Context: an optimization exercise on an open-source flow, tuned for small area, a short achievable clock period and few clock cycles. The choices shown serve that exercise and are no tape-out recipe. Where RTL was checked, it was by simulation tests only, not by an equivalence proof against the original. Not every run is shown, and edits may drop behaviour that the tests do not exercise. The RTL of runs 2, 4, 5 and 7 to 12 was laid out without a check of its function.

`design/flow/config.mk`:
```
export PLATFORM = sky130hd
export DESIGN_NAME = SimpleCPU
export DESIGN_NICKNAME = SimpleCPU
export VERILOG_FILES = /design/flow/design.v
export SDC_FILE = /design/flow/constraint.sdc
export NUM_CORES = 4
export LEC_CHECK = 0
export CAP_MARGIN = 20
export CORE_MARGIN = 2
export CORE_UTILIZATION = 40
export SLEW_MARGIN = 20
```
`design/flow/constraint.sdc`:
```
create_clock -name core_clock -period 7.0 [get_ports {clk}]
set_input_delay 1.4000 -clock core_clock [delete_from_list [all_inputs] [get_ports {clk}]]
set_output_delay 1.4000 -clock core_clock [all_outputs]
set_load 0.01 [all_outputs]
```
`design/flow/design.v`:
```
`timescale 1ns / 1ps
module SimpleCPU(clk, rst, data_fromRAM, wrEn, addr_toRAM, data_toRAM, pCounter);
parameter SIZE = 10;
input clk, rst;
input wire [15:0] data_fromRAM;
output reg wrEn;
output reg [SIZE-1:0] addr_toRAM;
output reg [15:0] data_toRAM;
output reg [SIZE-1:0] pCounter;
reg [ 2:0] opcode, opcodeNext;
reg [12:0] operand1, operand1Next;
reg [SIZE-1:0]   pCounterNext;
reg [15:0] num1,  num1Next;
reg [ 3:0] stateNext;
reg [ 3:0] state;
reg [15:0] W;
reg [ 15:0] WNext;
always @(posedge clk)begin
	state    <= stateNext;
	pCounter <= pCounterNext;
	opcode   <= opcodeNext;
	operand1 <= operand1Next;
	num1     <= num1Next;
	W        <= WNext;
end
always @*begin
	stateNext    = state;
	pCounterNext = pCounter;
	opcodeNext   = opcode;
	operand1Next = operand1;
	num1Next     = num1;
	WNext        = W;
	addr_toRAM   = 0;
	wrEn         = 0;
	data_toRAM   = 0;
if(rst)
	begin
	stateNext    = 0;
	pCounterNext = 0;
	opcodeNext   = 0;
	operand1Next = 0;
	num1Next     = 0;
	WNext        = W;
	addr_toRAM   = 0;
	wrEn         = 0;
	data_toRAM   = 0;
	end
else 
	case(state)                       
		0: begin											 
			pCounterNext = pCounter;
			opcodeNext   = opcode;
			operand1Next = 0;
			addr_toRAM   = pCounter;
			num1Next     = 0;
			WNext        = W;
			wrEn         = 0;
			data_toRAM   = 0;
			stateNext    = 1;
		end 
		1:begin  
			pCounterNext = pCounter;
			opcodeNext   = data_fromRAM[15:13]; 
			operand1Next = data_fromRAM[12:0];
			addr_toRAM   = data_fromRAM[12:0];
			num1Next     = 0;
			wrEn         = 0;
			data_toRAM   = 0;
			stateNext    = 2;
			if(operand1Next == 0)begin
				stateNext = 4;
				addr_toRAM = 4;
			end
		end
		2: begin          
			pCounterNext = pCounter;
			operand1Next = operand1;
			opcodeNext   = opcode;
			num1Next     = data_fromRAM;
			stateNext = 3;
		end
		3: begin            
			pCounterNext = pCounter + 1;
			opcodeNext = opcode;
			operand1Next = operand1;
			if(opcode == 3'b000)  
				WNext = num1 + W;
			if(opcode == 3'b001)  
				WNext = ~( num1 & W);
			if(opcode == 3'b010)begin  
				if(num1 <= 16)
					WNext = W >> num1;
				else
					WNext = W << (num1 -16);
			end
			if(opcode == 3'b011)  
				WNext = W < num1;
			if(opcode == 3'b100)begin  
				if( W == 0 ) 
					pCounterNext = num1;
			end
			if(opcode == 3'b101)begin  
				WNext = num1;
				data_toRAM = num1;
		end
			if(opcode == 3'b110)begin  
				wrEn = 1;
				data_toRAM = W;
				addr_toRAM   = operand1;
			end
			if(opcode == 3'b111)  
				WNext = W * num1 ;
			 stateNext = 0;
		end
		4: begin
			pCounterNext = pCounter;
			operand1Next = operand1;
			opcodeNext   = opcode;
			addr_toRAM   = data_fromRAM;
			num1Next   = data_fromRAM;
			stateNext = 5;
		end
		5: begin
			pCounterNext = pCounter;
			operand1Next = operand1;
			opcodeNext   = opcode;
			num1Next    = data_fromRAM; 
			addr_toRAM  = operand1; 
			stateNext = 3;
			if(opcode == 3'b110)begin  
				wrEn = 1;
				data_toRAM = W;
				addr_toRAM   = num1;
				stateNext = 0;
				pCounterNext = pCounter+1;
			end
		end
		6: begin
			pCounterNext = pCounter;
			operand1Next = operand1;
			opcodeNext   = opcode;
			wrEn         = 0;
			data_toRAM   = num1;
			stateNext = 2;
		end
		default: begin
			stateNext    = 0;
			pCounterNext = 0;
			opcodeNext   = 0;
			operand1Next = 0;
			num1Next     = 0;
			addr_toRAM   = 0;
			wrEn         = 0;
			data_toRAM   = 0;
		end
	endcase
end
endmodule
```
`design/flow/run.sh`:
```
#!/bin/bash
# synth_recipe.tcl (not shown) runs the flow's synth.tcl, then flattens the netlist and writes it again
# the make line also repeats each setting of config.mk as NAME=value (left out here)
make -C /OpenROAD-flow-scripts/flow DESIGN_CONFIG=/design/flow/config.mk WORK_HOME=/design/flow/orfs CLKGATE_MAP_FILE= SYNTH_SCRIPT=/design/flow/synth_recipe.tcl finish
```
Run 1, clock tree after CTS:
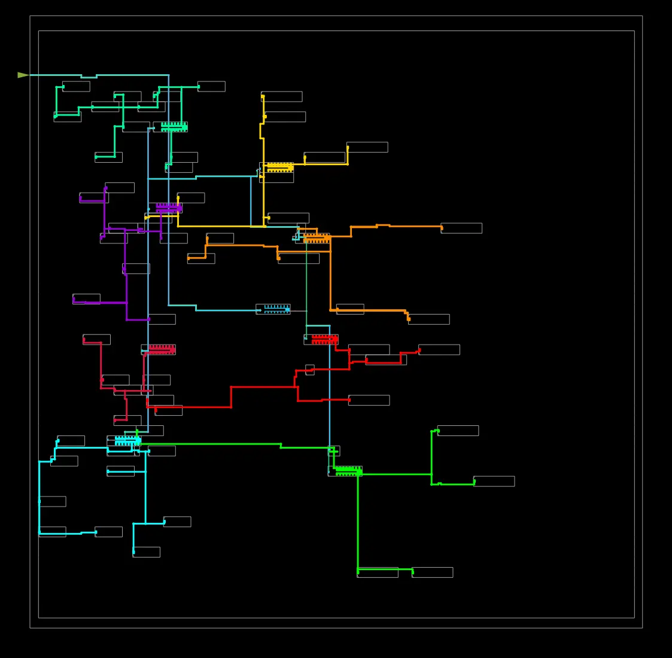
# clock sinks: 58
FFs & Latches: 58
depth of the CTS H-tree: 3
Num CTS Buffers: 9

Run 1, signal metal coverage by tile:
Bar = 50 um. The die is cut into 33 by 33 equal tiles; dark blue is low, red is high, scaled to the fullest tile. Values are wire area over tile area, all layers added.
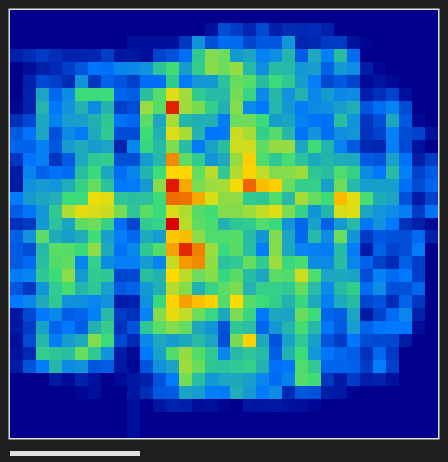
fullest tile = 0.84
nearly empty tiles = 20%
mean over tiles = 0.23
tiles over half the peak = 17%

Run 1, signal wires by layer:
Bar = 50 um.
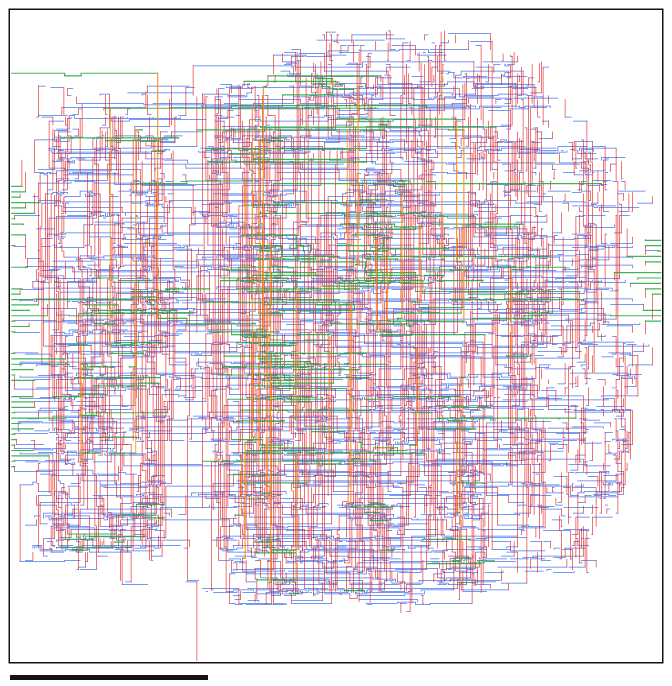
blue -> M1  # wire length 16300 um
red -> M2  # wire length 17400 um
orange -> M4  # wire length 1200 um
green -> M3  # wire length 3090 um

## run 1: cells in the mapped netlist (21+ instances only)
cell type	n
mux2i_1	23
o21ai_0	60
ha_1	86
inv_1	141
xnor2_1	39
dfxtp_1	42
clkbuf_1	75
and2_1	55
a21oi_1	90
fa_1	80
nor3_1	21
nand2_1	151
a22oi_1	39
nor2_1	171
## run 1: critical path: cells and delay by family, from the launching register on
kind	cells	cell delay, ns
adder cells (fa/ha/maj)	7	3.32
AO/OA/AOI/OAI	5	1.30
flip-flops	1	0.86
AND/OR/NAND/NOR	1	0.15
buffers and inverters	3	0.14
XOR/XNOR	1	0.13
## run 1: flip-flops by register name (all words and copies together) (netlist names)
name,cells
W,16
opcode,3
num1,16
operand1,10
pCounter,10
state,3
==> flow_summary.yaml, run 1 <==
yosys:
  ys_ff_latch: 58
  synth_top_family_by_area: "adder cells"
  ys_types: 78
  netlist_area_um2: 10300
  yosysWarnings: 1
  synth-simple-area-share_pct: 21.8
global_routing:
  grt_pass1_vias: 9897
  busiest_layer: "met2"
  use_met3_pct: 3.24
  grt_max_degree: 49
  grt_usage_pct: 28.5
  grt_use_met2_pct: 45.9
  grt_overflow: 0
critical_path:
  crit_chain: "nand2_1, fa_1, fa_1, fa_1, fa_1, inv_1, fa_1, inv_1, fa_1, inv_1, ha_1, a21o_1, a221o_1, a21o_1, a21oi_1, xnor2_1, o221a_1"
  slowest_stage: "dfxtp_1"
sta:
  setup_tns_ns: 0
  relSlewSlack_pct: 27.5
  period_share_pct: 87.8
  fmax_ghz: 0.163
  worst_slack_ns: 0.857
  rsz0062_at_grt: "false"
  hold_slack_ns: 0.519
clock_network:
  clkTransAtPathRegs_ns: 0.06
  clkLatencyLatePin_ns: 0.35
  cts_resized: 0
layout:
  fillers: 2587
  clock_buffers: 11
  area_delta_synth_final_pct: 10.8
  final_cell_area_um2: 11400
  final_nets: 1551
  sh_seq_area_pct: 11.6
  drive_gt1_share_pct: 6.34
  buf_share_pct: 6.90
placed_design:
  dpl_worst_slack_ns: 0.938
  placed_area_um2: 11100
floorplanning:
  die_h_um: 165
  rows: 58
  fp.dieW_um: 165
  start_util_pct: 40.8
  die_area_um2: 27100
status:
  outcome: "complete, no violations"
drt:
  totalWireLength_mm: 38.0
  dr.pass1.iters: 7
  wl_met3_mm: 3.09
  drc: 0
Testbench counts for the RTL of run 1, summed over its fixed seeds: cycles 204,167.
Run 1, pin map:
Pins as bars across the die edge, other pins in grey.
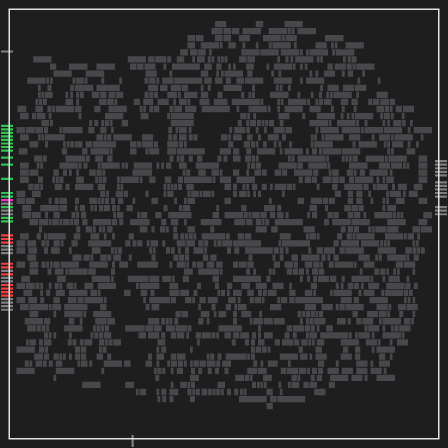

==> run 2: changes to the inputs <==
==> design/flow/design.v (replaced) <==
`timescale 1ns / 1ps
module SimpleCPU(clk, rst, data_fromRAM, wrEn, addr_toRAM, data_toRAM, pCounter);
parameter SIZE = 10;
input clk, rst;
input wire [15:0] data_fromRAM;
output reg wrEn;
output reg [SIZE-1:0] addr_toRAM;
output wire [15:0] data_toRAM;
output reg [SIZE-1:0] pCounter;
localparam S_D = 2'd0;    
localparam S_E = 2'd1;    
localparam S_F = 2'd2;    
localparam S_I = 2'd3;    
reg [1:0]  state, stateNext;
reg [2:0]  op, opNext;
reg [15:0] W, WNext;
reg [9:0]  S4, S4Next;
reg        s4v, s4vNext;
reg        pend, pendNext;    
reg [15:0] Mreg;
reg [9:0]  pcNext;
wire [15:0] I     = data_fromRAM;
wire [2:0]  iop   = I[15:13];
wire        azero = (I[12:0] == 13'd0);
wire [9:0]  ea_d  = azero ? S4 : I[9:0];
wire [9:0]  pc1   = pCounter + 10'd1;
wire        Wz    = (W == 16'd0);
assign data_toRAM = W;
wire [15:0] M = data_fromRAM;
wire        sh_zero = (|M[15:5]) | (M[4] & ~|M[3:0]);
wire [15:0] Wrev, sh_in, sh_out, sh_rev;
genvar g;
generate for (g = 0; g < 16; g = g + 1) begin : rv
  assign Wrev[g] = W[15-g];
  assign sh_rev[g] = sh_out[15-g];
end endgenerate
assign sh_in  = M[4] ? Wrev : W;
assign sh_out = sh_in >> M[3:0];
wire [15:0] srl_res = sh_zero ? 16'd0 : (M[4] ? sh_rev : sh_out);
reg [15:0] alu;
always @* begin
  case (op)
    3'd0: alu = W + M;
    3'd1: alu = ~(W & M);
    3'd2: alu = srl_res;
    3'd3: alu = {15'd0, W < M};
    default: alu = M;
  endcase
end
always @(posedge clk) begin
  state    <= stateNext;
  pCounter <= pcNext;
  op       <= opNext;
  W        <= WNext;
  S4       <= S4Next;
  s4v      <= s4vNext;
  pend     <= pendNext;
  Mreg     <= data_fromRAM;
end
wire [15:0] prod = W * Mreg;
always @* begin
  stateNext  = state;
  pcNext     = pCounter;
  opNext     = op;
  WNext      = W;
  S4Next     = S4;
  s4vNext    = s4v;
  pendNext   = 1'b0;
  if (pend) WNext = prod;
  addr_toRAM = pCounter;
  wrEn       = 1'b0;
  if (rst) begin
    stateNext  = S_D;
    pcNext     = 10'd0;
    s4vNext    = 1'b0;
    addr_toRAM = 10'd0;
  end else begin
    case (state)
      S_D: begin
        opNext = iop;
        if (pend && (iop == 3'd4 || iop == 3'd6)) begin   
          addr_toRAM = pCounter;
          stateNext  = S_D;
        end else if (iop == 3'd4 && !Wz) begin          
          addr_toRAM = pc1;
          pcNext     = pc1;
          stateNext  = S_D;
        end else if (azero && !s4v) begin      
          addr_toRAM = 10'd4;
          stateNext  = S_I;
        end else if (iop == 3'd6) begin        
          addr_toRAM = ea_d;
          wrEn       = 1'b1;
          pcNext     = pc1;
          stateNext  = S_F;
          if (ea_d == 10'd4) S4Next = W[9:0];
        end else begin
          addr_toRAM = ea_d;
          stateNext  = S_E;
        end
      end
      S_I: begin
        S4Next  = I[9:0];
        s4vNext = 1'b1;
        addr_toRAM = I[9:0];
        if (op == 3'd6) begin
          wrEn      = 1'b1;
          pcNext    = pc1;
          stateNext = S_F;
          if (I[9:0] == 10'd4) S4Next = W[9:0];
        end else begin
          stateNext = S_E;
        end
      end
      S_E: begin
        if (op == 3'd4) begin                  
          addr_toRAM = M[9:0];
          pcNext     = M[9:0];
        end else begin
          if (op == 3'd7) pendNext = 1'b1;
          else WNext = alu;
          addr_toRAM = pc1;
          pcNext     = pc1;
        end
        stateNext = S_D;
      end
      default: begin                           
        addr_toRAM = pCounter;
        stateNext  = S_D;
      end
    endcase
  end
end
endmodule
--- a/design/flow/config.mk
+++ b/design/flow/config.mk
@@ -8,4 +8,5 @@
 export CAP_MARGIN = 20
 export CORE_MARGIN = 2
 export CORE_UTILIZATION = 40
+export SETUP_SLACK_MARGIN = 3.0
 export SLEW_MARGIN = 20
Run 2, pin map:
Pins as bars across the die edge, other pins in grey.
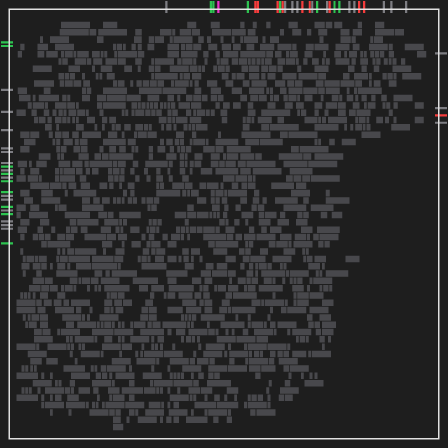
green -> data_fromRAM  # pins 16, direction input, edge 9 west, 7 north
red -> addr_toRAM  # pins 10, direction output, edge 9 north, 1 east
magenta -> wrEn  # pins 1, direction output, edge north
Buffers on Ports: 54
Die Height: 159 um

Run 2, signal metal coverage by tile:
Bar = 50 um. The die is cut into 32 by 32 equal tiles; dark blue is low, red is high, scaled to the fullest tile. Values are wire area over tile area, all layers added.
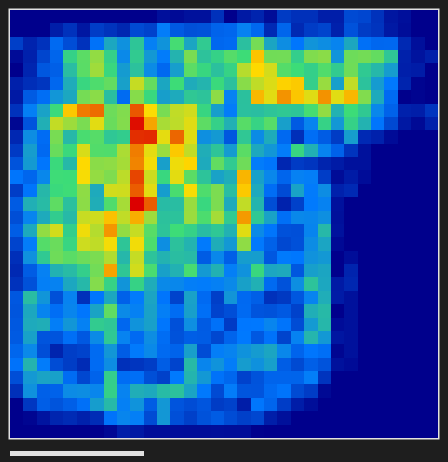
fullest tile = 0.81
tiles over half the peak = 17%
emptiest ninth of the die = south-east

==> run 2 against run 1 <==
Against the previous run:
- via count shrank 9.9%
- count of clock-buffer cells in the layout is the same
- cell count shrank 7.9%
- sequential cell count grew 1
- clock skew grew 0.0014 ns
- fmax grew 19%
- first-iteration DRC count shrank 1.9%
- sequential share of layout area grew 0.24 points
- synthesized area shrank 6.5%
- critical path type unchanged
- largest cell class unchanged
==> flow_summary.yaml, run 2 <==
status:
  outcome: "complete, no violations"
sta:
  hold_slack_ns: 0.498
  setup_tns_ns: 0
  period_share_pct: 73.5
  worst_slack_ns: 1.85
  rsz0062_at_grt: "true"
  relSlewSlack_pct: 29.4
yosys:
  synth_top_family_by_area: "adder cells"
  synth_commonest_cells: "inv_1 (150), nand2_1 (119), ha_1 (86)"
  netlist_area_um2: 9640
  synth-simple-area-share_pct: 19.0
  synth_most_common_cell: "inv_1"
  yosysWarnings: 1
  ys_types: 79
floorplanning:
  start_util_pct: 41.0
  die_area_um2: 25400
layout:
  area_delta_synth_final_pct: 21.7
  largestRegisters: "Mreg x16, W x16"
  final_nets: 1429
drt:
  wl_met3_mm: 2.53
  drc: 0
  dr.pass1.iters: 5
  totalWireLength_mm: 34.0
global_routing:
  grt_pass1_vias: 9011
  grt_usage_pct: 26.5
  busiest_layer: "met2"
  grt_use_met2_pct: 41.6
critical_path:
  critPathBufInv: 5
  cp_top_family: "adder cells"
placed_design:
  dpl_worst_slack_ns: 0.946
clock_network:
  cts_made_buffers: 9
  clock-sinks: 59
Run 2, cells by drive strength:
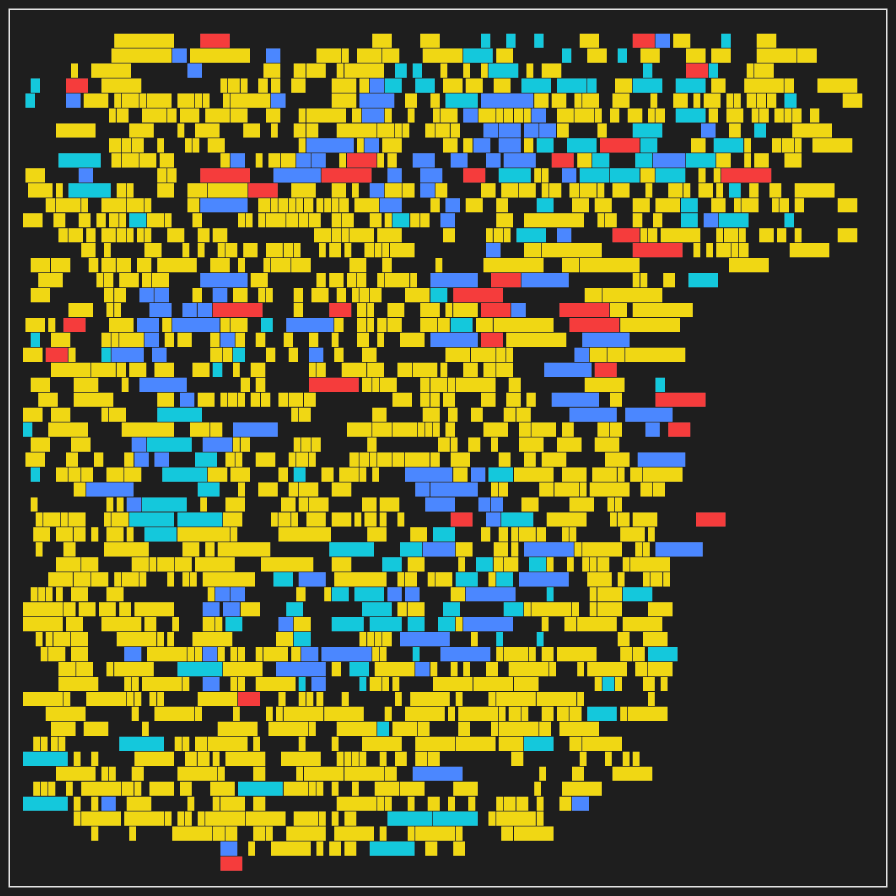
yellow -> x1 and smaller  # cells 989, share 79%
blue -> x3 and x4  # cells 115, share 9.2%
cyan -> x2  # cells 113, share 9.0%
red -> x6 and larger  # cells 32, share 2.6%

-- run 2: worst max-delay path by stage --
stage                                from            end  cells past startpoint
final                     Mreg[4]$_DFF_P_  W[14]$_DFF_P_                     18
after global routing      Mreg[4]$_DFF_P_  W[14]$_DFF_P_                     18
after CTS                 Mreg[4]$_DFF_P_  W[15]$_DFF_P_                     18
after detailed placement  data_fromRAM[7]  addr_toRAM[6]                     10
after global placement    data_fromRAM[6]  addr_toRAM[6]                     10
after floorplan              W[9]$_DFF_P_  W[14]$_DFF_P_                     18
-- run 2: timing repair --
action	CTS	global route
pin swaps	43	40
gates cloned	1	0
endpoints found under the setup margin	26	22
buffers inserted	44	10
gates resized for setup	159	48
-- run 2: kinds of logic (layout without fill, tap and decap cells) --
group / count (synthesis) / in the layout
xor+xnor: 54 / 54
mux: 48 / 48
fa+ha+maj: 167 / 167
buf+inv: 229 / 294
simple gates: 375 / 376
flops: 59 / 59
compound gates: 251 / 251
-- run 2: cell type report --
type	instances	area, um2	share of cell area [%]
Clock buffer	11	264	2.25
Clock inverter	5	25.0	0.213
Inverter	153	579	4.94
Multi-Input combinational cell	896	7990	68.1
Sequential cell	59	1390	11.8
Tap cell	319	399	3.40
Timing Repair Buffer	125	1080	9.24
Run 2, clock tree after CTS:
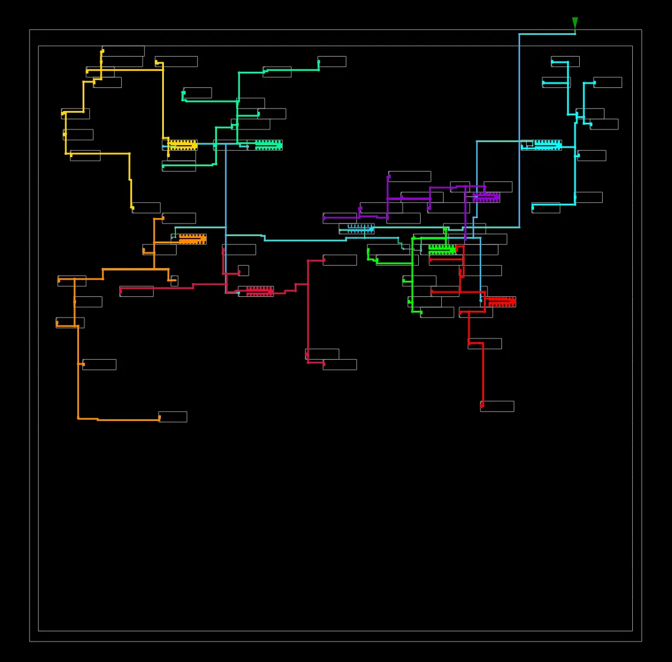

==> run 3: changes to the inputs <==
--- a/design/flow/design.v
+++ b/design/flow/design.v
@@ -16,8 +16,6 @@
 reg [15:0] W, WNext;
 reg [9:0]  S4, S4Next;
 reg        s4v, s4vNext;
-reg        pend, pendNext;    
-reg [15:0] Mreg;
 reg [9:0]  pcNext;
 wire [15:0] I     = data_fromRAM;
 wire [2:0]  iop   = I[15:13];
@@ -44,6 +42,7 @@
     3'd1: alu = ~(W & M);
     3'd2: alu = srl_res;
     3'd3: alu = {15'd0, W < M};
+    3'd7: alu = W * M;
     default: alu = M;
   endcase
 end
@@ -54,10 +53,7 @@
   W        <= WNext;
   S4       <= S4Next;
   s4v      <= s4vNext;
-  pend     <= pendNext;
-  Mreg     <= data_fromRAM;
 end
-wire [15:0] prod = W * Mreg;
 always @* begin
   stateNext  = state;
   pcNext     = pCounter;
@@ -65,8 +61,6 @@
   WNext      = W;
   S4Next     = S4;
   s4vNext    = s4v;
-  pendNext   = 1'b0;
-  if (pend) WNext = prod;
   addr_toRAM = pCounter;
   wrEn       = 1'b0;
   if (rst) begin
@@ -78,10 +72,7 @@
     case (state)
       S_D: begin
         opNext = iop;
-        if (pend && (iop == 3'd4 || iop == 3'd6)) begin   
-          addr_toRAM = pCounter;
-          stateNext  = S_D;
-        end else if (iop == 3'd4 && !Wz) begin          
+        if (iop == 3'd4 && !Wz) begin          
           addr_toRAM = pc1;
           pcNext     = pc1;
           stateNext  = S_D;
@@ -117,8 +108,7 @@
           addr_toRAM = M[9:0];
           pcNext     = M[9:0];
         end else begin
-          if (op == 3'd7) pendNext = 1'b1;
-          else WNext = alu;
+          WNext      = alu;
           addr_toRAM = pc1;
           pcNext     = pc1;
         end
--- a/design/flow/config.mk
+++ b/design/flow/config.mk
@@ -8,5 +8,4 @@
 export CAP_MARGIN = 20
 export CORE_MARGIN = 2
 export CORE_UTILIZATION = 40
-export SETUP_SLACK_MARGIN = 3.0
 export SLEW_MARGIN = 20
Run 3, clock tree after CTS:
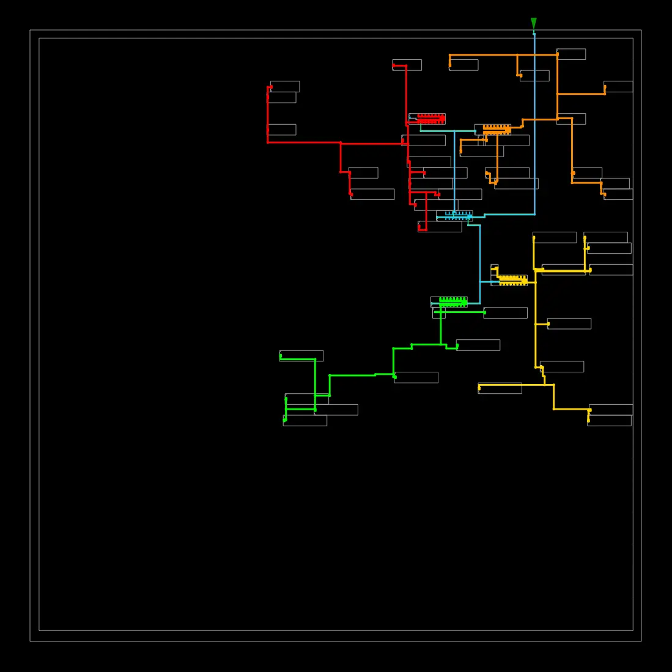
depth of the CTS H-tree: 2
Num CTS Buffers: 5
# clock sinks: 42
FFs & Latches: 42

Run 3, signal metal coverage by tile:
Bar = 50 um. The die is cut into 31 by 31 equal tiles; dark blue is low, red is high, scaled to the fullest tile. Values are wire area over tile area, all layers added.
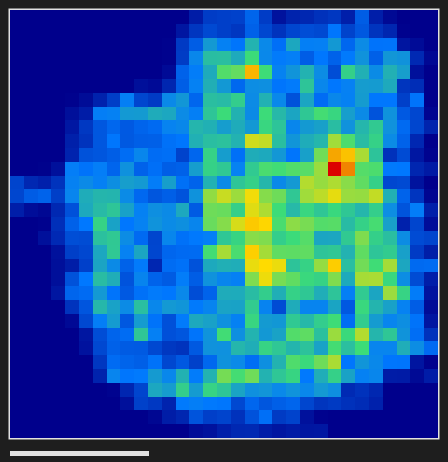
emptiest ninth of the die = north-west
mean over tiles = 0.22
tiles over half the peak = 10%
fullest tile = 0.91
nearly empty tiles = 23%
GR Util All Layers: 26.4%
WL/cell: 21.0 um
Vias: 8541

==> run 3 against run 2 <==
Against the previous run:
- clock skew fell by 0.0090 ns
- critical endpoint is now W[15]$_DFFE_PP_
- sequential share of layout area is 1.0 points lower
==> flow_summary.yaml, run 3 <==
yosys:
  synth_most_common_cell: "inv_1"
  synth-simple-area-share_pct: 19.0
  yosysWarnings: 1
  synth_commonest_cells: "inv_1 (143), nand2_1 (123), ha_1 (88)"
  synth_top_family_by_area: "adder cells"
  netlist_area_um2: 9040
  synth_compound_area_share_pct: 17.2
sta:
  relSlewSlack_pct: 29.1
  setup_tns_ns: 0
  hold_slack_ns: 0.545
  fmax_ghz: 0.149
  worst_slack_ns: 0.275
drt:
  highest_layer: "met4"
  drc: 0
  totalWireLength_mm: 30.9
  wl_met3_mm: 2.84
layout:
  largest_reg_flops: 16
  multi_input_area_um2: 7120
  largestRegisters: "W x16, S4 x10, pCounter x10"
  area_delta_synth_final_pct: 15.5
  multi_input_comb_cells: 860
  final_cell_area_um2: 10400
  n_all_buffers: 133
  top_register: "W"
  final_nets: 1375
  clock_buffers: 6
  buf_share_pct: 11.0
  multi_input_area_share_pct: 68.1
  drive_gt1_share_pct: 11.0
  sh_seq_area_pct: 10.8
  clock_cell_area_share_pct: 1.37
  stdcell_count: 1475
clock_network:
  clkLatencyLatePin_ns: 0.29
  clkTransAtPathRegs_ns: 0.07
  cts_resized: 0
critical_path:
  critPathBufInv: 6
  slowest_stage: "fa_1"
  cp_top_family: "adder cells"
  crit_chain: "clkdlybuf4s50_1, buf_4, and2_1, fa_1, inv_1, fa_1, inv_1, fa_1, fa_1, inv_1, fa_1, fa_1, inv_1, ha_1, or3_1, nor3_2, o31a_1, nor3_1, o32a_1"
global_routing:
  use_met3_pct: 3.75
  grt_use_met2_pct: 41.5
  busiest_layer: "met2"
  grt_max_degree: 31
  grt_overflow: 0
  grt_pass1_vias: 8525
status:
  outcome: "complete, no violations"
floorplanning:
  start_util_pct: 40.3
  rows: 55
  tap_cells: 285
  die_area_um2: 23800
placed_design:
  port_buffers: 54
  dpl_worst_slack_ns: -0.208
  placed_area_um2: 10300
Testbench counts for the RTL of run 3, summed over its fixed seeds: cycles 97,789.
Run 3, pin map:
Pins as bars across the die edge, other pins in grey.
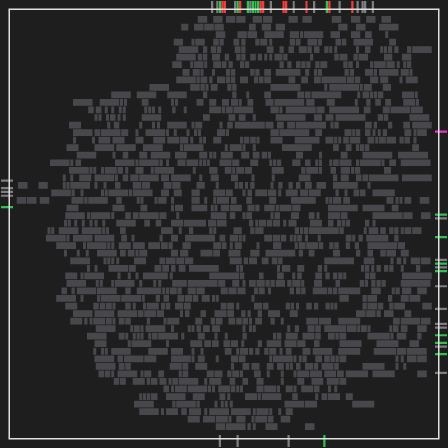
Die X: 154 um
Die Height: 154 um

-- run 3: cell count changes after synthesis, moves of 16 or more --
cell	delta
and2_1	-18
o21ai_1	+16
o21ai_0	+17
dfxtp_1	-33
edfxtp_1	+16
a21oi_1	-20
-- run 3: worst paths after layout --
kind / depth (start not counted) / slack [ns] / end / start
worst max-delay path: 19 / 0.28 / W[15]$_DFFE_PP_ / data_fromRAM[1]
worst min-delay path: 2 / 0.55 / s4v$_SDFFE_PP0P_ / s4v$_SDFFE_PP0P_
worst max register to register: 18 / 0.97 / W[15]$_DFFE_PP_ / W[6]$_DFFE_PP_
worst min register to register: 2 / 0.55 / s4v$_SDFFE_PP0P_ / s4v$_SDFFE_PP0P_
-- run 3: worst reg2reg max path, stage by stage, from the launching register on --
cell      delay [ns]
edfxtp_1        1.04
ha_1            0.36
fa_1            0.43
inv_1           0.08
fa_1            0.41
inv_1           0.09
fa_1            0.45
fa_1            0.53
fa_1            0.50
inv_1           0.05
fa_1            0.49
inv_1           0.07
ha_4            0.28
nand3_1         0.08
a21oi_2         0.16
nor3_2          0.08
nor4_2          0.26
nor3_1          0.09
o32a_1          0.35
Run 3, signal wires by layer:
Bar = 50 um.
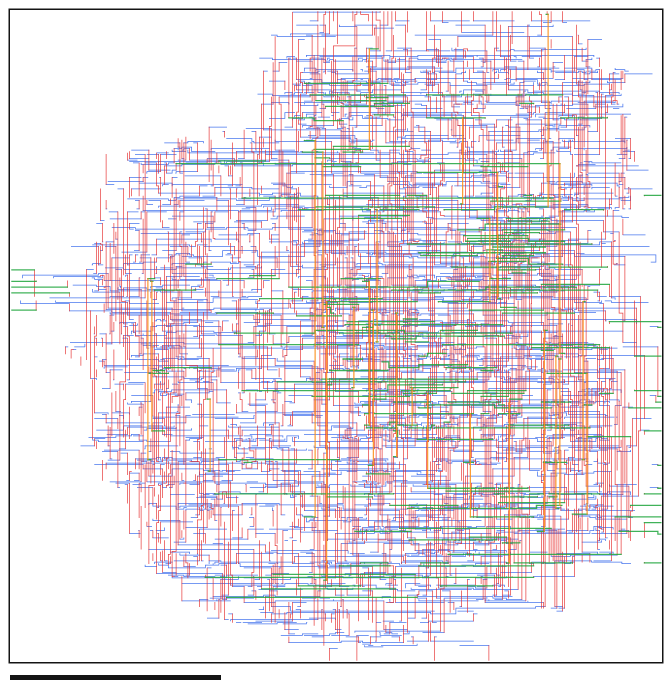

==> run 4: changes to the inputs <==
--- a/design/flow/design.v
+++ b/design/flow/design.v
@@ -7,15 +7,20 @@
 output reg [SIZE-1:0] addr_toRAM;
 output wire [15:0] data_toRAM;
 output reg [SIZE-1:0] pCounter;
-localparam S_D = 2'd0;    
-localparam S_E = 2'd1;    
-localparam S_F = 2'd2;    
-localparam S_I = 2'd3;    
-reg [1:0]  state, stateNext;
+localparam S_D = 3'd0;    
+localparam S_E = 3'd1;    
+localparam S_F = 3'd2;    
+localparam S_I = 3'd3;    
+localparam S_M = 3'd4;    
+reg [2:0]  state, stateNext;
 reg [2:0]  op, opNext;
 reg [15:0] W, WNext;
 reg [9:0]  S4, S4Next;
 reg        s4v, s4vNext;
+reg        pend, pendNext;    
+reg [15:0] Mreg;
+reg [15:0] acc, accNext;
+reg [1:0]  cnt, cntNext;
 reg [9:0]  pcNext;
 wire [15:0] I     = data_fromRAM;
 wire [2:0]  iop   = I[15:13];
@@ -42,7 +47,6 @@
     3'd1: alu = ~(W & M);
     3'd2: alu = srl_res;
     3'd3: alu = {15'd0, W < M};
-    3'd7: alu = W * M;
     default: alu = M;
   endcase
 end
@@ -53,7 +57,23 @@
   W        <= WNext;
   S4       <= S4Next;
   s4v      <= s4vNext;
+  pend     <= pendNext;
+  acc      <= accNext;
+  cnt      <= cntNext;
+  if (state != S_M) Mreg <= data_fromRAM;
 end
+reg [3:0] nib;
+always @* begin
+  case (cnt)
+    2'd0: nib = Mreg[15:12];
+    2'd1: nib = Mreg[11:8];
+    2'd2: nib = Mreg[7:4];
+    default: nib = Mreg[3:0];
+  endcase
+end
+wire [15:0] accs = (cnt == 2'd0) ? 16'd0 : {acc[11:0], 4'd0};
+wire [15:0] prod = accs + (nib[0] ? W : 16'd0) + (nib[1] ? {W[14:0], 1'b0} : 16'd0)
+                 + (nib[2] ? {W[13:0], 2'd0} : 16'd0) + (nib[3] ? {W[12:0], 3'd0} : 16'd0);
 always @* begin
   stateNext  = state;
   pcNext     = pCounter;
@@ -61,6 +81,10 @@
   WNext      = W;
   S4Next     = S4;
   s4vNext    = s4v;
+  pendNext   = 1'b0;
+  accNext    = prod;
+  cntNext    = 2'd0;
+  if (pend) WNext = prod;
   addr_toRAM = pCounter;
   wrEn       = 1'b0;
   if (rst) begin
@@ -72,7 +96,10 @@
     case (state)
       S_D: begin
         opNext = iop;
-        if (iop == 3'd4 && !Wz) begin          
+        if (pend && (iop == 3'd4 || iop == 3'd6)) begin   
+          addr_toRAM = pCounter;
+          stateNext  = S_D;
+        end else if (iop == 3'd4 && !Wz) begin          
           addr_toRAM = pc1;
           pcNext     = pc1;
           stateNext  = S_D;
@@ -113,6 +140,21 @@
           pcNext     = pc1;
         end
         stateNext = S_D;
+        if (op == 3'd7) begin                  
+          WNext      = W;
+          addr_toRAM = pCounter;
+          pcNext     = pCounter;
+          stateNext  = S_M;
+        end
+      end
+      S_M: begin
+        cntNext = cnt + 2'd1;
+        if (cnt == 2'd2) begin                
+          addr_toRAM = pc1;
+          pcNext     = pc1;
+          pendNext   = 1'b1;
+          stateNext  = S_D;
+        end
       end
       default: begin                           
         addr_toRAM = pCounter;
--- a/design/flow/config.mk
+++ b/design/flow/config.mk
@@ -8,4 +8,5 @@
 export CAP_MARGIN = 20
 export CORE_MARGIN = 2
 export CORE_UTILIZATION = 40
+export SETUP_SLACK_MARGIN = 3.0
 export SLEW_MARGIN = 20
Run 4, signal wires by layer:
Bar = 50 um.
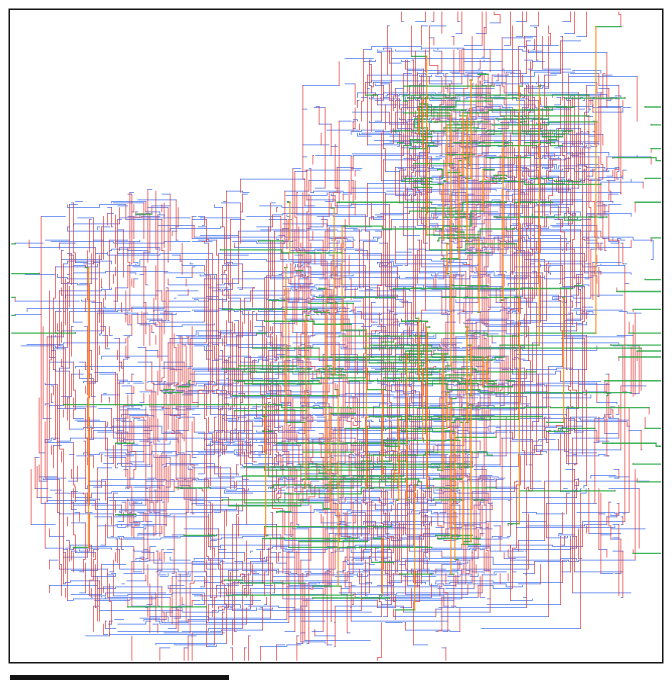
blue -> M1  # wire length 13000 um
red -> M2  # wire length 13700 um
green -> M3  # wire length 2720 um
orange -> M4  # wire length 1340 um

Run 4, cells by drive strength:
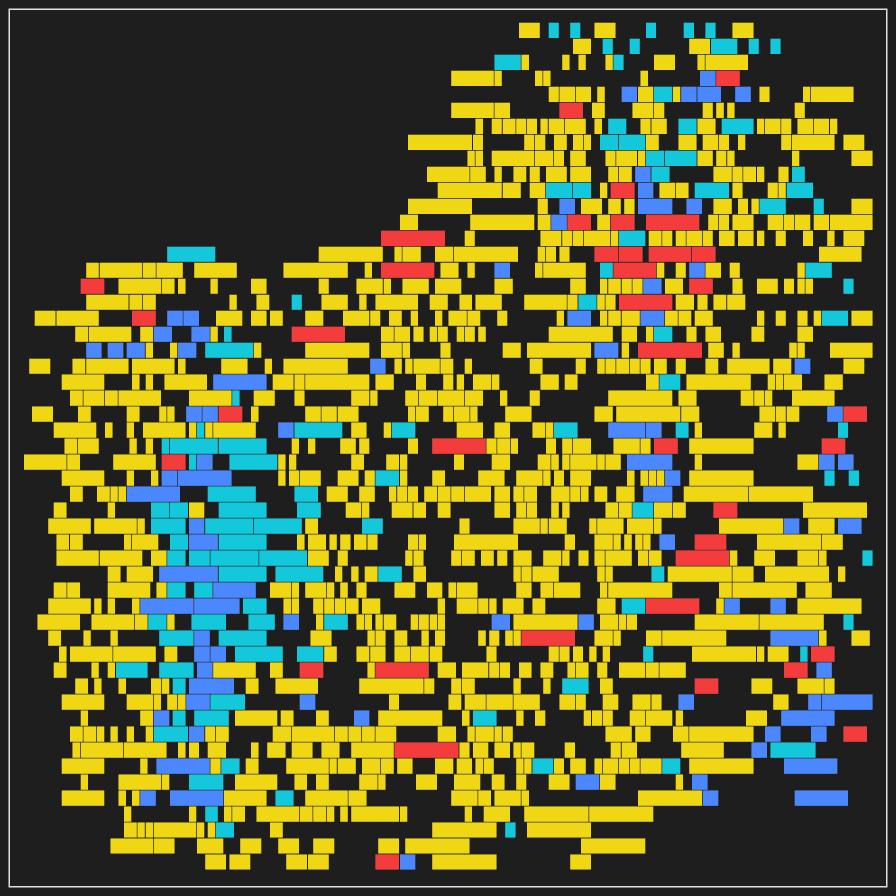
red -> x6 and larger  # cells 38, share 3.5%
cyan -> x2  # cells 110, share 10%
blue -> x3 and x4  # cells 85, share 7.9%
yellow -> x1 and smaller  # cells 843, share 78%
final worst setup slack: 1.85 ns
design area: 10400 um2
Non-clk bufs: 126

Run 4, pin map:
Pins as bars across the die edge, other pins in grey.
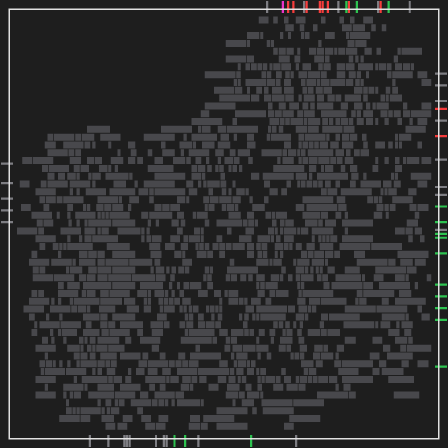
Die Height: 149 um
Die X: 149 um

==> run 4 against run 3 <==
Against the previous run:
- via count decreased by 1.5%
- still clean
- worst hold slack got worse by 0.024 ns
==> flow_summary.yaml, run 4 <==
status:
  outcome: "complete, no violations"
layout:
  n_all_inverters: 82
  final_nets: 1178
  stdcell_count: 1351
  buf_share_pct: 10.5
  sh_seq_area_pct: 18.6
  fillers: 1991
  clock_buffers: 9
drt:
  dr.pass1.iters: 7
  via_count: 8409
floorplanning:
  start_util_pct: 40.4
  tap_cells: 275
  rows: 53
global_routing:
  grt_pass1_vias: 8084
  grt_overflow: 0
  grt_use_met2_pct: 42.9
yosys:
  synth_commonest_cells: "nand2_1 (83), inv_1 (80), nor2_1 (80)"
  synth_most_common_cell: "nand2_1"
clock_network:
  clkTransAtPathRegs_ns: 0.05
sta:
  rsz0062_at_grt: "true"
  period_share_pct: 73.6
  relSlewSlack_pct: 22.0
  hold_slack_ns: 0.521
critical_path:
  r2r-end: "W[8]$_DFFE_PP_"
  critPathLaunch: "data_fromRAM[1]"
worst_hold_path:
  min_delay_path_depth: 2
  holdPathEnd: "s4v$_SDFFE_PP0P_"
## run 4: cell count changes after synthesis, sizes merged, moves of 10 or more
cell	before	now
xor2	17	7
o21ai	70	57
and2	54	39
ha	88	51
edfxtp	29	45
a21oi	58	76
nand2	124	85
nor2b	15	25
dfxtp	13	29
fa	80	38
xnor2	39	21
inv	146	80
## run 4: worst register-to-register path, cell delays in order, from the launching register on
cell and delay [ns]:
dfxtp_4 0.38, inv_4 0.05, ha_4 0.16, a222oi_1 0.45, mux2i_4 0.22, buf_6 0.18
buf_6 0.10, and2_4 0.15, fa_2 0.53, inv_2 0.04, fa_2 0.33, fa_1 0.47
inv_2 0.08, ha_4 0.13, inv_2 0.03, fa_2 0.34, nor2b_2 0.13, o21ai_2 0.07
buf_4 0.13, nor2b_4 0.12, xnor2_2 0.14, a211oi_2 0.36, a31oi_1 0.10, o21a_1 0.15
## run 4: kinds of logic after synthesis
family	share of synthesized area, %
compound gates	22.8
flops	23.0
fa+ha+maj	16.6
buf+inv	7.20
mux	7.43
simple gates	19.8
xor+xnor	3.18
## run 4: timing repair
item	in CTS	in global routing
endpoints found under the setup margin	54	45
gates resized for setup	125	71
pin swaps	48	46
setup buffers	34	11
Run 4, signal metal coverage by tile:
Bar = 50 um. The die is cut into 30 by 30 equal tiles; dark blue is low, red is high, scaled to the fullest tile. Values are wire area over tile area, all layers added.
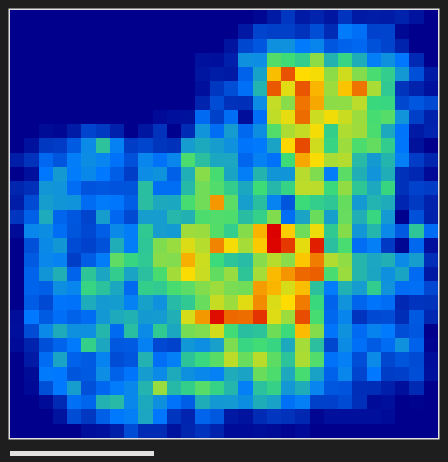

==> run 5: a larger rewrite; changed files in full <==
==> design/flow/design.v <==
`timescale 1ns / 1ps
module SimpleCPU(clk, rst, data_fromRAM, wrEn, addr_toRAM, data_toRAM, pCounter);
parameter SIZE = 10;
input clk, rst;
input wire [15:0] data_fromRAM;
output reg wrEn;
output reg [SIZE-1:0] addr_toRAM;
output wire [15:0] data_toRAM;
output reg [SIZE-1:0] pCounter;
localparam S_D = 3'd0;    
localparam S_E = 3'd1;    
localparam S_F = 3'd2;    
localparam S_I = 3'd3;    
localparam S_M = 3'd4;    
reg [2:0]  state, stateNext;
reg [2:0]  op, opNext;
reg [15:0] W, WNext;
reg [9:0]  S4, S4Next;      
reg        s4v, s4vNext;
reg        pend, pendNext;  
reg [15:0] Mreg;
reg [15:0] acc;
reg [1:0]  cnt, cntNext;
reg [9:0]  pcNext;
wire [15:0] I     = data_fromRAM;
wire [2:0]  iop   = I[15:13];
wire        azero = (I[12:0] == 13'd0);
wire [9:0]  pc1   = pCounter + 10'd1;
wire        Wz    = (W == 16'd0);
assign data_toRAM = W;
wire [15:0] M = data_fromRAM;
wire        sh_zero = (|M[15:5]) | (M[4] & ~|M[3:0]);
wire [15:0] Wrev, sh_in, sh_out, sh_rev;
genvar g;
generate for (g = 0; g < 16; g = g + 1) begin : rv
  assign Wrev[g] = W[15-g];
  assign sh_rev[g] = sh_out[15-g];
end endgenerate
assign sh_in  = M[4] ? Wrev : W;
assign sh_out = sh_in >> M[3:0];
wire [15:0] srl_res = sh_zero ? 16'd0 : (M[4] ? sh_rev : sh_out);
reg [15:0] alu;
always @* begin
  case (op)
    3'd0: alu = W + M;
    3'd1: alu = ~(W & M);
    3'd2: alu = srl_res;
    3'd3: alu = {15'd0, W < M};
    default: alu = M;
  endcase
end
reg [3:0] nib;
always @* begin
  case (cnt)
    2'd0: nib = Mreg[15:12];
    2'd1: nib = Mreg[11:8];
    2'd2: nib = Mreg[7:4];
    default: nib = Mreg[3:0];
  endcase
end
wire [15:0] accs = (cnt == 2'd0) ? 16'd0 : {acc[11:0], 4'd0};
wire [15:0] prod = accs + (nib[0] ? W : 16'd0) + (nib[1] ? {W[14:0], 1'b0} : 16'd0)
                 + (nib[2] ? {W[13:0], 2'd0} : 16'd0) + (nib[3] ? {W[12:0], 3'd0} : 16'd0);
wire inD = (state == S_D);
wire inE = (state == S_E);
wire inI = (state == S_I);
wire inM = (state == S_M);
wire inF = (state == S_F);
wire d_bz    = (iop == 3'd4);
wire d_st    = (iop == 3'd6);
wire d_stall = pend & (d_bz | d_st);      
wire d_bznt  = d_bz & ~Wz;                
wire d_ea    = ~d_stall & ~d_bznt;        
reg selI, selEA, selP1, selP;
always @* begin
  selI  = 1'b0;
  selEA = 1'b0;
  selP1 = 1'b0;
  selP  = 1'b0;
  if (!rst) begin
    if (inD) begin
      selEA = d_ea;
      selP1 = ~d_stall & d_bznt;
      selP  = d_stall;
    end
    if (inE) begin
      selI  = (op == 3'd4);
      selP1 = (op != 3'd4) && (op != 3'd7);
      selP  = (op == 3'd7);
    end
    if (inI) selI = 1'b1;
    if (inM) begin
      selP1 = (cnt == 2'd2);
      selP  = (cnt != 2'd2);
    end
    if (inF) selP = 1'b1;
  end
end
always @* begin
  addr_toRAM = ({10{selI | selEA}} & I[9:0]) | ({10{selEA & azero}} & S4)
             | ({10{selP1}} & pc1) | ({10{selP}} & pCounter);
  wrEn = ~rst & ((inD & d_ea & d_st & ~(azero & ~s4v)) | (inI & (op == 3'd6)));
end
always @(posedge clk) begin
  state    <= stateNext;
  pCounter <= pcNext;
  op       <= opNext;
  W        <= WNext;
  S4       <= S4Next;
  s4v      <= s4vNext;
  pend     <= pendNext;
  acc      <= prod;
  cnt      <= cntNext;
  if (!inM) Mreg <= data_fromRAM;
end
wire [9:0] ea_d = I[9:0] | ({10{azero}} & S4);
always @* begin
  stateNext = state;
  pcNext    = pCounter;
  opNext    = op;
  WNext     = pend ? prod : W;
  S4Next    = S4;
  s4vNext   = s4v;
  pendNext  = 1'b0;
  cntNext   = 2'd0;
  if (rst) begin
    stateNext = S_D;
    pcNext    = 10'd0;
    S4Next    = 10'd4;
    s4vNext   = 1'b0;
  end else begin
    case (state)
      S_D: begin
        opNext = iop;
        if (d_stall) begin
          stateNext = S_D;
        end else if (d_bznt) begin
          pcNext    = pc1;
          stateNext = S_D;
        end else if (azero && !s4v) begin      
          stateNext = S_I;
        end else if (d_st) begin               
          pcNext    = pc1;
          stateNext = S_F;
          if (ea_d == 10'd4) begin
            S4Next  = W[9:0];
            s4vNext = 1'b1;
          end
        end else begin
          stateNext = S_E;
        end
      end
      S_I: begin
        S4Next  = I[9:0];
        s4vNext = 1'b1;
        if (op == 3'd6) begin
          pcNext    = pc1;
          stateNext = S_F;
          if (I[9:0] == 10'd4) S4Next = W[9:0];
        end else begin
          stateNext = S_E;
        end
      end
      S_E: begin
        stateNext = S_D;
        if (op == 3'd4) begin                  
          pcNext = M[9:0];
        end else if (op == 3'd7) begin         
          stateNext = S_M;
        end else begin
          WNext  = alu;
          pcNext = pc1;
        end
      end
      S_M: begin
        cntNext = cnt + 2'd1;
        if (cnt == 2'd2) begin                 
          pcNext    = pc1;
          pendNext  = 1'b1;
          stateNext = S_D;
        end
      end
      default: begin                           
        stateNext = S_D;
      end
    endcase
  end
end
endmodule
Run 5, signal metal coverage by tile:
Bar = 50 um. The die is cut into 29 by 29 equal tiles; dark blue is low, red is high, scaled to the fullest tile. Values are wire area over tile area, all layers added.
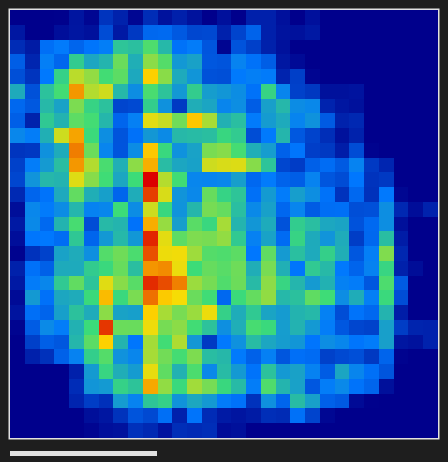
nearly empty tiles = 20%
fullest tile = 0.80
tiles over half the peak = 17%
densest ninth of the die = centre

Run 5, pin map:
Pins as bars across the die edge, other pins in grey.
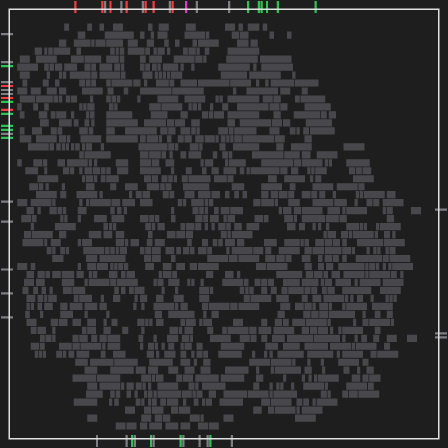
red -> addr_toRAM  # pins 10, direction output, edge 7 north, 3 west
magenta -> wrEn  # pins 1, direction output, edge north
green -> data_fromRAM  # pins 16, direction input, edge 6 west, 6 north, 4 south
all pins by edge = 20 north, 20 west, 12 south, 3 east
Die X: 146 um
Die Height: 146 um

Run 5, clock tree after CTS:
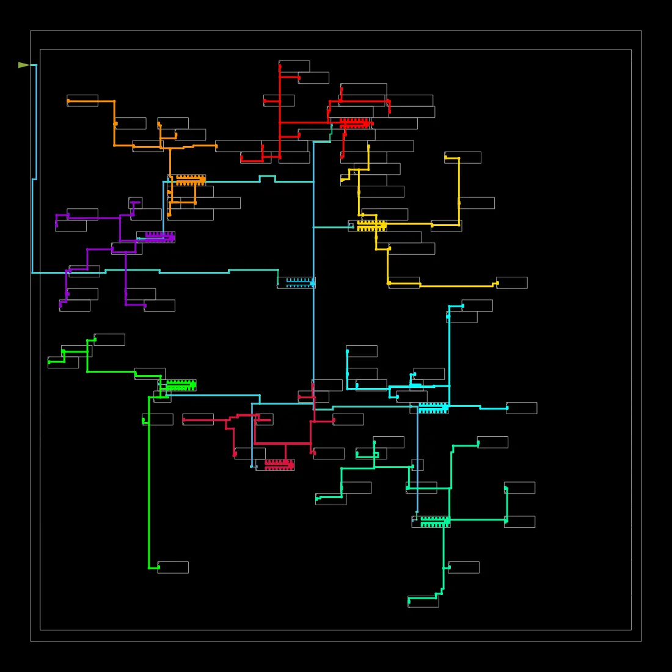
FFs & Latches: 74
Root Driver: clkbuf_16

==> run 5 against run 4 <==
Against the previous run:
- critical path depth up 6
- die area down 4.0%
- largest cell class unchanged
- setup slack better by 0.24 ns
- count of clock-buffer cells in the layout unchanged
- critical path type is now flop to flop
- global-route usage down 1.4 points
- fmax up 4.9%
==> flow_summary.yaml, run 5 <==
drt:
  wl_met3_mm: 2.06
  via_count: 7757
  post_drt_wl_per_cell_um: 21.3
  dr.pass1.iters: 5
  highest_layer: "met4"
yosys:
  synth_most_common_cell: "nand2_1"
  synth-simple-area-share_pct: 21.3
  ys_types: 84
  synthMuxAreaShare_pct: 8.43
  synth_commonest_cells: "nand2_1 (97), inv_1 (86), nor2_1 (71)"
  synth_top_family_by_area: "simple AND/OR/NAND/NOR gates"
  synthAdderAreaFrac_pct: 17.4
  synth_compound_area_share_pct: 20.7
  yosysWarnings: 1
  netlist_area_um2: 8060
layout:
  drive_gt1_share_pct: 21.3
  fillers: 1878
  n_all_inverters: 87
  area_delta_synth_final_pct: 22.9
  multi_input_comb_cells: 740
  clock_buffers: 9
  final_nets: 1136
  sh_seq_area_pct: 16.9
  area.sequential_um2: 1680
  dominant_cells: "multi-input combinational cells"
  n_all_buffers: 117
sta:
  period_share_pct: 70.2
  fmax_ghz: 0.204
  relSlewSlack_pct: 32.6
  rsz0062_at_grt: "true"
global_routing:
  use_met3_pct: 4.95
  grt_pass1_vias: 7407
  grt_max_degree: 36
  grt_use_met2_pct: 39.5
  grt_usage_pct: 26.2
  grt_overflow: 0
floorplanning:
  tap_cells: 265
  die_area_um2: 21300
  rows: 51
  start_util_pct: 41.1
critical_path:
  rr_worst_depth: 19
  critPathLaunch: "cnt[1]$_SDFF_PP0_"
  setup.worst_path.end: "W[12]$_DFF_P_"
  timing.rr.start: "cnt[1]$_SDFF_PP0_"
  r2r-end: "W[12]$_DFF_P_"
  rrSetupSlack_ns: 2.09
clock_network:
  htreeDepth: 3
  clock-sinks: 74
  clkLatencyLatePin_ns: 0.36
status:
  outcome: "complete, no violations"
worst_hold_path:
  holdPathEnd: "cnt[0]$_SDFF_PP0_"
-- run 5: metrics by stage --
step,hold slack (ns),worst slack [ns],std cells,area (um2)
6_report,0.467,2.09,1299,9910
5_1_grt,0.477,1.91,1299,9910
4_1_cts,0.483,2.17,1289,9780
3_5_place_dp,0.450,1.11,1231,8810
3_3_place_gp,0.447,1.13,1231,8810
2_1_floorplan,0.427,2.41,959,8180
-- run 5: worst max-delay path, cell delays in order (launching register included) --
cell and delay [ns]:
dfxtp_4 0.39, inv_4 0.05, ha_4 0.16, a222oi_1 0.47
mux2i_4 0.23, and2_4 0.22, fa_1 0.48, inv_1 0.05
fa_2 0.34, fa_1 0.52, inv_2 0.05, ha_4 0.16
fa_2 0.40, a21oi_2 0.18, o21ai_2 0.10, a2111oi_4 0.36
nor2_1 0.11, xor2_1 0.22, a211oi_2 0.10, a211oi_1 0.24
Run 5, signal wires by layer:
Bar = 50 um.
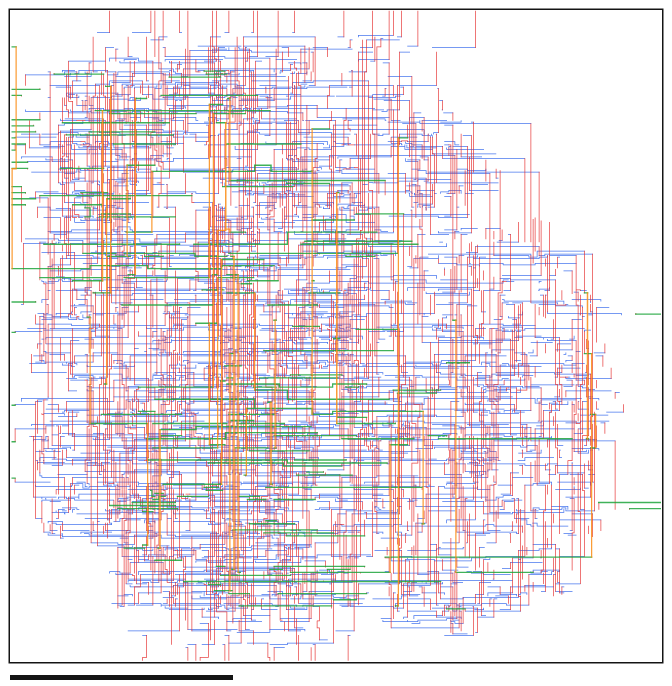

==> run 6: changes to the inputs <==
--- a/design/flow/design.v
+++ b/design/flow/design.v
@@ -49,16 +49,8 @@
     default: alu = M;
   endcase
 end
-reg [3:0] nib;
-always @* begin
-  case (cnt)
-    2'd0: nib = Mreg[15:12];
-    2'd1: nib = Mreg[11:8];
-    2'd2: nib = Mreg[7:4];
-    default: nib = Mreg[3:0];
-  endcase
-end
-wire [15:0] accs = (cnt == 2'd0) ? 16'd0 : {acc[11:0], 4'd0};
+wire [3:0] nib = Mreg[15:12];    
+wire [15:0] accs = {acc[11:0], 4'd0};    
 wire [15:0] prod = accs + (nib[0] ? W : 16'd0) + (nib[1] ? {W[14:0], 1'b0} : 16'd0)
                  + (nib[2] ? {W[13:0], 2'd0} : 16'd0) + (nib[3] ? {W[12:0], 3'd0} : 16'd0);
 wire inD = (state == S_D);
@@ -109,9 +101,9 @@
   S4       <= S4Next;
   s4v      <= s4vNext;
   pend     <= pendNext;
-  acc      <= prod;
+  acc      <= inE ? 16'd0 : prod;
   cnt      <= cntNext;
-  if (!inM) Mreg <= data_fromRAM;
+  Mreg     <= inM ? {Mreg[11:0], 4'd0} : data_fromRAM;
 end
 wire [9:0] ea_d = I[9:0] | ({10{azero}} & S4);
 always @* begin
--- a/design/flow/config.mk
+++ b/design/flow/config.mk
@@ -8,5 +8,5 @@
 export CAP_MARGIN = 20
 export CORE_MARGIN = 2
 export CORE_UTILIZATION = 40
-export SETUP_SLACK_MARGIN = 3.0
+export SETUP_SLACK_MARGIN = 3.3
 export SLEW_MARGIN = 20
Run 6, signal wires by layer:
Bar = 50 um.
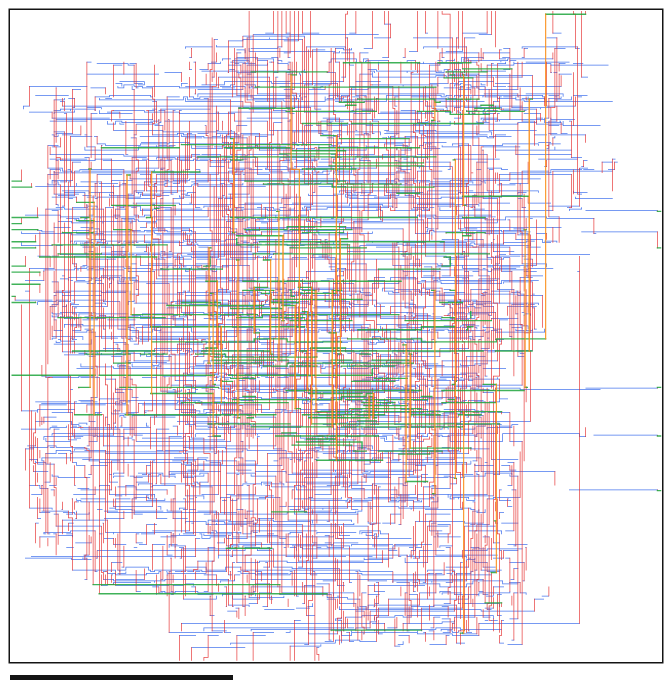
GR Util All Layers: 28.4%
WL final: 30.4 mm
Vias: 8178
WL/cell: 22.3 um

Run 6, clock tree after CTS:
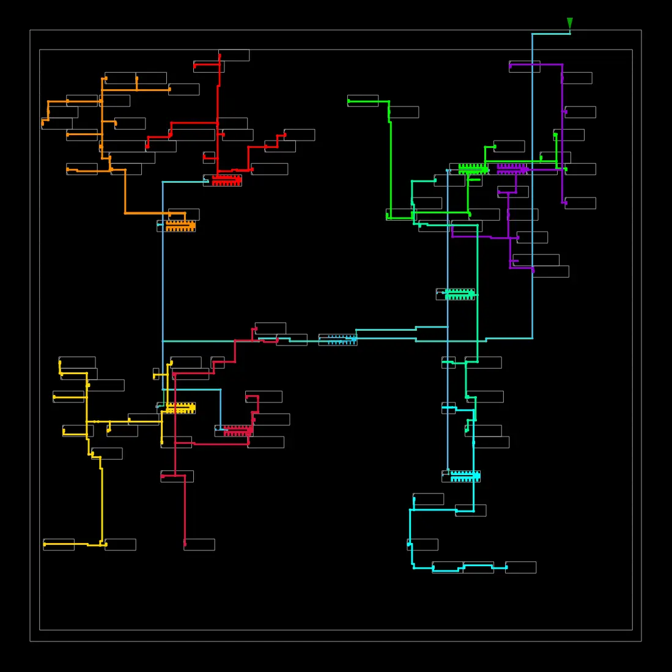
depth of the CTS H-tree: 3
Num CTS Buffers: 9

Run 6, pin map:
Pins as bars across the die edge, other pins in grey.
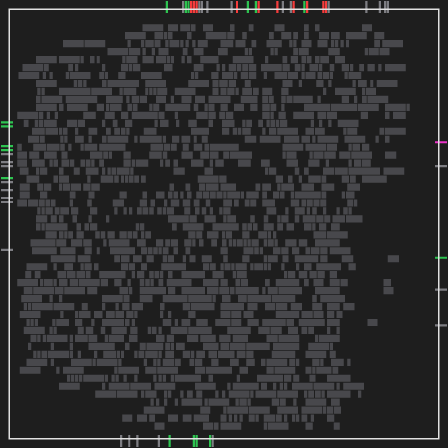
green -> data_fromRAM  # pins 16, direction input, edge 6 north, 5 west, 4 south, 1 east
red -> addr_toRAM  # pins 10, direction output, edge north
magenta -> wrEn  # pins 1, direction output, edge east
all pins by edge = 28 north, 13 west, 9 south, 5 east
Die X: 146 um
Die Height: 146 um

==> run 6 against run 5 <==
Against the previous run:
- non-clock buffer count up 8
- utilization up 0.46 points
- die area up 0.26%
- critical endpoint is now addr_toRAM[3]
- first-iteration DRC count up 34%
==> flow_summary.yaml, run 6 <==
sta:
  fmax_ghz: 0.226
  worst_slack_ns: 2.58
  period_share_pct: 63.2
  rsz0062_at_grt: "true"
  setup_tns_ns: 0
  hold_slack_ns: 0.431
critical_path:
  setup.worst_path.end: "addr_toRAM[3]"
  slowest_stage: "a211o_4"
  rr_worst_depth: 14
  crit_chain: "buf_12, buf_12, nor3_4, nand4_1, buf_4, a211o_4, o31ai_2, buf_2"
  rrSetupSlack_ns: 3.04
  timing.rr.start: "Mreg[13]$_DFF_P_"
  slowest_delay_ns: 0.34
  critPathLaunch: "data_fromRAM[13]"
  cpMostUsedCell: "buf_12"
  r2r-end: "W[12]$_DFF_P_"
global_routing:
  grt_overflow: 0
  grt_use_met2_pct: 42.0
  grt_max_degree: 39
  grt_pass1_vias: 7878
  busiest_layer: "met2"
  use_met3_pct: 5.88
layout:
  largestRegisters: "Mreg x16, W x16, acc x12"
  fillers: 1941
  drive_gt1_share_pct: 21.9
  area_delta_synth_final_pct: 24.1
  final_nets: 1196
floorplanning:
  start_util_pct: 41.1
  rows: 51
worst_hold_path:
  min_delay_path_depth: 1
  holdPathEnd: "cnt[0]$_SDFF_PP0_"
  min_from: "cnt[0]$_SDFF_PP0_"
placed_design:
  placed_area_um2: 8880
  port_buffers: 54
  dp.cells: 1291
  dpl_worst_slack_ns: 1.29
status:
  outcome: "complete, no violations"
yosys:
  synth_commonest_cells: "nand2_1 (118), inv_1 (97), nor2_1 (90)"
  netlist_area_um2: 8080
  ys_ff_latch: 74
  synth_most_common_cell: "nand2_1"
  yosys.area.top_type: "dfxtp_1"
  ys_types: 78
clock_network:
  cts_root_buffer: "clkbuf_16"
  cts_resized: 176
  post_cts_buffers: 50
drt:
  wl_met3_mm: 2.56
  drc: 0
  dr.pass1.iters: 6
Testbench counts for the RTL of run 6, summed over its fixed seeds: cycles 107,331.
-- run 6: cell count changes in the layout (fill, tap and decap cells not counted), moves of 10 or more --
cell	change
nor2_1	+18
edfxtp_1	-16
mux2_1	+16
nand2_1	+16
mux2i_1	+14
nor2b_1	-12
dfxtp_4	+11
inv_1	+10
-- run 6: critical path: cells and delay by family --
kind,cells,cell delay (ns)
compound gates,2,0.55
buf+inv,4,0.58
simple gates,2,0.47
-- run 6: layout make-up --
class	count	area [um2]	area share (%)
Sequential cell	74	1560	15.6
Clock buffer	9	225	2.25
Tap cell	265	332	3.31
Clock inverter	7	76.3	0.761
Timing Repair Buffer	125	1090	10.9
Multi-Input combinational cell	783	6360	63.4
Inverter	99	385	3.84
-- run 6: kinds of logic after synthesis --
| kind of cell | Yosys count | synth area share (%) |
|---|---|---|
| AOI/OAI and AO/OA | 225 | 18.5 |
| xor gates and xnor gates | 29 | 3.14 |
| adders and majority gates | 86 | 16.8 |
| muxes | 80 | 13.0 |
| buffers and inverters | 165 | 8.19 |
| and+or+nand+nor | 363 | 21.6 |
| DFF | 74 | 18.7 |
Run 6, signal metal coverage by tile:
Bar = 50 um. The die is cut into 29 by 29 equal tiles; dark blue is low, red is high, scaled to the fullest tile. Values are wire area over tile area, all layers added.
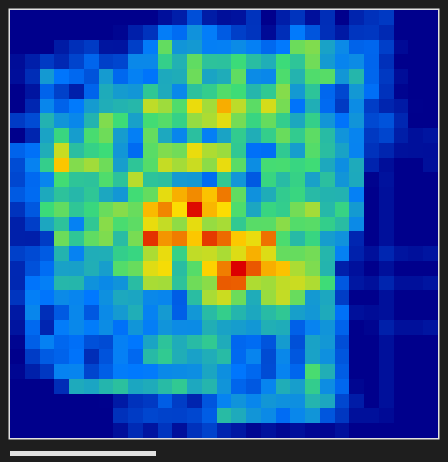

==> run 7: changes to the inputs <==
--- a/design/flow/design.v
+++ b/design/flow/design.v
@@ -60,38 +60,20 @@
 wire inF = (state == S_F);
 wire d_bz    = (iop == 3'd4);
 wire d_st    = (iop == 3'd6);
-wire d_stall = pend & (d_bz | d_st);      
-wire d_bznt  = d_bz & ~Wz;                
-wire d_ea    = ~d_stall & ~d_bznt;        
-reg selI, selEA, selP1, selP;
+wire dq      = ~rst & inD;
+wire bzq     = dq & ~pend & ~Wz;          
+wire t_bznt  = bzq & d_bz;
+wire eaq     = dq & ~t_bznt;
+wire e_bzt   = (op == 3'd4) & Wz;         
+wire rI      = ~rst & ((inE & e_bzt) | inI);
+wire rP1     = ~rst & ((inE & ~e_bzt & (op != 3'd7)) | (inM & (cnt == 2'd2)));
+wire rP      = ~rst & ((inE & (op == 3'd7)) | (inM & (cnt != 2'd2)) | inF);
 always @* begin
-  selI  = 1'b0;
-  selEA = 1'b0;
-  selP1 = 1'b0;
-  selP  = 1'b0;
-  if (!rst) begin
-    if (inD) begin
-      selEA = d_ea;
-      selP1 = ~d_stall & d_bznt;
-      selP  = d_stall;
-    end
-    if (inE) begin
-      selI  = (op == 3'd4);
-      selP1 = (op != 3'd4) && (op != 3'd7);
-      selP  = (op == 3'd7);
-    end
-    if (inI) selI = 1'b1;
-    if (inM) begin
-      selP1 = (cnt == 2'd2);
-      selP  = (cnt != 2'd2);
-    end
-    if (inF) selP = 1'b1;
-  end
-end
-always @* begin
-  addr_toRAM = ({10{selI | selEA}} & I[9:0]) | ({10{selEA & azero}} & S4)
-             | ({10{selP1}} & pc1) | ({10{selP}} & pCounter);
-  wrEn = ~rst & ((inD & d_ea & d_st & ~(azero & ~s4v)) | (inI & (op == 3'd6)));
+  addr_toRAM = ({10{eaq}} & (I[9:0] | ({10{azero}} & S4)))
+             | ({10{rI}} & I[9:0])
+             | ({10{t_bznt | rP1}} & pc1)
+             | ({10{rP}} & pCounter);
+  wrEn = (dq & ~pend & d_st & ~(azero & ~s4v)) | (~rst & inI & (op == 3'd6));
 end
 always @(posedge clk) begin
   state    <= stateNext;
@@ -124,19 +106,19 @@
     case (state)
       S_D: begin
         opNext = iop;
-        if (d_stall) begin
-          stateNext = S_D;
-        end else if (d_bznt) begin
+        if (t_bznt) begin                      
           pcNext    = pc1;
           stateNext = S_D;
         end else if (azero && !s4v) begin      
           stateNext = S_I;
         end else if (d_st) begin               
-          pcNext    = pc1;
           stateNext = S_F;
-          if (ea_d == 10'd4) begin
-            S4Next  = W[9:0];
-            s4vNext = 1'b1;
+          if (!pend) begin                     
+            pcNext = pc1;
+            if (ea_d == 10'd4) begin
+              S4Next  = W[9:0];
+              s4vNext = 1'b1;
+            end
           end
         end else begin
           stateNext = S_E;
@@ -156,7 +138,7 @@
       S_E: begin
         stateNext = S_D;
         if (op == 3'd4) begin                  
-          pcNext = M[9:0];
+          pcNext = Wz ? M[9:0] : pc1;
         end else if (op == 3'd7) begin         
           stateNext = S_M;
         end else begin
Run 7, signal metal coverage by tile:
Bar = 50 um. The die is cut into 29 by 29 equal tiles; dark blue is low, red is high, scaled to the fullest tile. Values are wire area over tile area, all layers added.
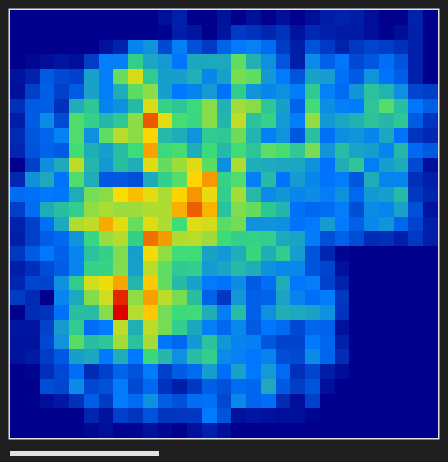
densest ninth of the die = centre
mean over tiles = 0.23
emptiest ninth of the die = south-east
GR Util All Layers: 28.3%
WL/cell: 21.1 um
Vias: 7929

Run 7, clock tree after CTS:
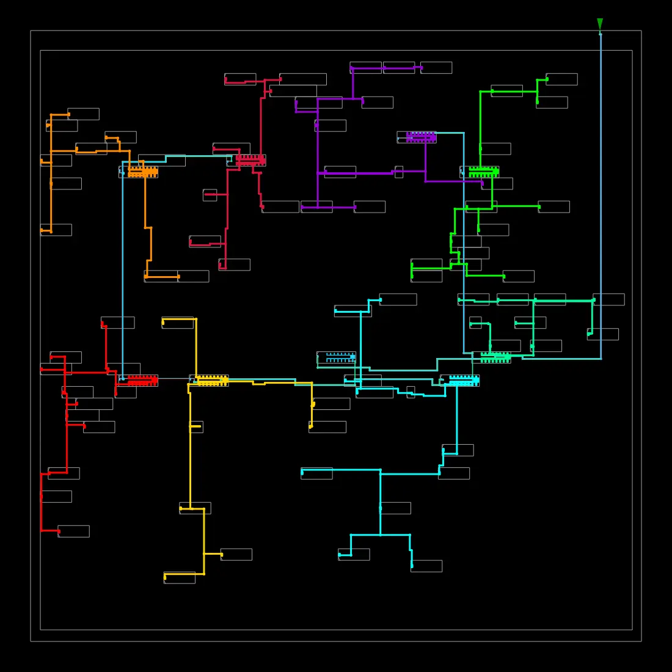
# clock sinks: 74

==> run 7 against run 6 <==
Against the previous run:
- fmax decreased by 8.5%
- setup slack worse by 0.41 ns
- clock skew up 0.0065 ns
- critical path type unchanged
- critical endpoint is now addr_toRAM[0]
- highest routed layer unchanged
==> flow_summary.yaml, run 7 <==
yosys:
  ys_ff_latch: 74
layout:
  largestRegisters: "Mreg x16, W x16, acc x12"
  final_cell_area_um2: 10100
  fillers: 1810
global_routing:
  busiest_layer: "met2"
  grt_max_degree: 31
sta:
  setup_tns_ns: 0
  hold_slack_ns: 0.422
  relSlewSlack_pct: 27.3
  fmax_ghz: 0.207
critical_path:
  slowest_stage: "or4_4"
  crit_chain: "buf_6, or4_4, or4_4, o21a_4, buf_12, and3_4, a21oi_2, o221ai_2, buf_2"
  critPathLaunch: "rst"
  path_depth: 9
  rrSetupSlack_ns: 2.99
drt:
  totalWireLength_mm: 28.4
  drc: 0
  dr.pass1.iters: 5
clock_network:
  clkLatencyLatePin_ns: 0.36
  cts_root_buffer: "clkbuf_16"
placed_design:
  placed_area_um2: 8680
status:
  outcome: "complete, no violations"
floorplanning:
  die_h_um: 143
worst_hold_path:
  holdPathEnd: "cnt[0]$_SDFF_PP0_"
Run 7, signal wires by layer:
Bar = 50 um.
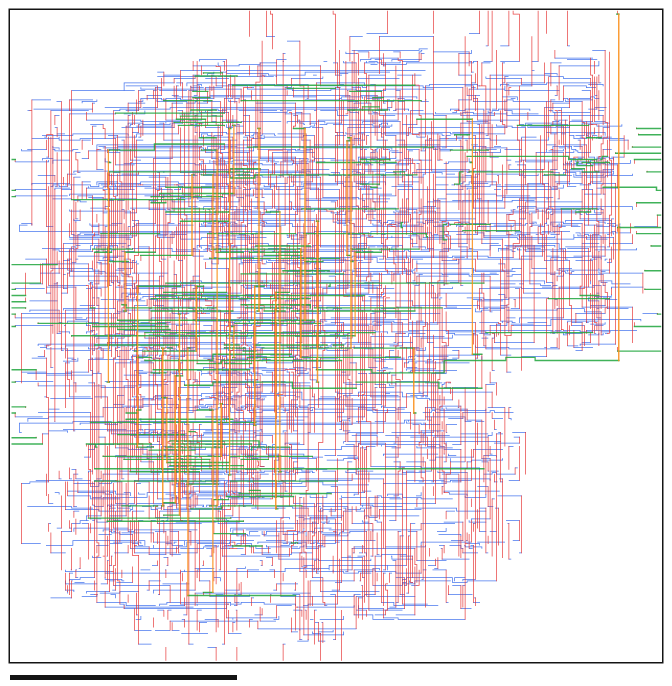
orange -> M4  # wire length 1060 um
red -> M2  # wire length 12700 um
green -> M3  # wire length 2640 um
blue -> M1  # wire length 12000 um

==> run 7: area by class of cell <==
| type | count | area (um2) | area share [%] |
|---|---|---|---|
| clock buffers | 10 | 239 | 2.36 |
| repair buffers | 142 | 1380 | 13.6 |
| multi-input cells | 753 | 6180 | 61.0 |
| well taps | 260 | 325 | 3.21 |
| inverters | 103 | 395 | 3.90 |
| clock inverters | 6 | 65.1 | 0.642 |
| flip-flops and latches | 74 | 1550 | 15.3 |
==> run 7: cell families after synthesis <==
kind of cell | count (synthesis) | synth area share (%)
xor gates and xnor gates | 29 | 3.27
AOI/OAI and AO/OA | 245 | 20.9
buffers and inverters | 166 | 8.29
and+or+nand+nor | 330 | 19.9
adders and majority gates | 86 | 17.5
DFF | 74 | 19.5
muxes | 62 | 10.7
==> run 7: per-stage QoR <==
step           setup WS, ns  std cells  util (%)
6_report               2.17       1348      53.6
5_1_grt                2.14       1348      53.6
4_1_cts                2.16       1332      52.0
3_5_place_dp           1.40       1265      45.9
3_3_place_gp           1.40       1265      45.9
2_1_floorplan          2.48        992         -
Run 7, pin map:
Pins as bars across the die edge, other pins in grey.
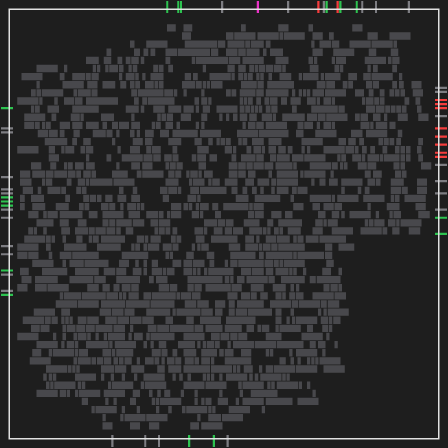

==> run 8: changes to the inputs <==
--- a/design/flow/design.v
+++ b/design/flow/design.v
@@ -60,20 +60,20 @@
 wire inF = (state == S_F);
 wire d_bz    = (iop == 3'd4);
 wire d_st    = (iop == 3'd6);
-wire dq      = ~rst & inD;
+wire dq      = inD;
 wire bzq     = dq & ~pend & ~Wz;          
 wire t_bznt  = bzq & d_bz;
 wire eaq     = dq & ~t_bznt;
 wire e_bzt   = (op == 3'd4) & Wz;         
-wire rI      = ~rst & ((inE & e_bzt) | inI);
-wire rP1     = ~rst & ((inE & ~e_bzt & (op != 3'd7)) | (inM & (cnt == 2'd2)));
-wire rP      = ~rst & ((inE & (op == 3'd7)) | (inM & (cnt != 2'd2)) | inF);
+wire rI      = (inE & e_bzt) | inI;
+wire rP1     = (inE & ~e_bzt & (op != 3'd7)) | (inM & (cnt == 2'd2));
+wire rP      = (inE & (op == 3'd7)) | (inM & (cnt != 2'd2)) | inF;
 always @* begin
   addr_toRAM = ({10{eaq}} & (I[9:0] | ({10{azero}} & S4)))
              | ({10{rI}} & I[9:0])
              | ({10{t_bznt | rP1}} & pc1)
              | ({10{rP}} & pCounter);
-  wrEn = (dq & ~pend & d_st & ~(azero & ~s4v)) | (~rst & inI & (op == 3'd6));
+  wrEn = ~rst & ((dq & ~pend & d_st & ~(azero & ~s4v)) | (inI & (op == 3'd6)));
 end
 always @(posedge clk) begin
   state    <= stateNext;
@@ -98,7 +98,7 @@
   pendNext  = 1'b0;
   cntNext   = 2'd0;
   if (rst) begin
-    stateNext = S_D;
+    stateNext = S_F;
     pcNext    = 10'd0;
     S4Next    = 10'd4;
     s4vNext   = 1'b0;
Run 8, pin map:
Pins as bars across the die edge, other pins in grey.
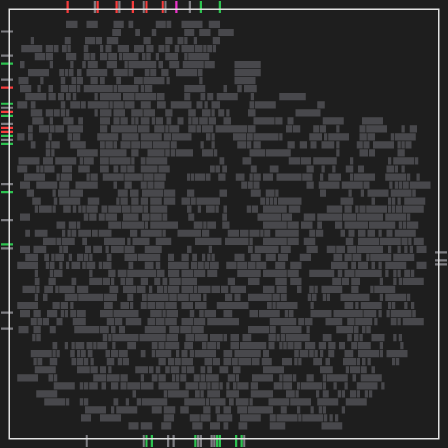
red -> addr_toRAM  # pins 10, direction output, edge 6 north, 4 west
magenta -> wrEn  # pins 1, direction output, edge north
green -> data_fromRAM  # pins 16, direction input, edge 7 west, 7 south, 2 north

Run 8, cells by drive strength:
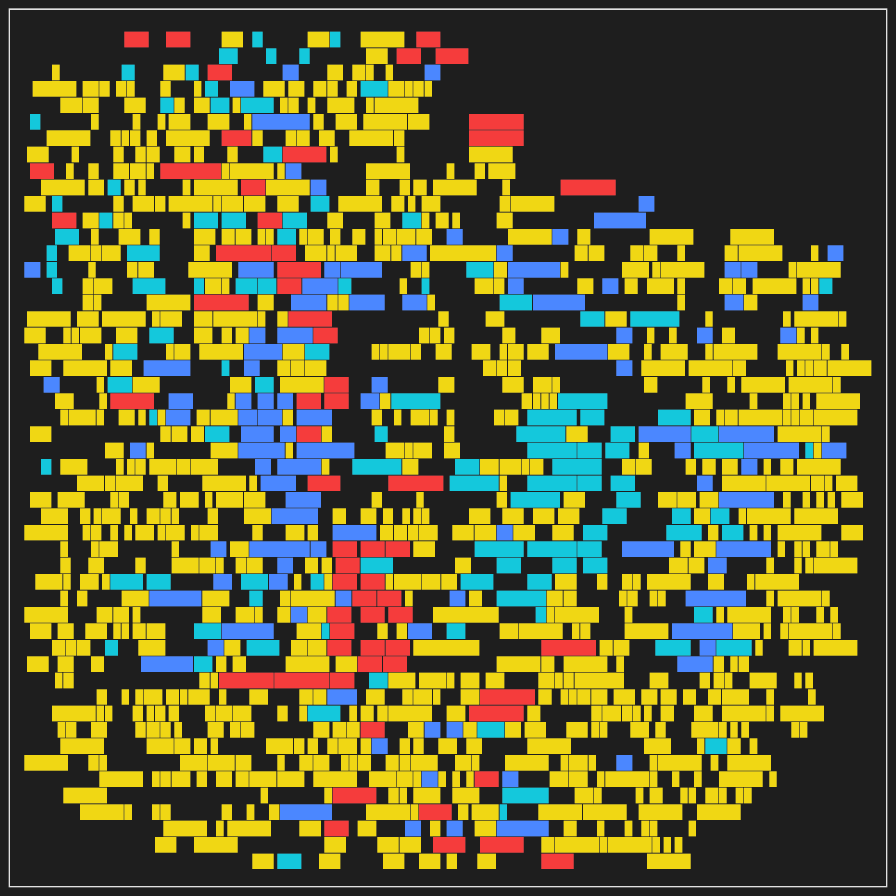
Non-clk bufs: 140
design area: 10300 um2
Area Overhead vs Synth: 29.9%
final worst setup slack: 2.49 ns

Run 8, signal metal coverage by tile:
Bar = 50 um. The die is cut into 29 by 29 equal tiles; dark blue is low, red is high, scaled to the fullest tile. Values are wire area over tile area, all layers added.
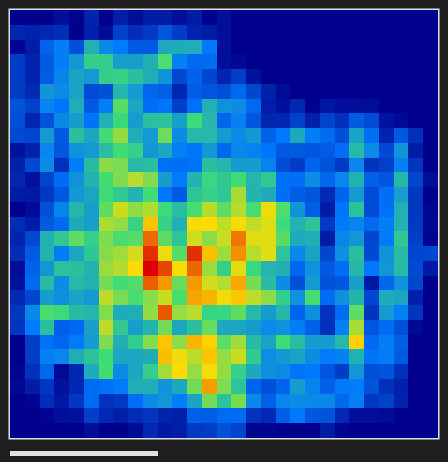
WL/cell: 21.9 um
WL final: 29.6 mm

==> run 8 against run 7 <==
Against the previous run:
- die area rose by 2.3%
- utilization fell by 0.55 points
- non-clock buffer count fell by 2
- sequential cell count did not move
- critical path depth did not move
- fmax rose by 7.2%
- count of clock-buffer cells in the layout rose by 3
- clock skew fell by 0.0066 ns
- worst hold slack improved by 0.0023 ns
- highest routed layer unchanged
==> flow_summary.yaml, run 8 <==
status:
  outcome: "complete, no violations"
layout:
  area.sequential_um2: 1550
  fin_util_pct: 53.1
  final_nets: 1187
  clock_cell_area_share_pct: 3.00
  multi_input_area_um2: 6380
  multi_input_comb_cells: 760
  drive_gt1_share_pct: 25.0
  fillers: 1851
  multi_input_area_share_pct: 61.8
yosys:
  ys_types: 75
  ys_ff_latch: 74
  yosysWarnings: 1
critical_path:
  r2r-end: "W[12]$_DFF_P_"
  slowest_stage: "or4b_4"
  critPathLaunch: "data_fromRAM[14]"
  path_depth: 9
  rrSetupSlack_ns: 2.69
  slowest_delay_ns: 0.54
  rr_worst_depth: 14
placed_design:
  dpl_worst_slack_ns: 1.40
  placed_area_um2: 8840
  port_buffers: 54
  dp.cells: 1268
drt:
  drc: 0
  highest_layer: "met4"
  wl_met3_mm: 2.65
clock_network:
  cts_made_buffers: 9
  clkTransAtPathRegs_ns: 0.06
  post_cts_buffers: 57
  clkLatencyLatePin_ns: 0.35
  htreeDepth: 3
sta:
  period_share_pct: 64.4
  rsz0062_at_grt: "true"
global_routing:
  busiest_layer: "met2"
  grt_usage_pct: 28.1
  grt_max_degree: 38
  grt_overflow: 0
  grt_use_met2_pct: 44.7
floorplanning:
  die_h_um: 145
  start_util_pct: 40.8
  fp.dieW_um: 145
worst_hold_path:
  min_from: "Mreg[0]$_SDFF_PN0_"
  min_delay_path_depth: 2
run 8: cell types whose count changed in the layout (fill, tap and decap cells not counted), sizes merged, moves of 5 or more:
| cell | delta |
|---|---|
| mux2 | +5 |
| inv | -6 |
| nand3 | -8 |
| o221ai | +6 |
| a2111oi | +5 |
| nor2 | -12 |
| a21o | +6 |
| o21ai | -9 |
| a31oi | -5 |
| nor3 | -7 |
run 8: cell families (layout without fill, tap and decap cells):
| group | Yosys count | after routing | share of synthesized area, % |
|---|---|---|---|
| XOR/XNOR | 27 | 27 | 3.15 |
| flip-flops | 74 | 74 | 19.0 |
| multiplexers | 69 | 69 | 11.1 |
| AO/OA/AOI/OAI | 246 | 246 | 21.1 |
| adder cells (fa/ha/maj) | 86 | 86 | 17.1 |
| AND/OR/NAND/NOR | 332 | 332 | 20.7 |
| buffers and inverters | 162 | 254 | 7.87 |
run 8: tightest hold or removal path, stage by stage, from the launching register on:
cell     delay [ns]
dfxtp_1        0.30
nand2_1        0.04
o21ai_0        0.05
Run 8, signal wires by layer:
Bar = 50 um.
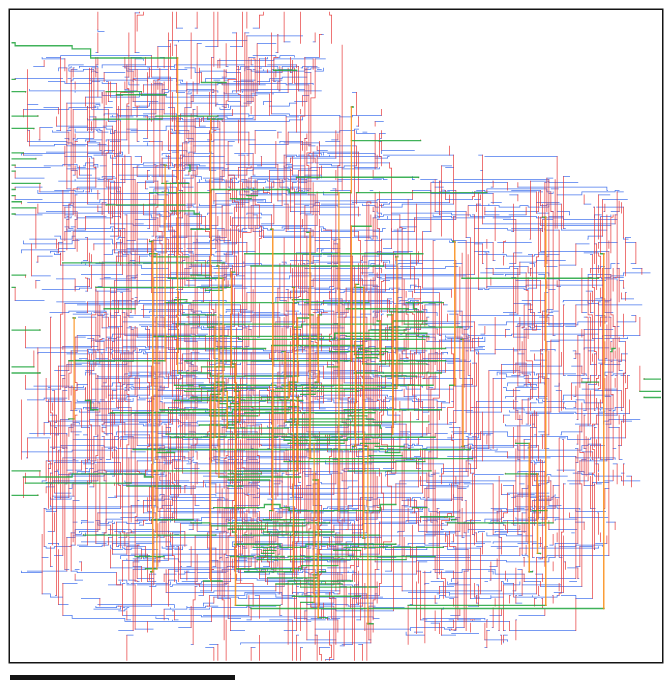

==> run 9: changes to the inputs <==
--- a/design/flow/design.v
+++ b/design/flow/design.v
@@ -29,30 +29,12 @@
 wire        Wz    = (W == 16'd0);
 assign data_toRAM = W;
 wire [15:0] M = data_fromRAM;
-wire        sh_zero = (|M[15:5]) | (M[4] & ~|M[3:0]);
-wire [15:0] Wrev, sh_in, sh_out, sh_rev;
-genvar g;
-generate for (g = 0; g < 16; g = g + 1) begin : rv
-  assign Wrev[g] = W[15-g];
-  assign sh_rev[g] = sh_out[15-g];
-end endgenerate
-assign sh_in  = M[4] ? Wrev : W;
-assign sh_out = sh_in >> M[3:0];
-wire [15:0] srl_res = sh_zero ? 16'd0 : (M[4] ? sh_rev : sh_out);
-reg [15:0] alu;
-always @* begin
-  case (op)
-    3'd0: alu = W + M;
-    3'd1: alu = ~(W & M);
-    3'd2: alu = srl_res;
-    3'd3: alu = {15'd0, W < M};
-    default: alu = M;
-  endcase
-end
+wire [15:0] alu;
+SimpleCPU_alu u_alu (.op(op), .W(W), .M(M), .alu(alu));
 wire [3:0] nib = Mreg[15:12];    
 wire [15:0] accs = {acc[11:0], 4'd0};    
-wire [15:0] prod = accs + (nib[0] ? W : 16'd0) + (nib[1] ? {W[14:0], 1'b0} : 16'd0)
-                 + (nib[2] ? {W[13:0], 2'd0} : 16'd0) + (nib[3] ? {W[12:0], 3'd0} : 16'd0);
+wire [15:0] prod;
+SimpleCPU_mul u_mul (.W(W), .nib(nib), .accs(accs), .prod(prod));
 wire inD = (state == S_D);
 wire inE = (state == S_E);
 wire inI = (state == S_I);
@@ -68,12 +50,14 @@
 wire rI      = (inE & e_bzt) | inI;
 wire rP1     = (inE & ~e_bzt & (op != 3'd7)) | (inM & (cnt == 2'd2));
 wire rP      = (inE & (op == 3'd7)) | (inM & (cnt != 2'd2)) | inF;
+wire [9:0] addr_w;
+wire       wrEn_w;
+SimpleCPU_bus u_bus (.I(I), .S4(S4), .pc(pCounter), .pc1(pc1), .eaq(eaq), .rI(rI),
+                     .p1q(t_bznt | rP1), .rP(rP), .wq(~rst & dq & ~pend & d_st),
+                     .s4v(s4v), .wI(~rst & inI & (op == 3'd6)), .addr(addr_w), .wrEn(wrEn_w));
 always @* begin
-  addr_toRAM = ({10{eaq}} & (I[9:0] | ({10{azero}} & S4)))
-             | ({10{rI}} & I[9:0])
-             | ({10{t_bznt | rP1}} & pc1)
-             | ({10{rP}} & pCounter);
-  wrEn = ~rst & ((dq & ~pend & d_st & ~(azero & ~s4v)) | (inI & (op == 3'd6)));
+  addr_toRAM = addr_w;
+  wrEn       = wrEn_w;
 end
 always @(posedge clk) begin
   state    <= stateNext;
@@ -161,3 +145,47 @@
   end
 end
 endmodule
+module SimpleCPU_bus(I, S4, pc, pc1, eaq, rI, p1q, rP, wq, s4v, wI, addr, wrEn);
+input  [15:0] I;
+input  [9:0]  S4, pc, pc1;
+input         eaq, rI, p1q, rP, wq, s4v, wI;
+output [9:0]  addr;
+output        wrEn;
+wire azero = (I[12:0] == 13'd0);
+assign addr = ({10{eaq}} & (I[9:0] | ({10{azero}} & S4)))
+            | ({10{rI}} & I[9:0])
+            | ({10{p1q}} & pc1)
+            | ({10{rP}} & pc);
+assign wrEn = (wq & ~(azero & ~s4v)) | wI;
+endmodule
+module SimpleCPU_alu(op, W, M, alu);
+input  [2:0]  op;
+input  [15:0] W, M;
+output reg [15:0] alu;
+wire        sh_zero = (|M[15:5]) | (M[4] & ~|M[3:0]);
+wire [15:0] Wrev, sh_in, sh_out, sh_rev;
+genvar g;
+generate for (g = 0; g < 16; g = g + 1) begin : rv
+  assign Wrev[g] = W[15-g];
+  assign sh_rev[g] = sh_out[15-g];
+end endgenerate
+assign sh_in  = M[4] ? Wrev : W;
+assign sh_out = sh_in >> M[3:0];
+wire [15:0] srl_res = sh_zero ? 16'd0 : (M[4] ? sh_rev : sh_out);
+always @* begin
+  case (op)
+    3'd0: alu = W + M;
+    3'd1: alu = ~(W & M);
+    3'd2: alu = srl_res;
+    3'd3: alu = {15'd0, W < M};
+    default: alu = M;
+  endcase
+end
+endmodule
+module SimpleCPU_mul(W, nib, accs, prod);
+input  [15:0] W, accs;
+input  [3:0]  nib;
+output [15:0] prod;
+assign prod = accs + (nib[0] ? W : 16'd0) + (nib[1] ? {W[14:0], 1'b0} : 16'd0)
+            + (nib[2] ? {W[13:0], 2'd0} : 16'd0) + (nib[3] ? {W[12:0], 3'd0} : 16'd0);
+endmodule
--- a/design/flow/config.mk
+++ b/design/flow/config.mk
@@ -10,3 +10,4 @@
 export CORE_UTILIZATION = 40
 export SETUP_SLACK_MARGIN = 3.3
 export SLEW_MARGIN = 20
+export SYNTH_HIERARCHICAL = 1
Run 9, signal wires by layer:
Bar = 50 um.
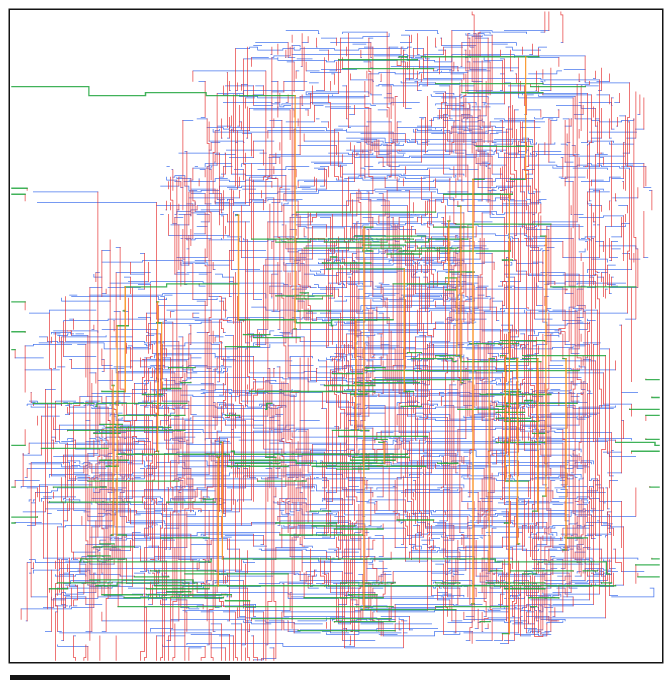
blue -> M1  # wire length 13400 um
red -> M2  # wire length 14400 um
green -> M3  # wire length 2310 um
orange -> M4  # wire length 985 um
Vias: 8342
WL/cell: 22.5 um
GR Util All Layers: 28.0%
WL final: 31.1 mm

Run 9, cells by drive strength:
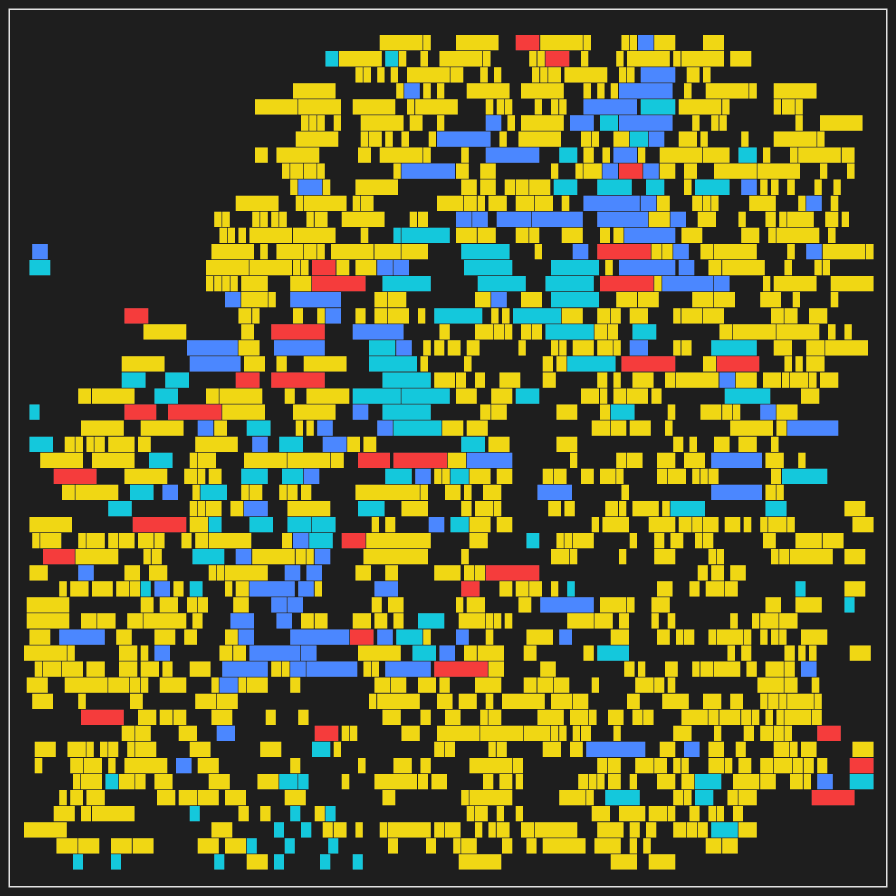
cyan -> x2  # cells 97, share 8.7%
red -> x6 and larger  # cells 30, share 2.7%
blue -> x3 and x4  # cells 101, share 9.1%
yellow -> x1 and smaller  # cells 885, share 80%

==> run 9 against run 8 <==
Against the previous run:
- clock skew is 0.0058 ns higher
- cell count is 2.2% higher
- register-to-register slack better by 0.31 ns
- non-clock buffer count fell by 20
- setup slack better by 0.18 ns
- largest cell class unchanged
- highest routed layer unchanged
==> flow_summary.yaml, run 9 <==
floorplanning:
  die_area_um2: 22000
  rows: 52
  fp.dieW_um: 148
worst_hold_path:
  min_delay_path_depth: 1
  holdPathEnd: "cnt[0]$_SDFF_PP0_"
critical_path:
  critPathLaunch: "data_fromRAM[13]"
  setup.worst_path.end: "addr_toRAM[3]"
  r2r-end: "W[11]$_DFF_P_"
  slowest_stage: "nor4b_4"
  rr_worst_depth: 16
  slowest_delay_ns: 0.29
clock_network:
  htreeDepth: 3
  clkTransAtPathRegs_ns: 0.06
  cts_made_buffers: 9
  cts_root_buffer: "clkbuf_16"
  cts_resized: 186
yosys:
  netlist_area_um2: 8330
  synth_most_common_cell: "nand2_1"
  synth-simple-area-share_pct: 20.3
  synth_xor_area_share_pct: 3.36
  synth_commonest_cells: "nand2_1 (124), inv_1 (123), dfxtp_1 (71)"
global_routing:
  grt_pass1_vias: 8041
  grt_use_met2_pct: 44.8
drt:
  wl_met3_mm: 2.31
  highest_layer: "met4"
  dr.pass1.iters: 7
layout:
  drive_gt1_share_pct: 20.5
  fillers: 1969
  final_nets: 1216
placed_design:
  dp.cells: 1316
  port_buffers: 54
status:
  outcome: "complete, no violations"
Run 9, signal metal coverage by tile:
Bar = 50 um. The die is cut into 30 by 30 equal tiles; dark blue is low, red is high, scaled to the fullest tile. Values are wire area over tile area, all layers added.
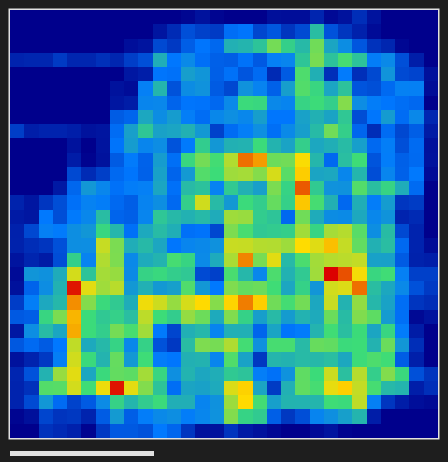
mean over tiles = 0.23
densest ninth of the die = centre
fullest tile = 0.77
emptiest ninth of the die = north-west
tiles over half the peak = 18%
nearly empty tiles = 13%

## run 9: final cells by class
class / count / area (um2) / area share, %
clock buffer: 11 / 275 / 2.69
clock inverter: 5 / 41.3 / 0.404
inverter: 126 / 478 / 4.67
multi-input combinational: 777 / 6490 / 63.5
sequential: 74 / 1560 / 15.3
tap: 270 / 338 / 3.30
timing repair buffer: 120 / 1040 / 10.2
## run 9: cell families (layout without fill, tap and decap cells)
| kind of cell | Yosys count | after routing |
|---|---|---|
| AOI/OAI and AO/OA | 249 | 249 |
| xor gates and xnor gates | 32 | 32 |
| adders and majority gates | 90 | 90 |
| buffers and inverters | 176 | 262 |
| DFF | 74 | 74 |
| muxes | 73 | 73 |
| other | 1 | 4 |
| and+or+nand+nor | 328 | 329 |
## run 9: Yosys stat by module, one instance, submodules excluded
module / flip-flops and latches / area (um2) / copies in the design / cells inside
SimpleCPU: 74 / 3360 / 1 / 357
SimpleCPU_alu: 0 / 2700 / 1 / 370
SimpleCPU_mul: 0 / 1950 / 1 / 251
SimpleCPU_bus: 0 / 323 / 1 / 45
Run 9, pin map:
Pins as bars across the die edge, other pins in grey.
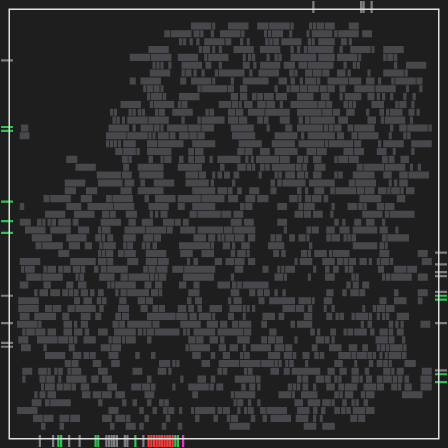

==> run 10: changes to the inputs <==
--- a/design/flow/config.mk
+++ b/design/flow/config.mk
@@ -7,7 +7,8 @@
 export LEC_CHECK = 0
 export CAP_MARGIN = 20
 export CORE_MARGIN = 2
-export CORE_UTILIZATION = 40
+export CORE_UTILIZATION = 50
+export CTS_BUF_LIST = sky130_fd_sc_hd__clkbuf_4 sky130_fd_sc_hd__clkbuf_8
 export SETUP_SLACK_MARGIN = 3.3
 export SLEW_MARGIN = 20
 export SYNTH_HIERARCHICAL = 1
Run 10, pin map:
Pins as bars across the die edge, other pins in grey.
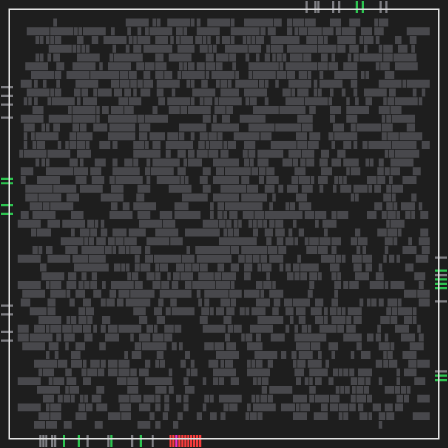
red -> addr_toRAM  # pins 10, direction output, edge south
green -> data_fromRAM  # pins 16, direction input, edge 6 east, 4 west, 4 south, 2 north
magenta -> wrEn  # pins 1, direction output, edge south
all pins by edge = 24 south, 12 west, 10 east, 9 north

Run 10, cells by drive strength:
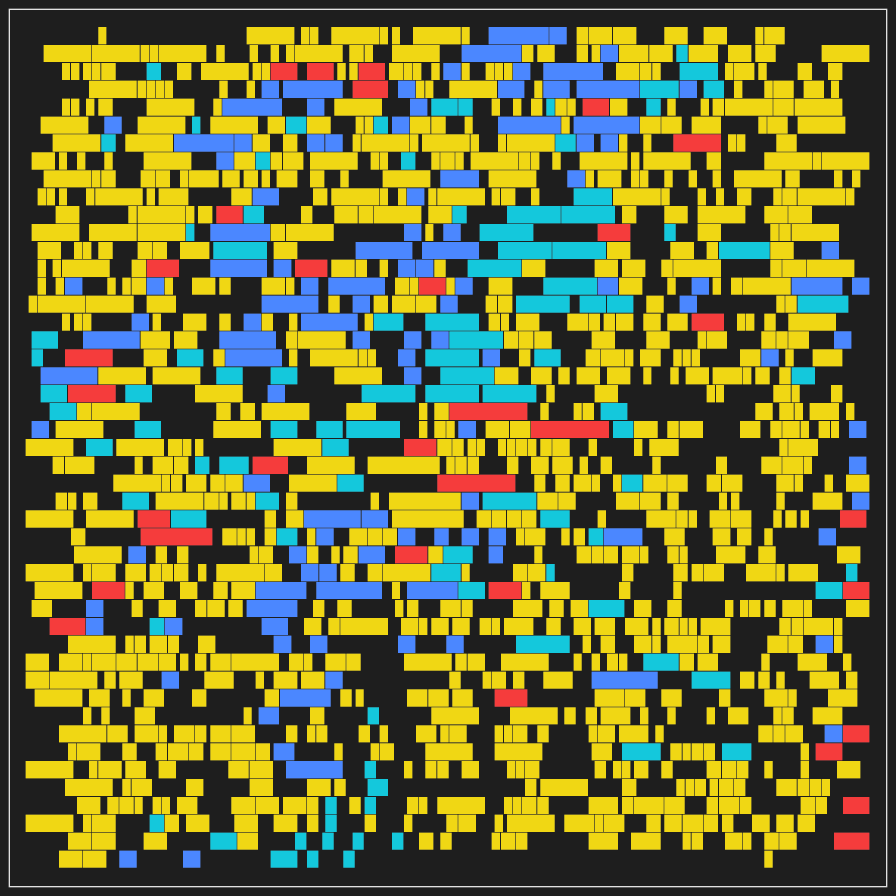
blue -> x3 and x4  # cells 116, share 10%
yellow -> x1 and smaller  # cells 883, share 78%
cyan -> x2  # cells 99, share 8.8%
red -> x6 and larger  # cells 32, share 2.8%
design area: 10300 um2
Non-clk bufs: 137

Run 10, clock tree after CTS:
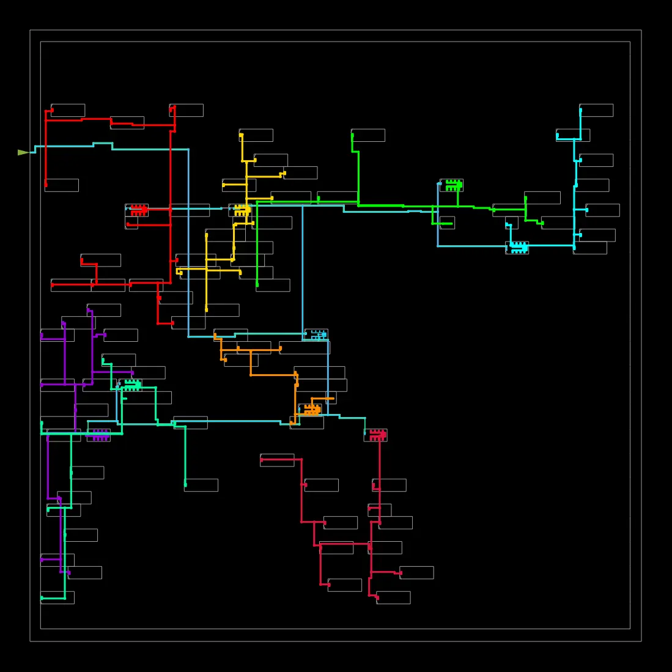
Root Driver: clkbuf_8

==> run 10 against run 9 <==
Against the previous run:
- still clean
- worst hold slack got worse by 0.0010 ns
- first-iteration DRC count is 15% higher
- via count grew 0.54%
- non-clock buffer count grew 17
- design area increased by 0.38%
- setup slack better by 0.0039 ns
- critical path depth is 1 higher
- synthesized area is the same
- sequential cell count did not move
- highest routed layer unchanged
==> flow_summary.yaml, run 10 <==
floorplanning:
  fp.dieW_um: 133
  die_h_um: 133
yosys:
  netlist_area_um2: 8330
  yosysWarnings: 8
  synth_commonest_cells: "nand2_1 (124), inv_1 (123), dfxtp_1 (71)"
critical_path:
  slowest_delay_ns: 0.29
  critPathLaunch: "data_fromRAM[14]"
  cp_top_family: "buffers and inverters"
  cpMostUsedCell: "buf_6"
  rrSetupSlack_ns: 2.99
  path_depth: 9
  crit_chain: "buf_6, buf_6, nor4b_4, a21oi_1, buf_4, or2_4, a222oi_1, o21ai_1, buf_2"
  setup.worst_path.end: "addr_toRAM[6]"
status:
  outcome: "complete, no violations"
layout:
  largestRegisters: "Mreg x16, W x16, acc x12"
  fin_util_pct: 62.6
global_routing:
  busiest_layer: "met2"
  grt_use_met2_pct: 51.4
  grt_max_degree: 33
drt:
  dr.pass1.iters: 8
  totalWireLength_mm: 30.0
placed_design:
  dpl_worst_slack_ns: 1.39
clock_network:
  clock-sinks: 74
sta:
  fmax_ghz: 0.231
  relSlewSlack_pct: 44.8
  hold_slack_ns: 0.424
[run 10: timing repair]
item / 4_1_cts / 5_1_grt
resized for setup: 187 / 37
endpoints found under the setup margin: 33 / 28
pin swaps: 38 / 29
cloned: 4 / 0
setup buffers: 45 / 17
[run 10: cell families after synthesis]
group | count (synthesis) | synth area share (%)
compound gates | 249 | 20.9
other cells | 1 | 0.0450
flops | 74 | 18.1
fa+ha+maj | 90 | 17.2
simple gates | 328 | 20.3
xor+xnor | 32 | 3.36
buf+inv | 176 | 8.50
mux | 73 | 11.6
[run 10: area by class of cell]
type / instances / area, um2
Timing Repair Buffer: 137 / 1260
Sequential cell: 74 / 1550
Fill cell: 1498 / 6140
Clock inverter: 4 / 52.6
Inverter: 126 / 477
Tap cell: 220 / 275
Multi-Input combinational cell: 777 / 6490
Clock buffer: 12 / 153
[run 10: worst register-to-register path, stage by stage, from the launching register on]
cell     delay, ns
dfxtp_4       0.42
buf_4         0.15
nand2_1       0.06
fa_1          0.47
inv_1         0.05
fa_1          0.45
fa_1          0.48
fa_2          0.40
a21o_1        0.19
a221o_1       0.40
buf_4         0.18
a21o_1        0.16
a21oi_2       0.18
xnor2_2       0.15
mux2i_1       0.10
o21ai_1       0.12
Run 10, signal wires by layer:
Bar = 50 um.
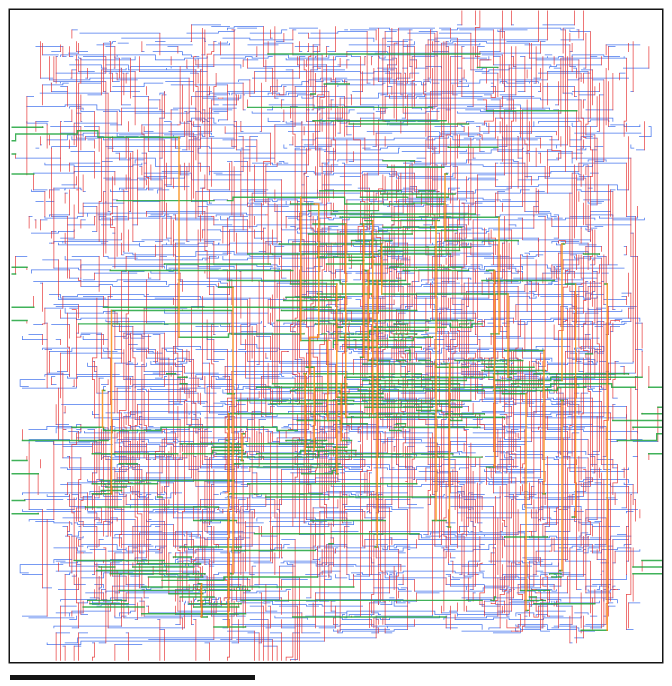

==> run 11: changes to the inputs <==
--- a/design/flow/design.v
+++ b/design/flow/design.v
@@ -43,8 +43,7 @@
 wire d_bz    = (iop == 3'd4);
 wire d_st    = (iop == 3'd6);
 wire dq      = inD;
-wire bzq     = dq & ~pend & ~Wz;          
-wire t_bznt  = bzq & d_bz;
+wire t_bznt  = 1'b0;                     
 wire eaq     = dq & ~t_bznt;
 wire e_bzt   = (op == 3'd4) & Wz;         
 wire rI      = (inE & e_bzt) | inI;
@@ -90,10 +89,7 @@
     case (state)
       S_D: begin
         opNext = iop;
-        if (t_bznt) begin                      
-          pcNext    = pc1;
-          stateNext = S_D;
-        end else if (azero && !s4v) begin      
+        if (azero && !s4v) begin      
           stateNext = S_I;
         end else if (d_st) begin               
           stateNext = S_F;
--- a/design/flow/config.mk
+++ b/design/flow/config.mk
@@ -7,8 +7,7 @@
 export LEC_CHECK = 0
 export CAP_MARGIN = 20
 export CORE_MARGIN = 2
-export CORE_UTILIZATION = 50
-export CTS_BUF_LIST = sky130_fd_sc_hd__clkbuf_4 sky130_fd_sc_hd__clkbuf_8
+export CORE_UTILIZATION = 40
 export SETUP_SLACK_MARGIN = 3.3
 export SLEW_MARGIN = 20
 export SYNTH_HIERARCHICAL = 1
Run 11, signal wires by layer:
Bar = 50 um.
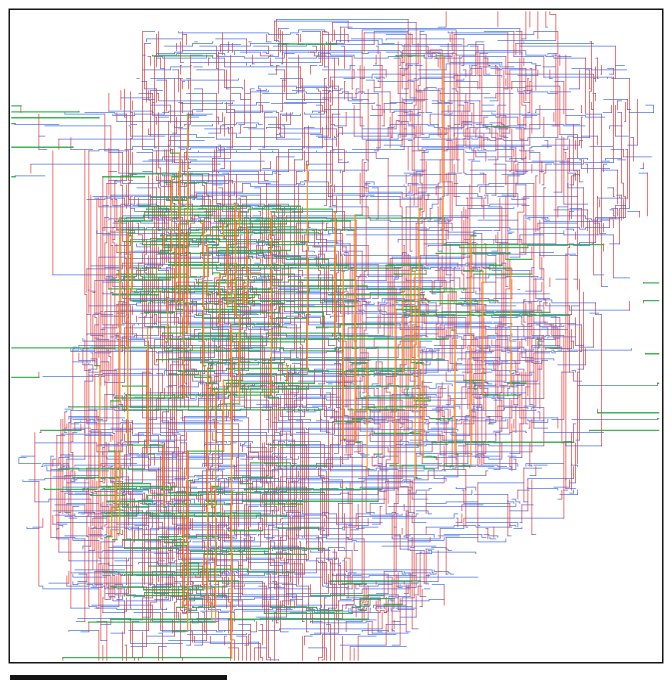
red -> M2  # wire length 14300 um
green -> M3  # wire length 3370 um
orange -> M4  # wire length 1440 um
blue -> M1  # wire length 14600 um

Run 11, pin map:
Pins as bars across the die edge, other pins in grey.
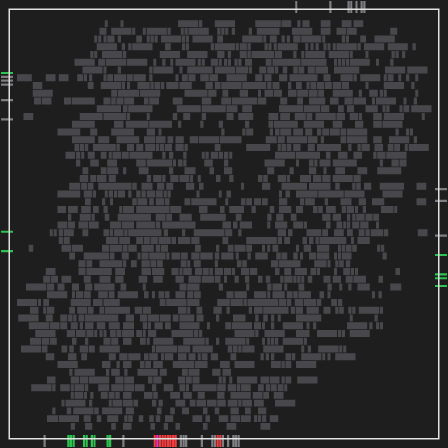
magenta -> wrEn  # pins 1, direction output, edge south
red -> addr_toRAM  # pins 10, direction output, edge south
green -> data_fromRAM  # pins 16, direction input, edge 9 south, 4 east, 3 west

==> run 11 against run 10 <==
Against the previous run:
- wire length rose by 12%
- critical endpoint is now addr_toRAM[9]
- design area rose by 4.2%
- die area rose by 28%
- global-route usage fell by 3.5 points
- clock skew fell by 0.0068 ns
==> flow_summary.yaml, run 11 <==
status:
  outcome: "complete, no violations"
sta:
  setup_tns_ns: 0
  period_share_pct: 57.0
yosys:
  synth_commonest_cells: "nand2_1 (140), inv_1 (113), dfxtp_1 (71)"
  synth_compound_area_share_pct: 21.3
  yosysWarnings: 8
  synthAdderAreaFrac_pct: 16.7
  synthMuxAreaShare_pct: 10.2
  yosys.area.top_type: "dfxtp_1"
  synth_most_common_cell: "nand2_1"
  ys_types: 97
clock_network:
  cts_root_buffer: "clkbuf_16"
  htreeDepth: 3
critical_path:
  slowest_stage: "nor4_4"
  rrSetupSlack_ns: 3.19
  r2r-end: "W[15]$_DFF_P_"
  path_depth: 7
  critPathBufInv: 4
drt:
  via_count: 8825
  totalWireLength_mm: 33.7
  drc: 0
floorplanning:
  die_area_um2: 22600
  fp.dieW_um: 150
  die_h_um: 150
worst_hold_path:
  min_delay_path_depth: 2
  holdPathEnd: "Mreg[9]$_DFF_P_"
layout:
  drive_gt1_share_pct: 21.8
  largestRegisters: "Mreg x16, W x16, acc x12"
  area_delta_synth_final_pct: 25.0
  stdcell_count: 1443
  fin_util_pct: 50.9
placed_design:
  dp.cells: 1363
  placed_area_um2: 9390
global_routing:
  grt_max_degree: 33
Run 11, signal metal coverage by tile:
Bar = 50 um. The die is cut into 30 by 30 equal tiles; dark blue is low, red is high, scaled to the fullest tile. Values are wire area over tile area, all layers added.
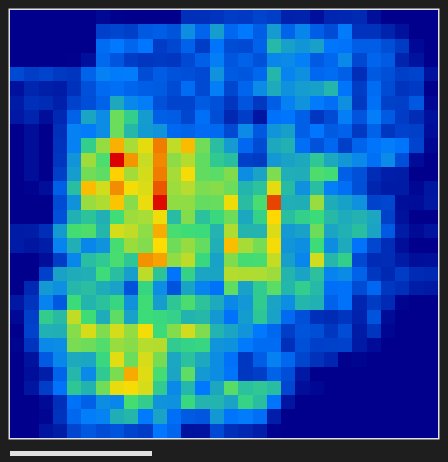
emptiest ninth of the die = south-east
fullest tile = 0.98
densest ninth of the die = centre
WL/cell: 23.4 um
GR Util All Layers: 30.2%

## run 11: cell count changes after synthesis, moves of 6 or more
cell / previous run / this run
o211ai_1: 16 / 8
nand2_1: 124 / 140
o21ai_0: 51 / 43
o21bai_1: 1 / 7
nor2_1: 48 / 64
a21oi_1: 43 / 35
clkbuf_1: 25 / 32
mux2i_1: 40 / 47
a211oi_1: 12 / 20
mux2_2: 16 / 9
inv_1: 123 / 113
nand3_1: 15 / 25
## run 11: final cells by class
cell class,instances,area [um2]
antenna,3,7.51
clock buffer,10,239
clock inverter,6,40.0
fill,2015,10300
inverter,116,442
multi-input combinational,824,6720
sequential,74,1560
tap,275,344
timing repair buffer,135,1350
## run 11: metal layers
metal	GRT usage, %	up-vias	part of all wire (%)
met4	10.9	0	4.3
met2	44.7	509	42
met5	0	-	0
li1	-	3994	-
met3	6.27	118	10
met1	43.4	4204	43
## run 11: what timing repair did
action	4_1_cts	5_1_grt
gates resized for setup	206	40
endpoints found under the setup margin	50	33
gates cloned	7	0
pin swaps	38	31
buffers inserted	47	7
Run 11, cells by drive strength:
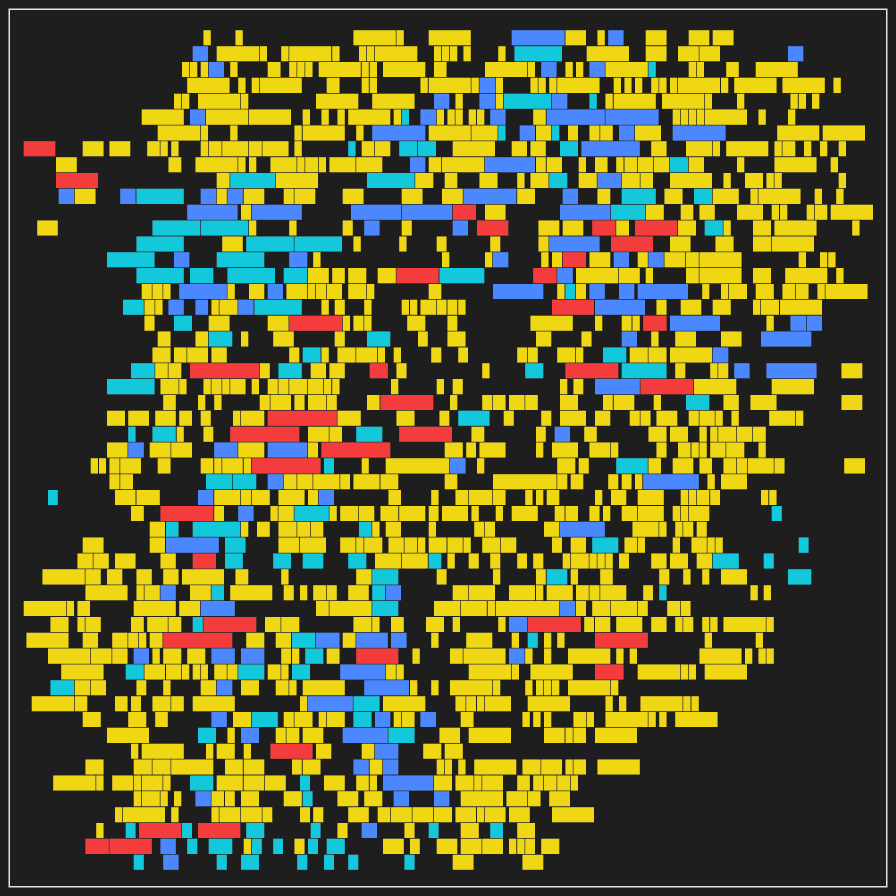

==> run 12: changes to the inputs <==
--- a/design/flow/config.mk
+++ b/design/flow/config.mk
@@ -8,6 +8,6 @@
 export CAP_MARGIN = 20
 export CORE_MARGIN = 2
 export CORE_UTILIZATION = 40
-export SETUP_SLACK_MARGIN = 3.3
+export SETUP_SLACK_MARGIN = 2.9
 export SLEW_MARGIN = 20
 export SYNTH_HIERARCHICAL = 1
Run 12, cells by drive strength:
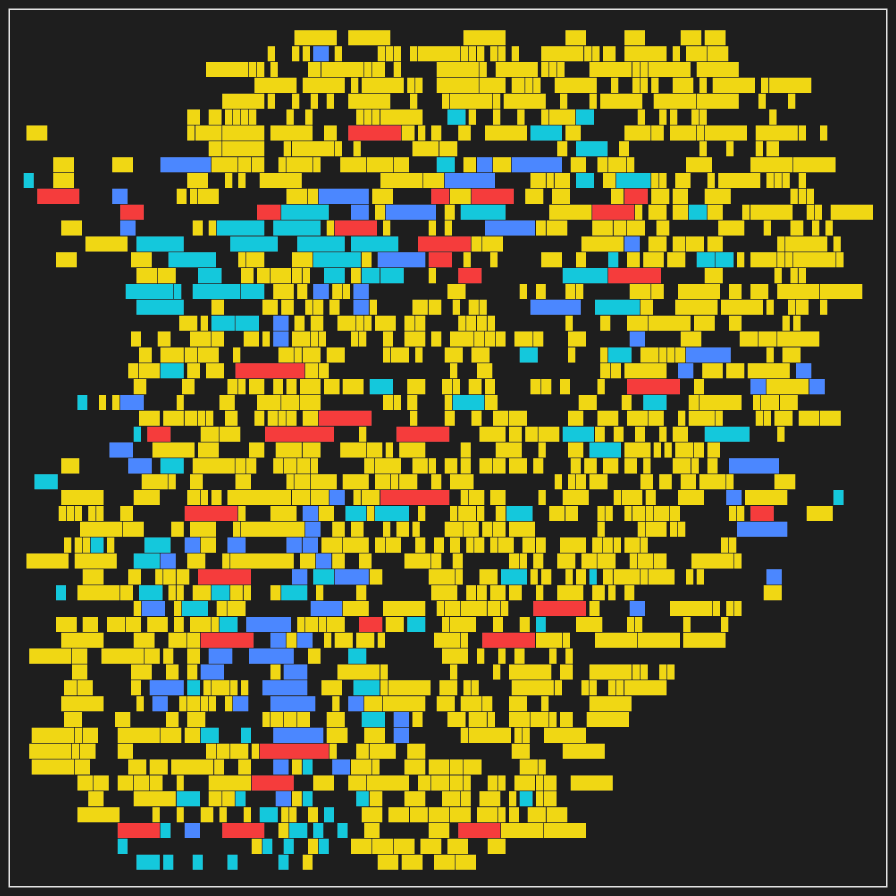
yellow -> x1 and smaller  # cells 948, share 83%
blue -> x3 and x4  # cells 66, share 5.8%
cyan -> x2  # cells 93, share 8.2%
red -> x6 and larger  # cells 32, share 2.8%
Non-clk bufs: 108
design area: 10200 um2
Area Overhead vs Synth: 19.6%
final worst setup slack: 2.96 ns

Run 12, pin map:
Pins as bars across the die edge, other pins in grey.
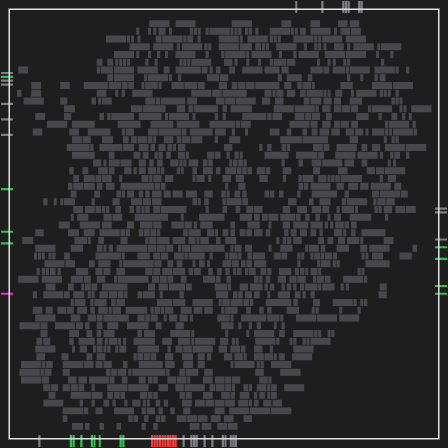
green -> data_fromRAM  # pins 16, direction input, edge 8 south, 4 west, 4 east
magenta -> wrEn  # pins 1, direction output, edge west
red -> addr_toRAM  # pins 10, direction output, edge south
all pins by edge = 30 south, 11 west, 7 east, 7 north
Die Height: 150 um
Die X: 150 um

Run 12, signal wires by layer:
Bar = 50 um.
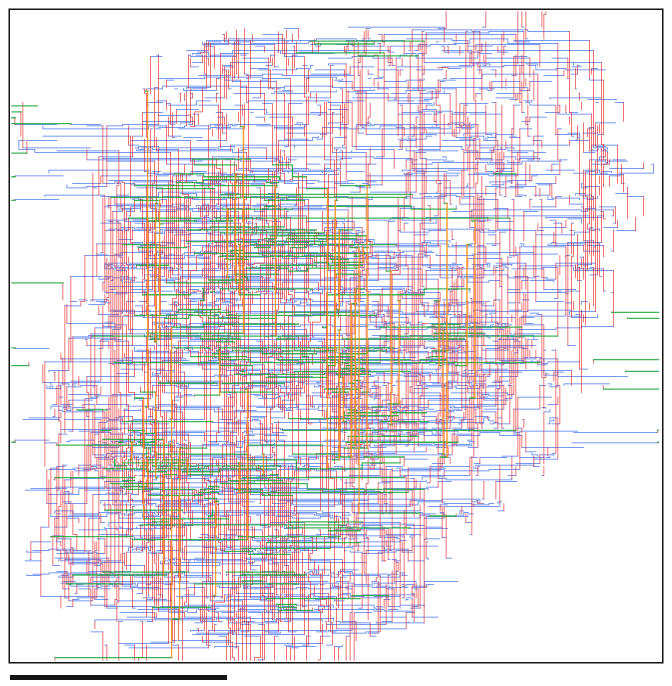
blue -> M1  # wire length 13900 um
red -> M2  # wire length 13100 um
orange -> M4  # wire length 1140 um
green -> M3  # wire length 3050 um
GR Util All Layers: 27.7%
Vias: 8640

==> run 12 against run 11 <==
Against the previous run:
- sequential share of layout area rose by 0.52 points
- critical endpoint is now wrEn
- still clean
- synthesized area did not move
- setup slack got worse by 0.048 ns
- worst hold slack improved by 0.0022 ns
- wire length fell by 7.5%
- via count fell by 2.1%
==> flow_summary.yaml, run 12 <==
layout:
  multi_input_comb_cells: 825
  sh_seq_area_pct: 15.1
clock_network:
  post_cts_buffers: 9
  htreeDepth: 3
drt:
  totalWireLength_mm: 31.2
yosys:
  yosysWarnings: 8
status:
  outcome: "complete, no violations"
critical_path:
  slowest_delay_ns: 0.28
run 12: worst max path at each step:
stage,startpoint,end,slack [ns],cells after the start
after detailed placement,data_fromRAM[7],addr_toRAM[4],2.07,5
after global placement,data_fromRAM[14],wrEn,2.12,6
after global routing,Mreg[12]$_DFF_P_,W[13]$_DFF_P_,2.88,16
after CTS,data_fromRAM[0],addr_toRAM[4],2.88,7
after floorplan,rst,wrEn,3.07,5
final,data_fromRAM[11],wrEn,2.96,6

port drivers added, routing unchanged:
No port has a modelled driver above. Below, the same layouts with a new extraction and two added sets of constraints.
Step 1 sets driving cells, clkbuf_16 on the clock port and buf_2 on the other inputs (assumed; they add their load-dependent delay and slew).
Step 2 times the ports against the registers' clock, not the clock port: input delays grow and output delays shrink by t, the midpoint of the rising clock arrivals with the driver on.
a / b / c = ideal / step 1 / step 2; a / b = the first two.
run | shift t [ns] | setup slack, ns | hold WS [ns] | latest minus earliest clock arrival (ns) | cell pins on the clock port's net
run 1 | 0.391 | 0.857 / 0.857 / 0.857 | 0.519 / 0.519 / 0.519 | 0.014 / 0.014 | 1
run 2 | 0.383 | 1.853 / 1.853 / 1.853 | 0.498 / 0.498 / 0.498 | 0.013 / 0.013 | 1
run 3 | 0.324 | 0.275 / 0.286 / -0.037 | 0.545 / 0.545 / 0.545 | 0.003 / 0.003 | 1
run 4 | 0.398 | 1.846 / 1.815 / 1.815 | 0.521 / 0.521 / 0.521 | 0.013 / 0.013 | 1
run 5 | 0.394 | 2.088 / 2.088 / 2.088 | 0.467 / 0.467 / 0.467 | 0.009 / 0.008 | 1
run 6 | 0.400 | 2.578 / 2.533 / 2.533 | 0.431 / 0.431 / 0.431 | 0.007 / 0.007 | 1
run 7 | 0.400 | 2.168 / 2.133 / 2.133 | 0.422 / 0.422 / 0.422 | 0.014 / 0.014 | 1
run 8 | 0.393 | 2.491 / 2.452 / 2.126 | 0.424 / 0.424 / 0.424 | 0.007 / 0.007 | 1
run 9 | 0.389 | 2.670 / 2.623 / 2.623 | 0.425 / 0.425 / 0.425 | 0.013 / 0.013 | 1
run 10 | 0.410 | 2.674 / 2.640 / 2.640 | 0.424 / 0.424 / 0.424 | 0.018 / 0.018 | 1
run 11 | 0.391 | 3.009 / 2.971 / 2.888 | 0.415 / 0.415 / 0.415 | 0.013 / 0.012 | 1
run 12 | 0.396 | 2.962 / 2.917 / 2.725 | 0.418 / 0.418 / 0.418 | 0.017 / 0.017 | 1
Met with ideal ports but missed after step 2: setup timing in run 3. For run 8, which loses most, drivers alone change the setup slack by -0.039 ns; drivers and shift together by -0.365 ns.
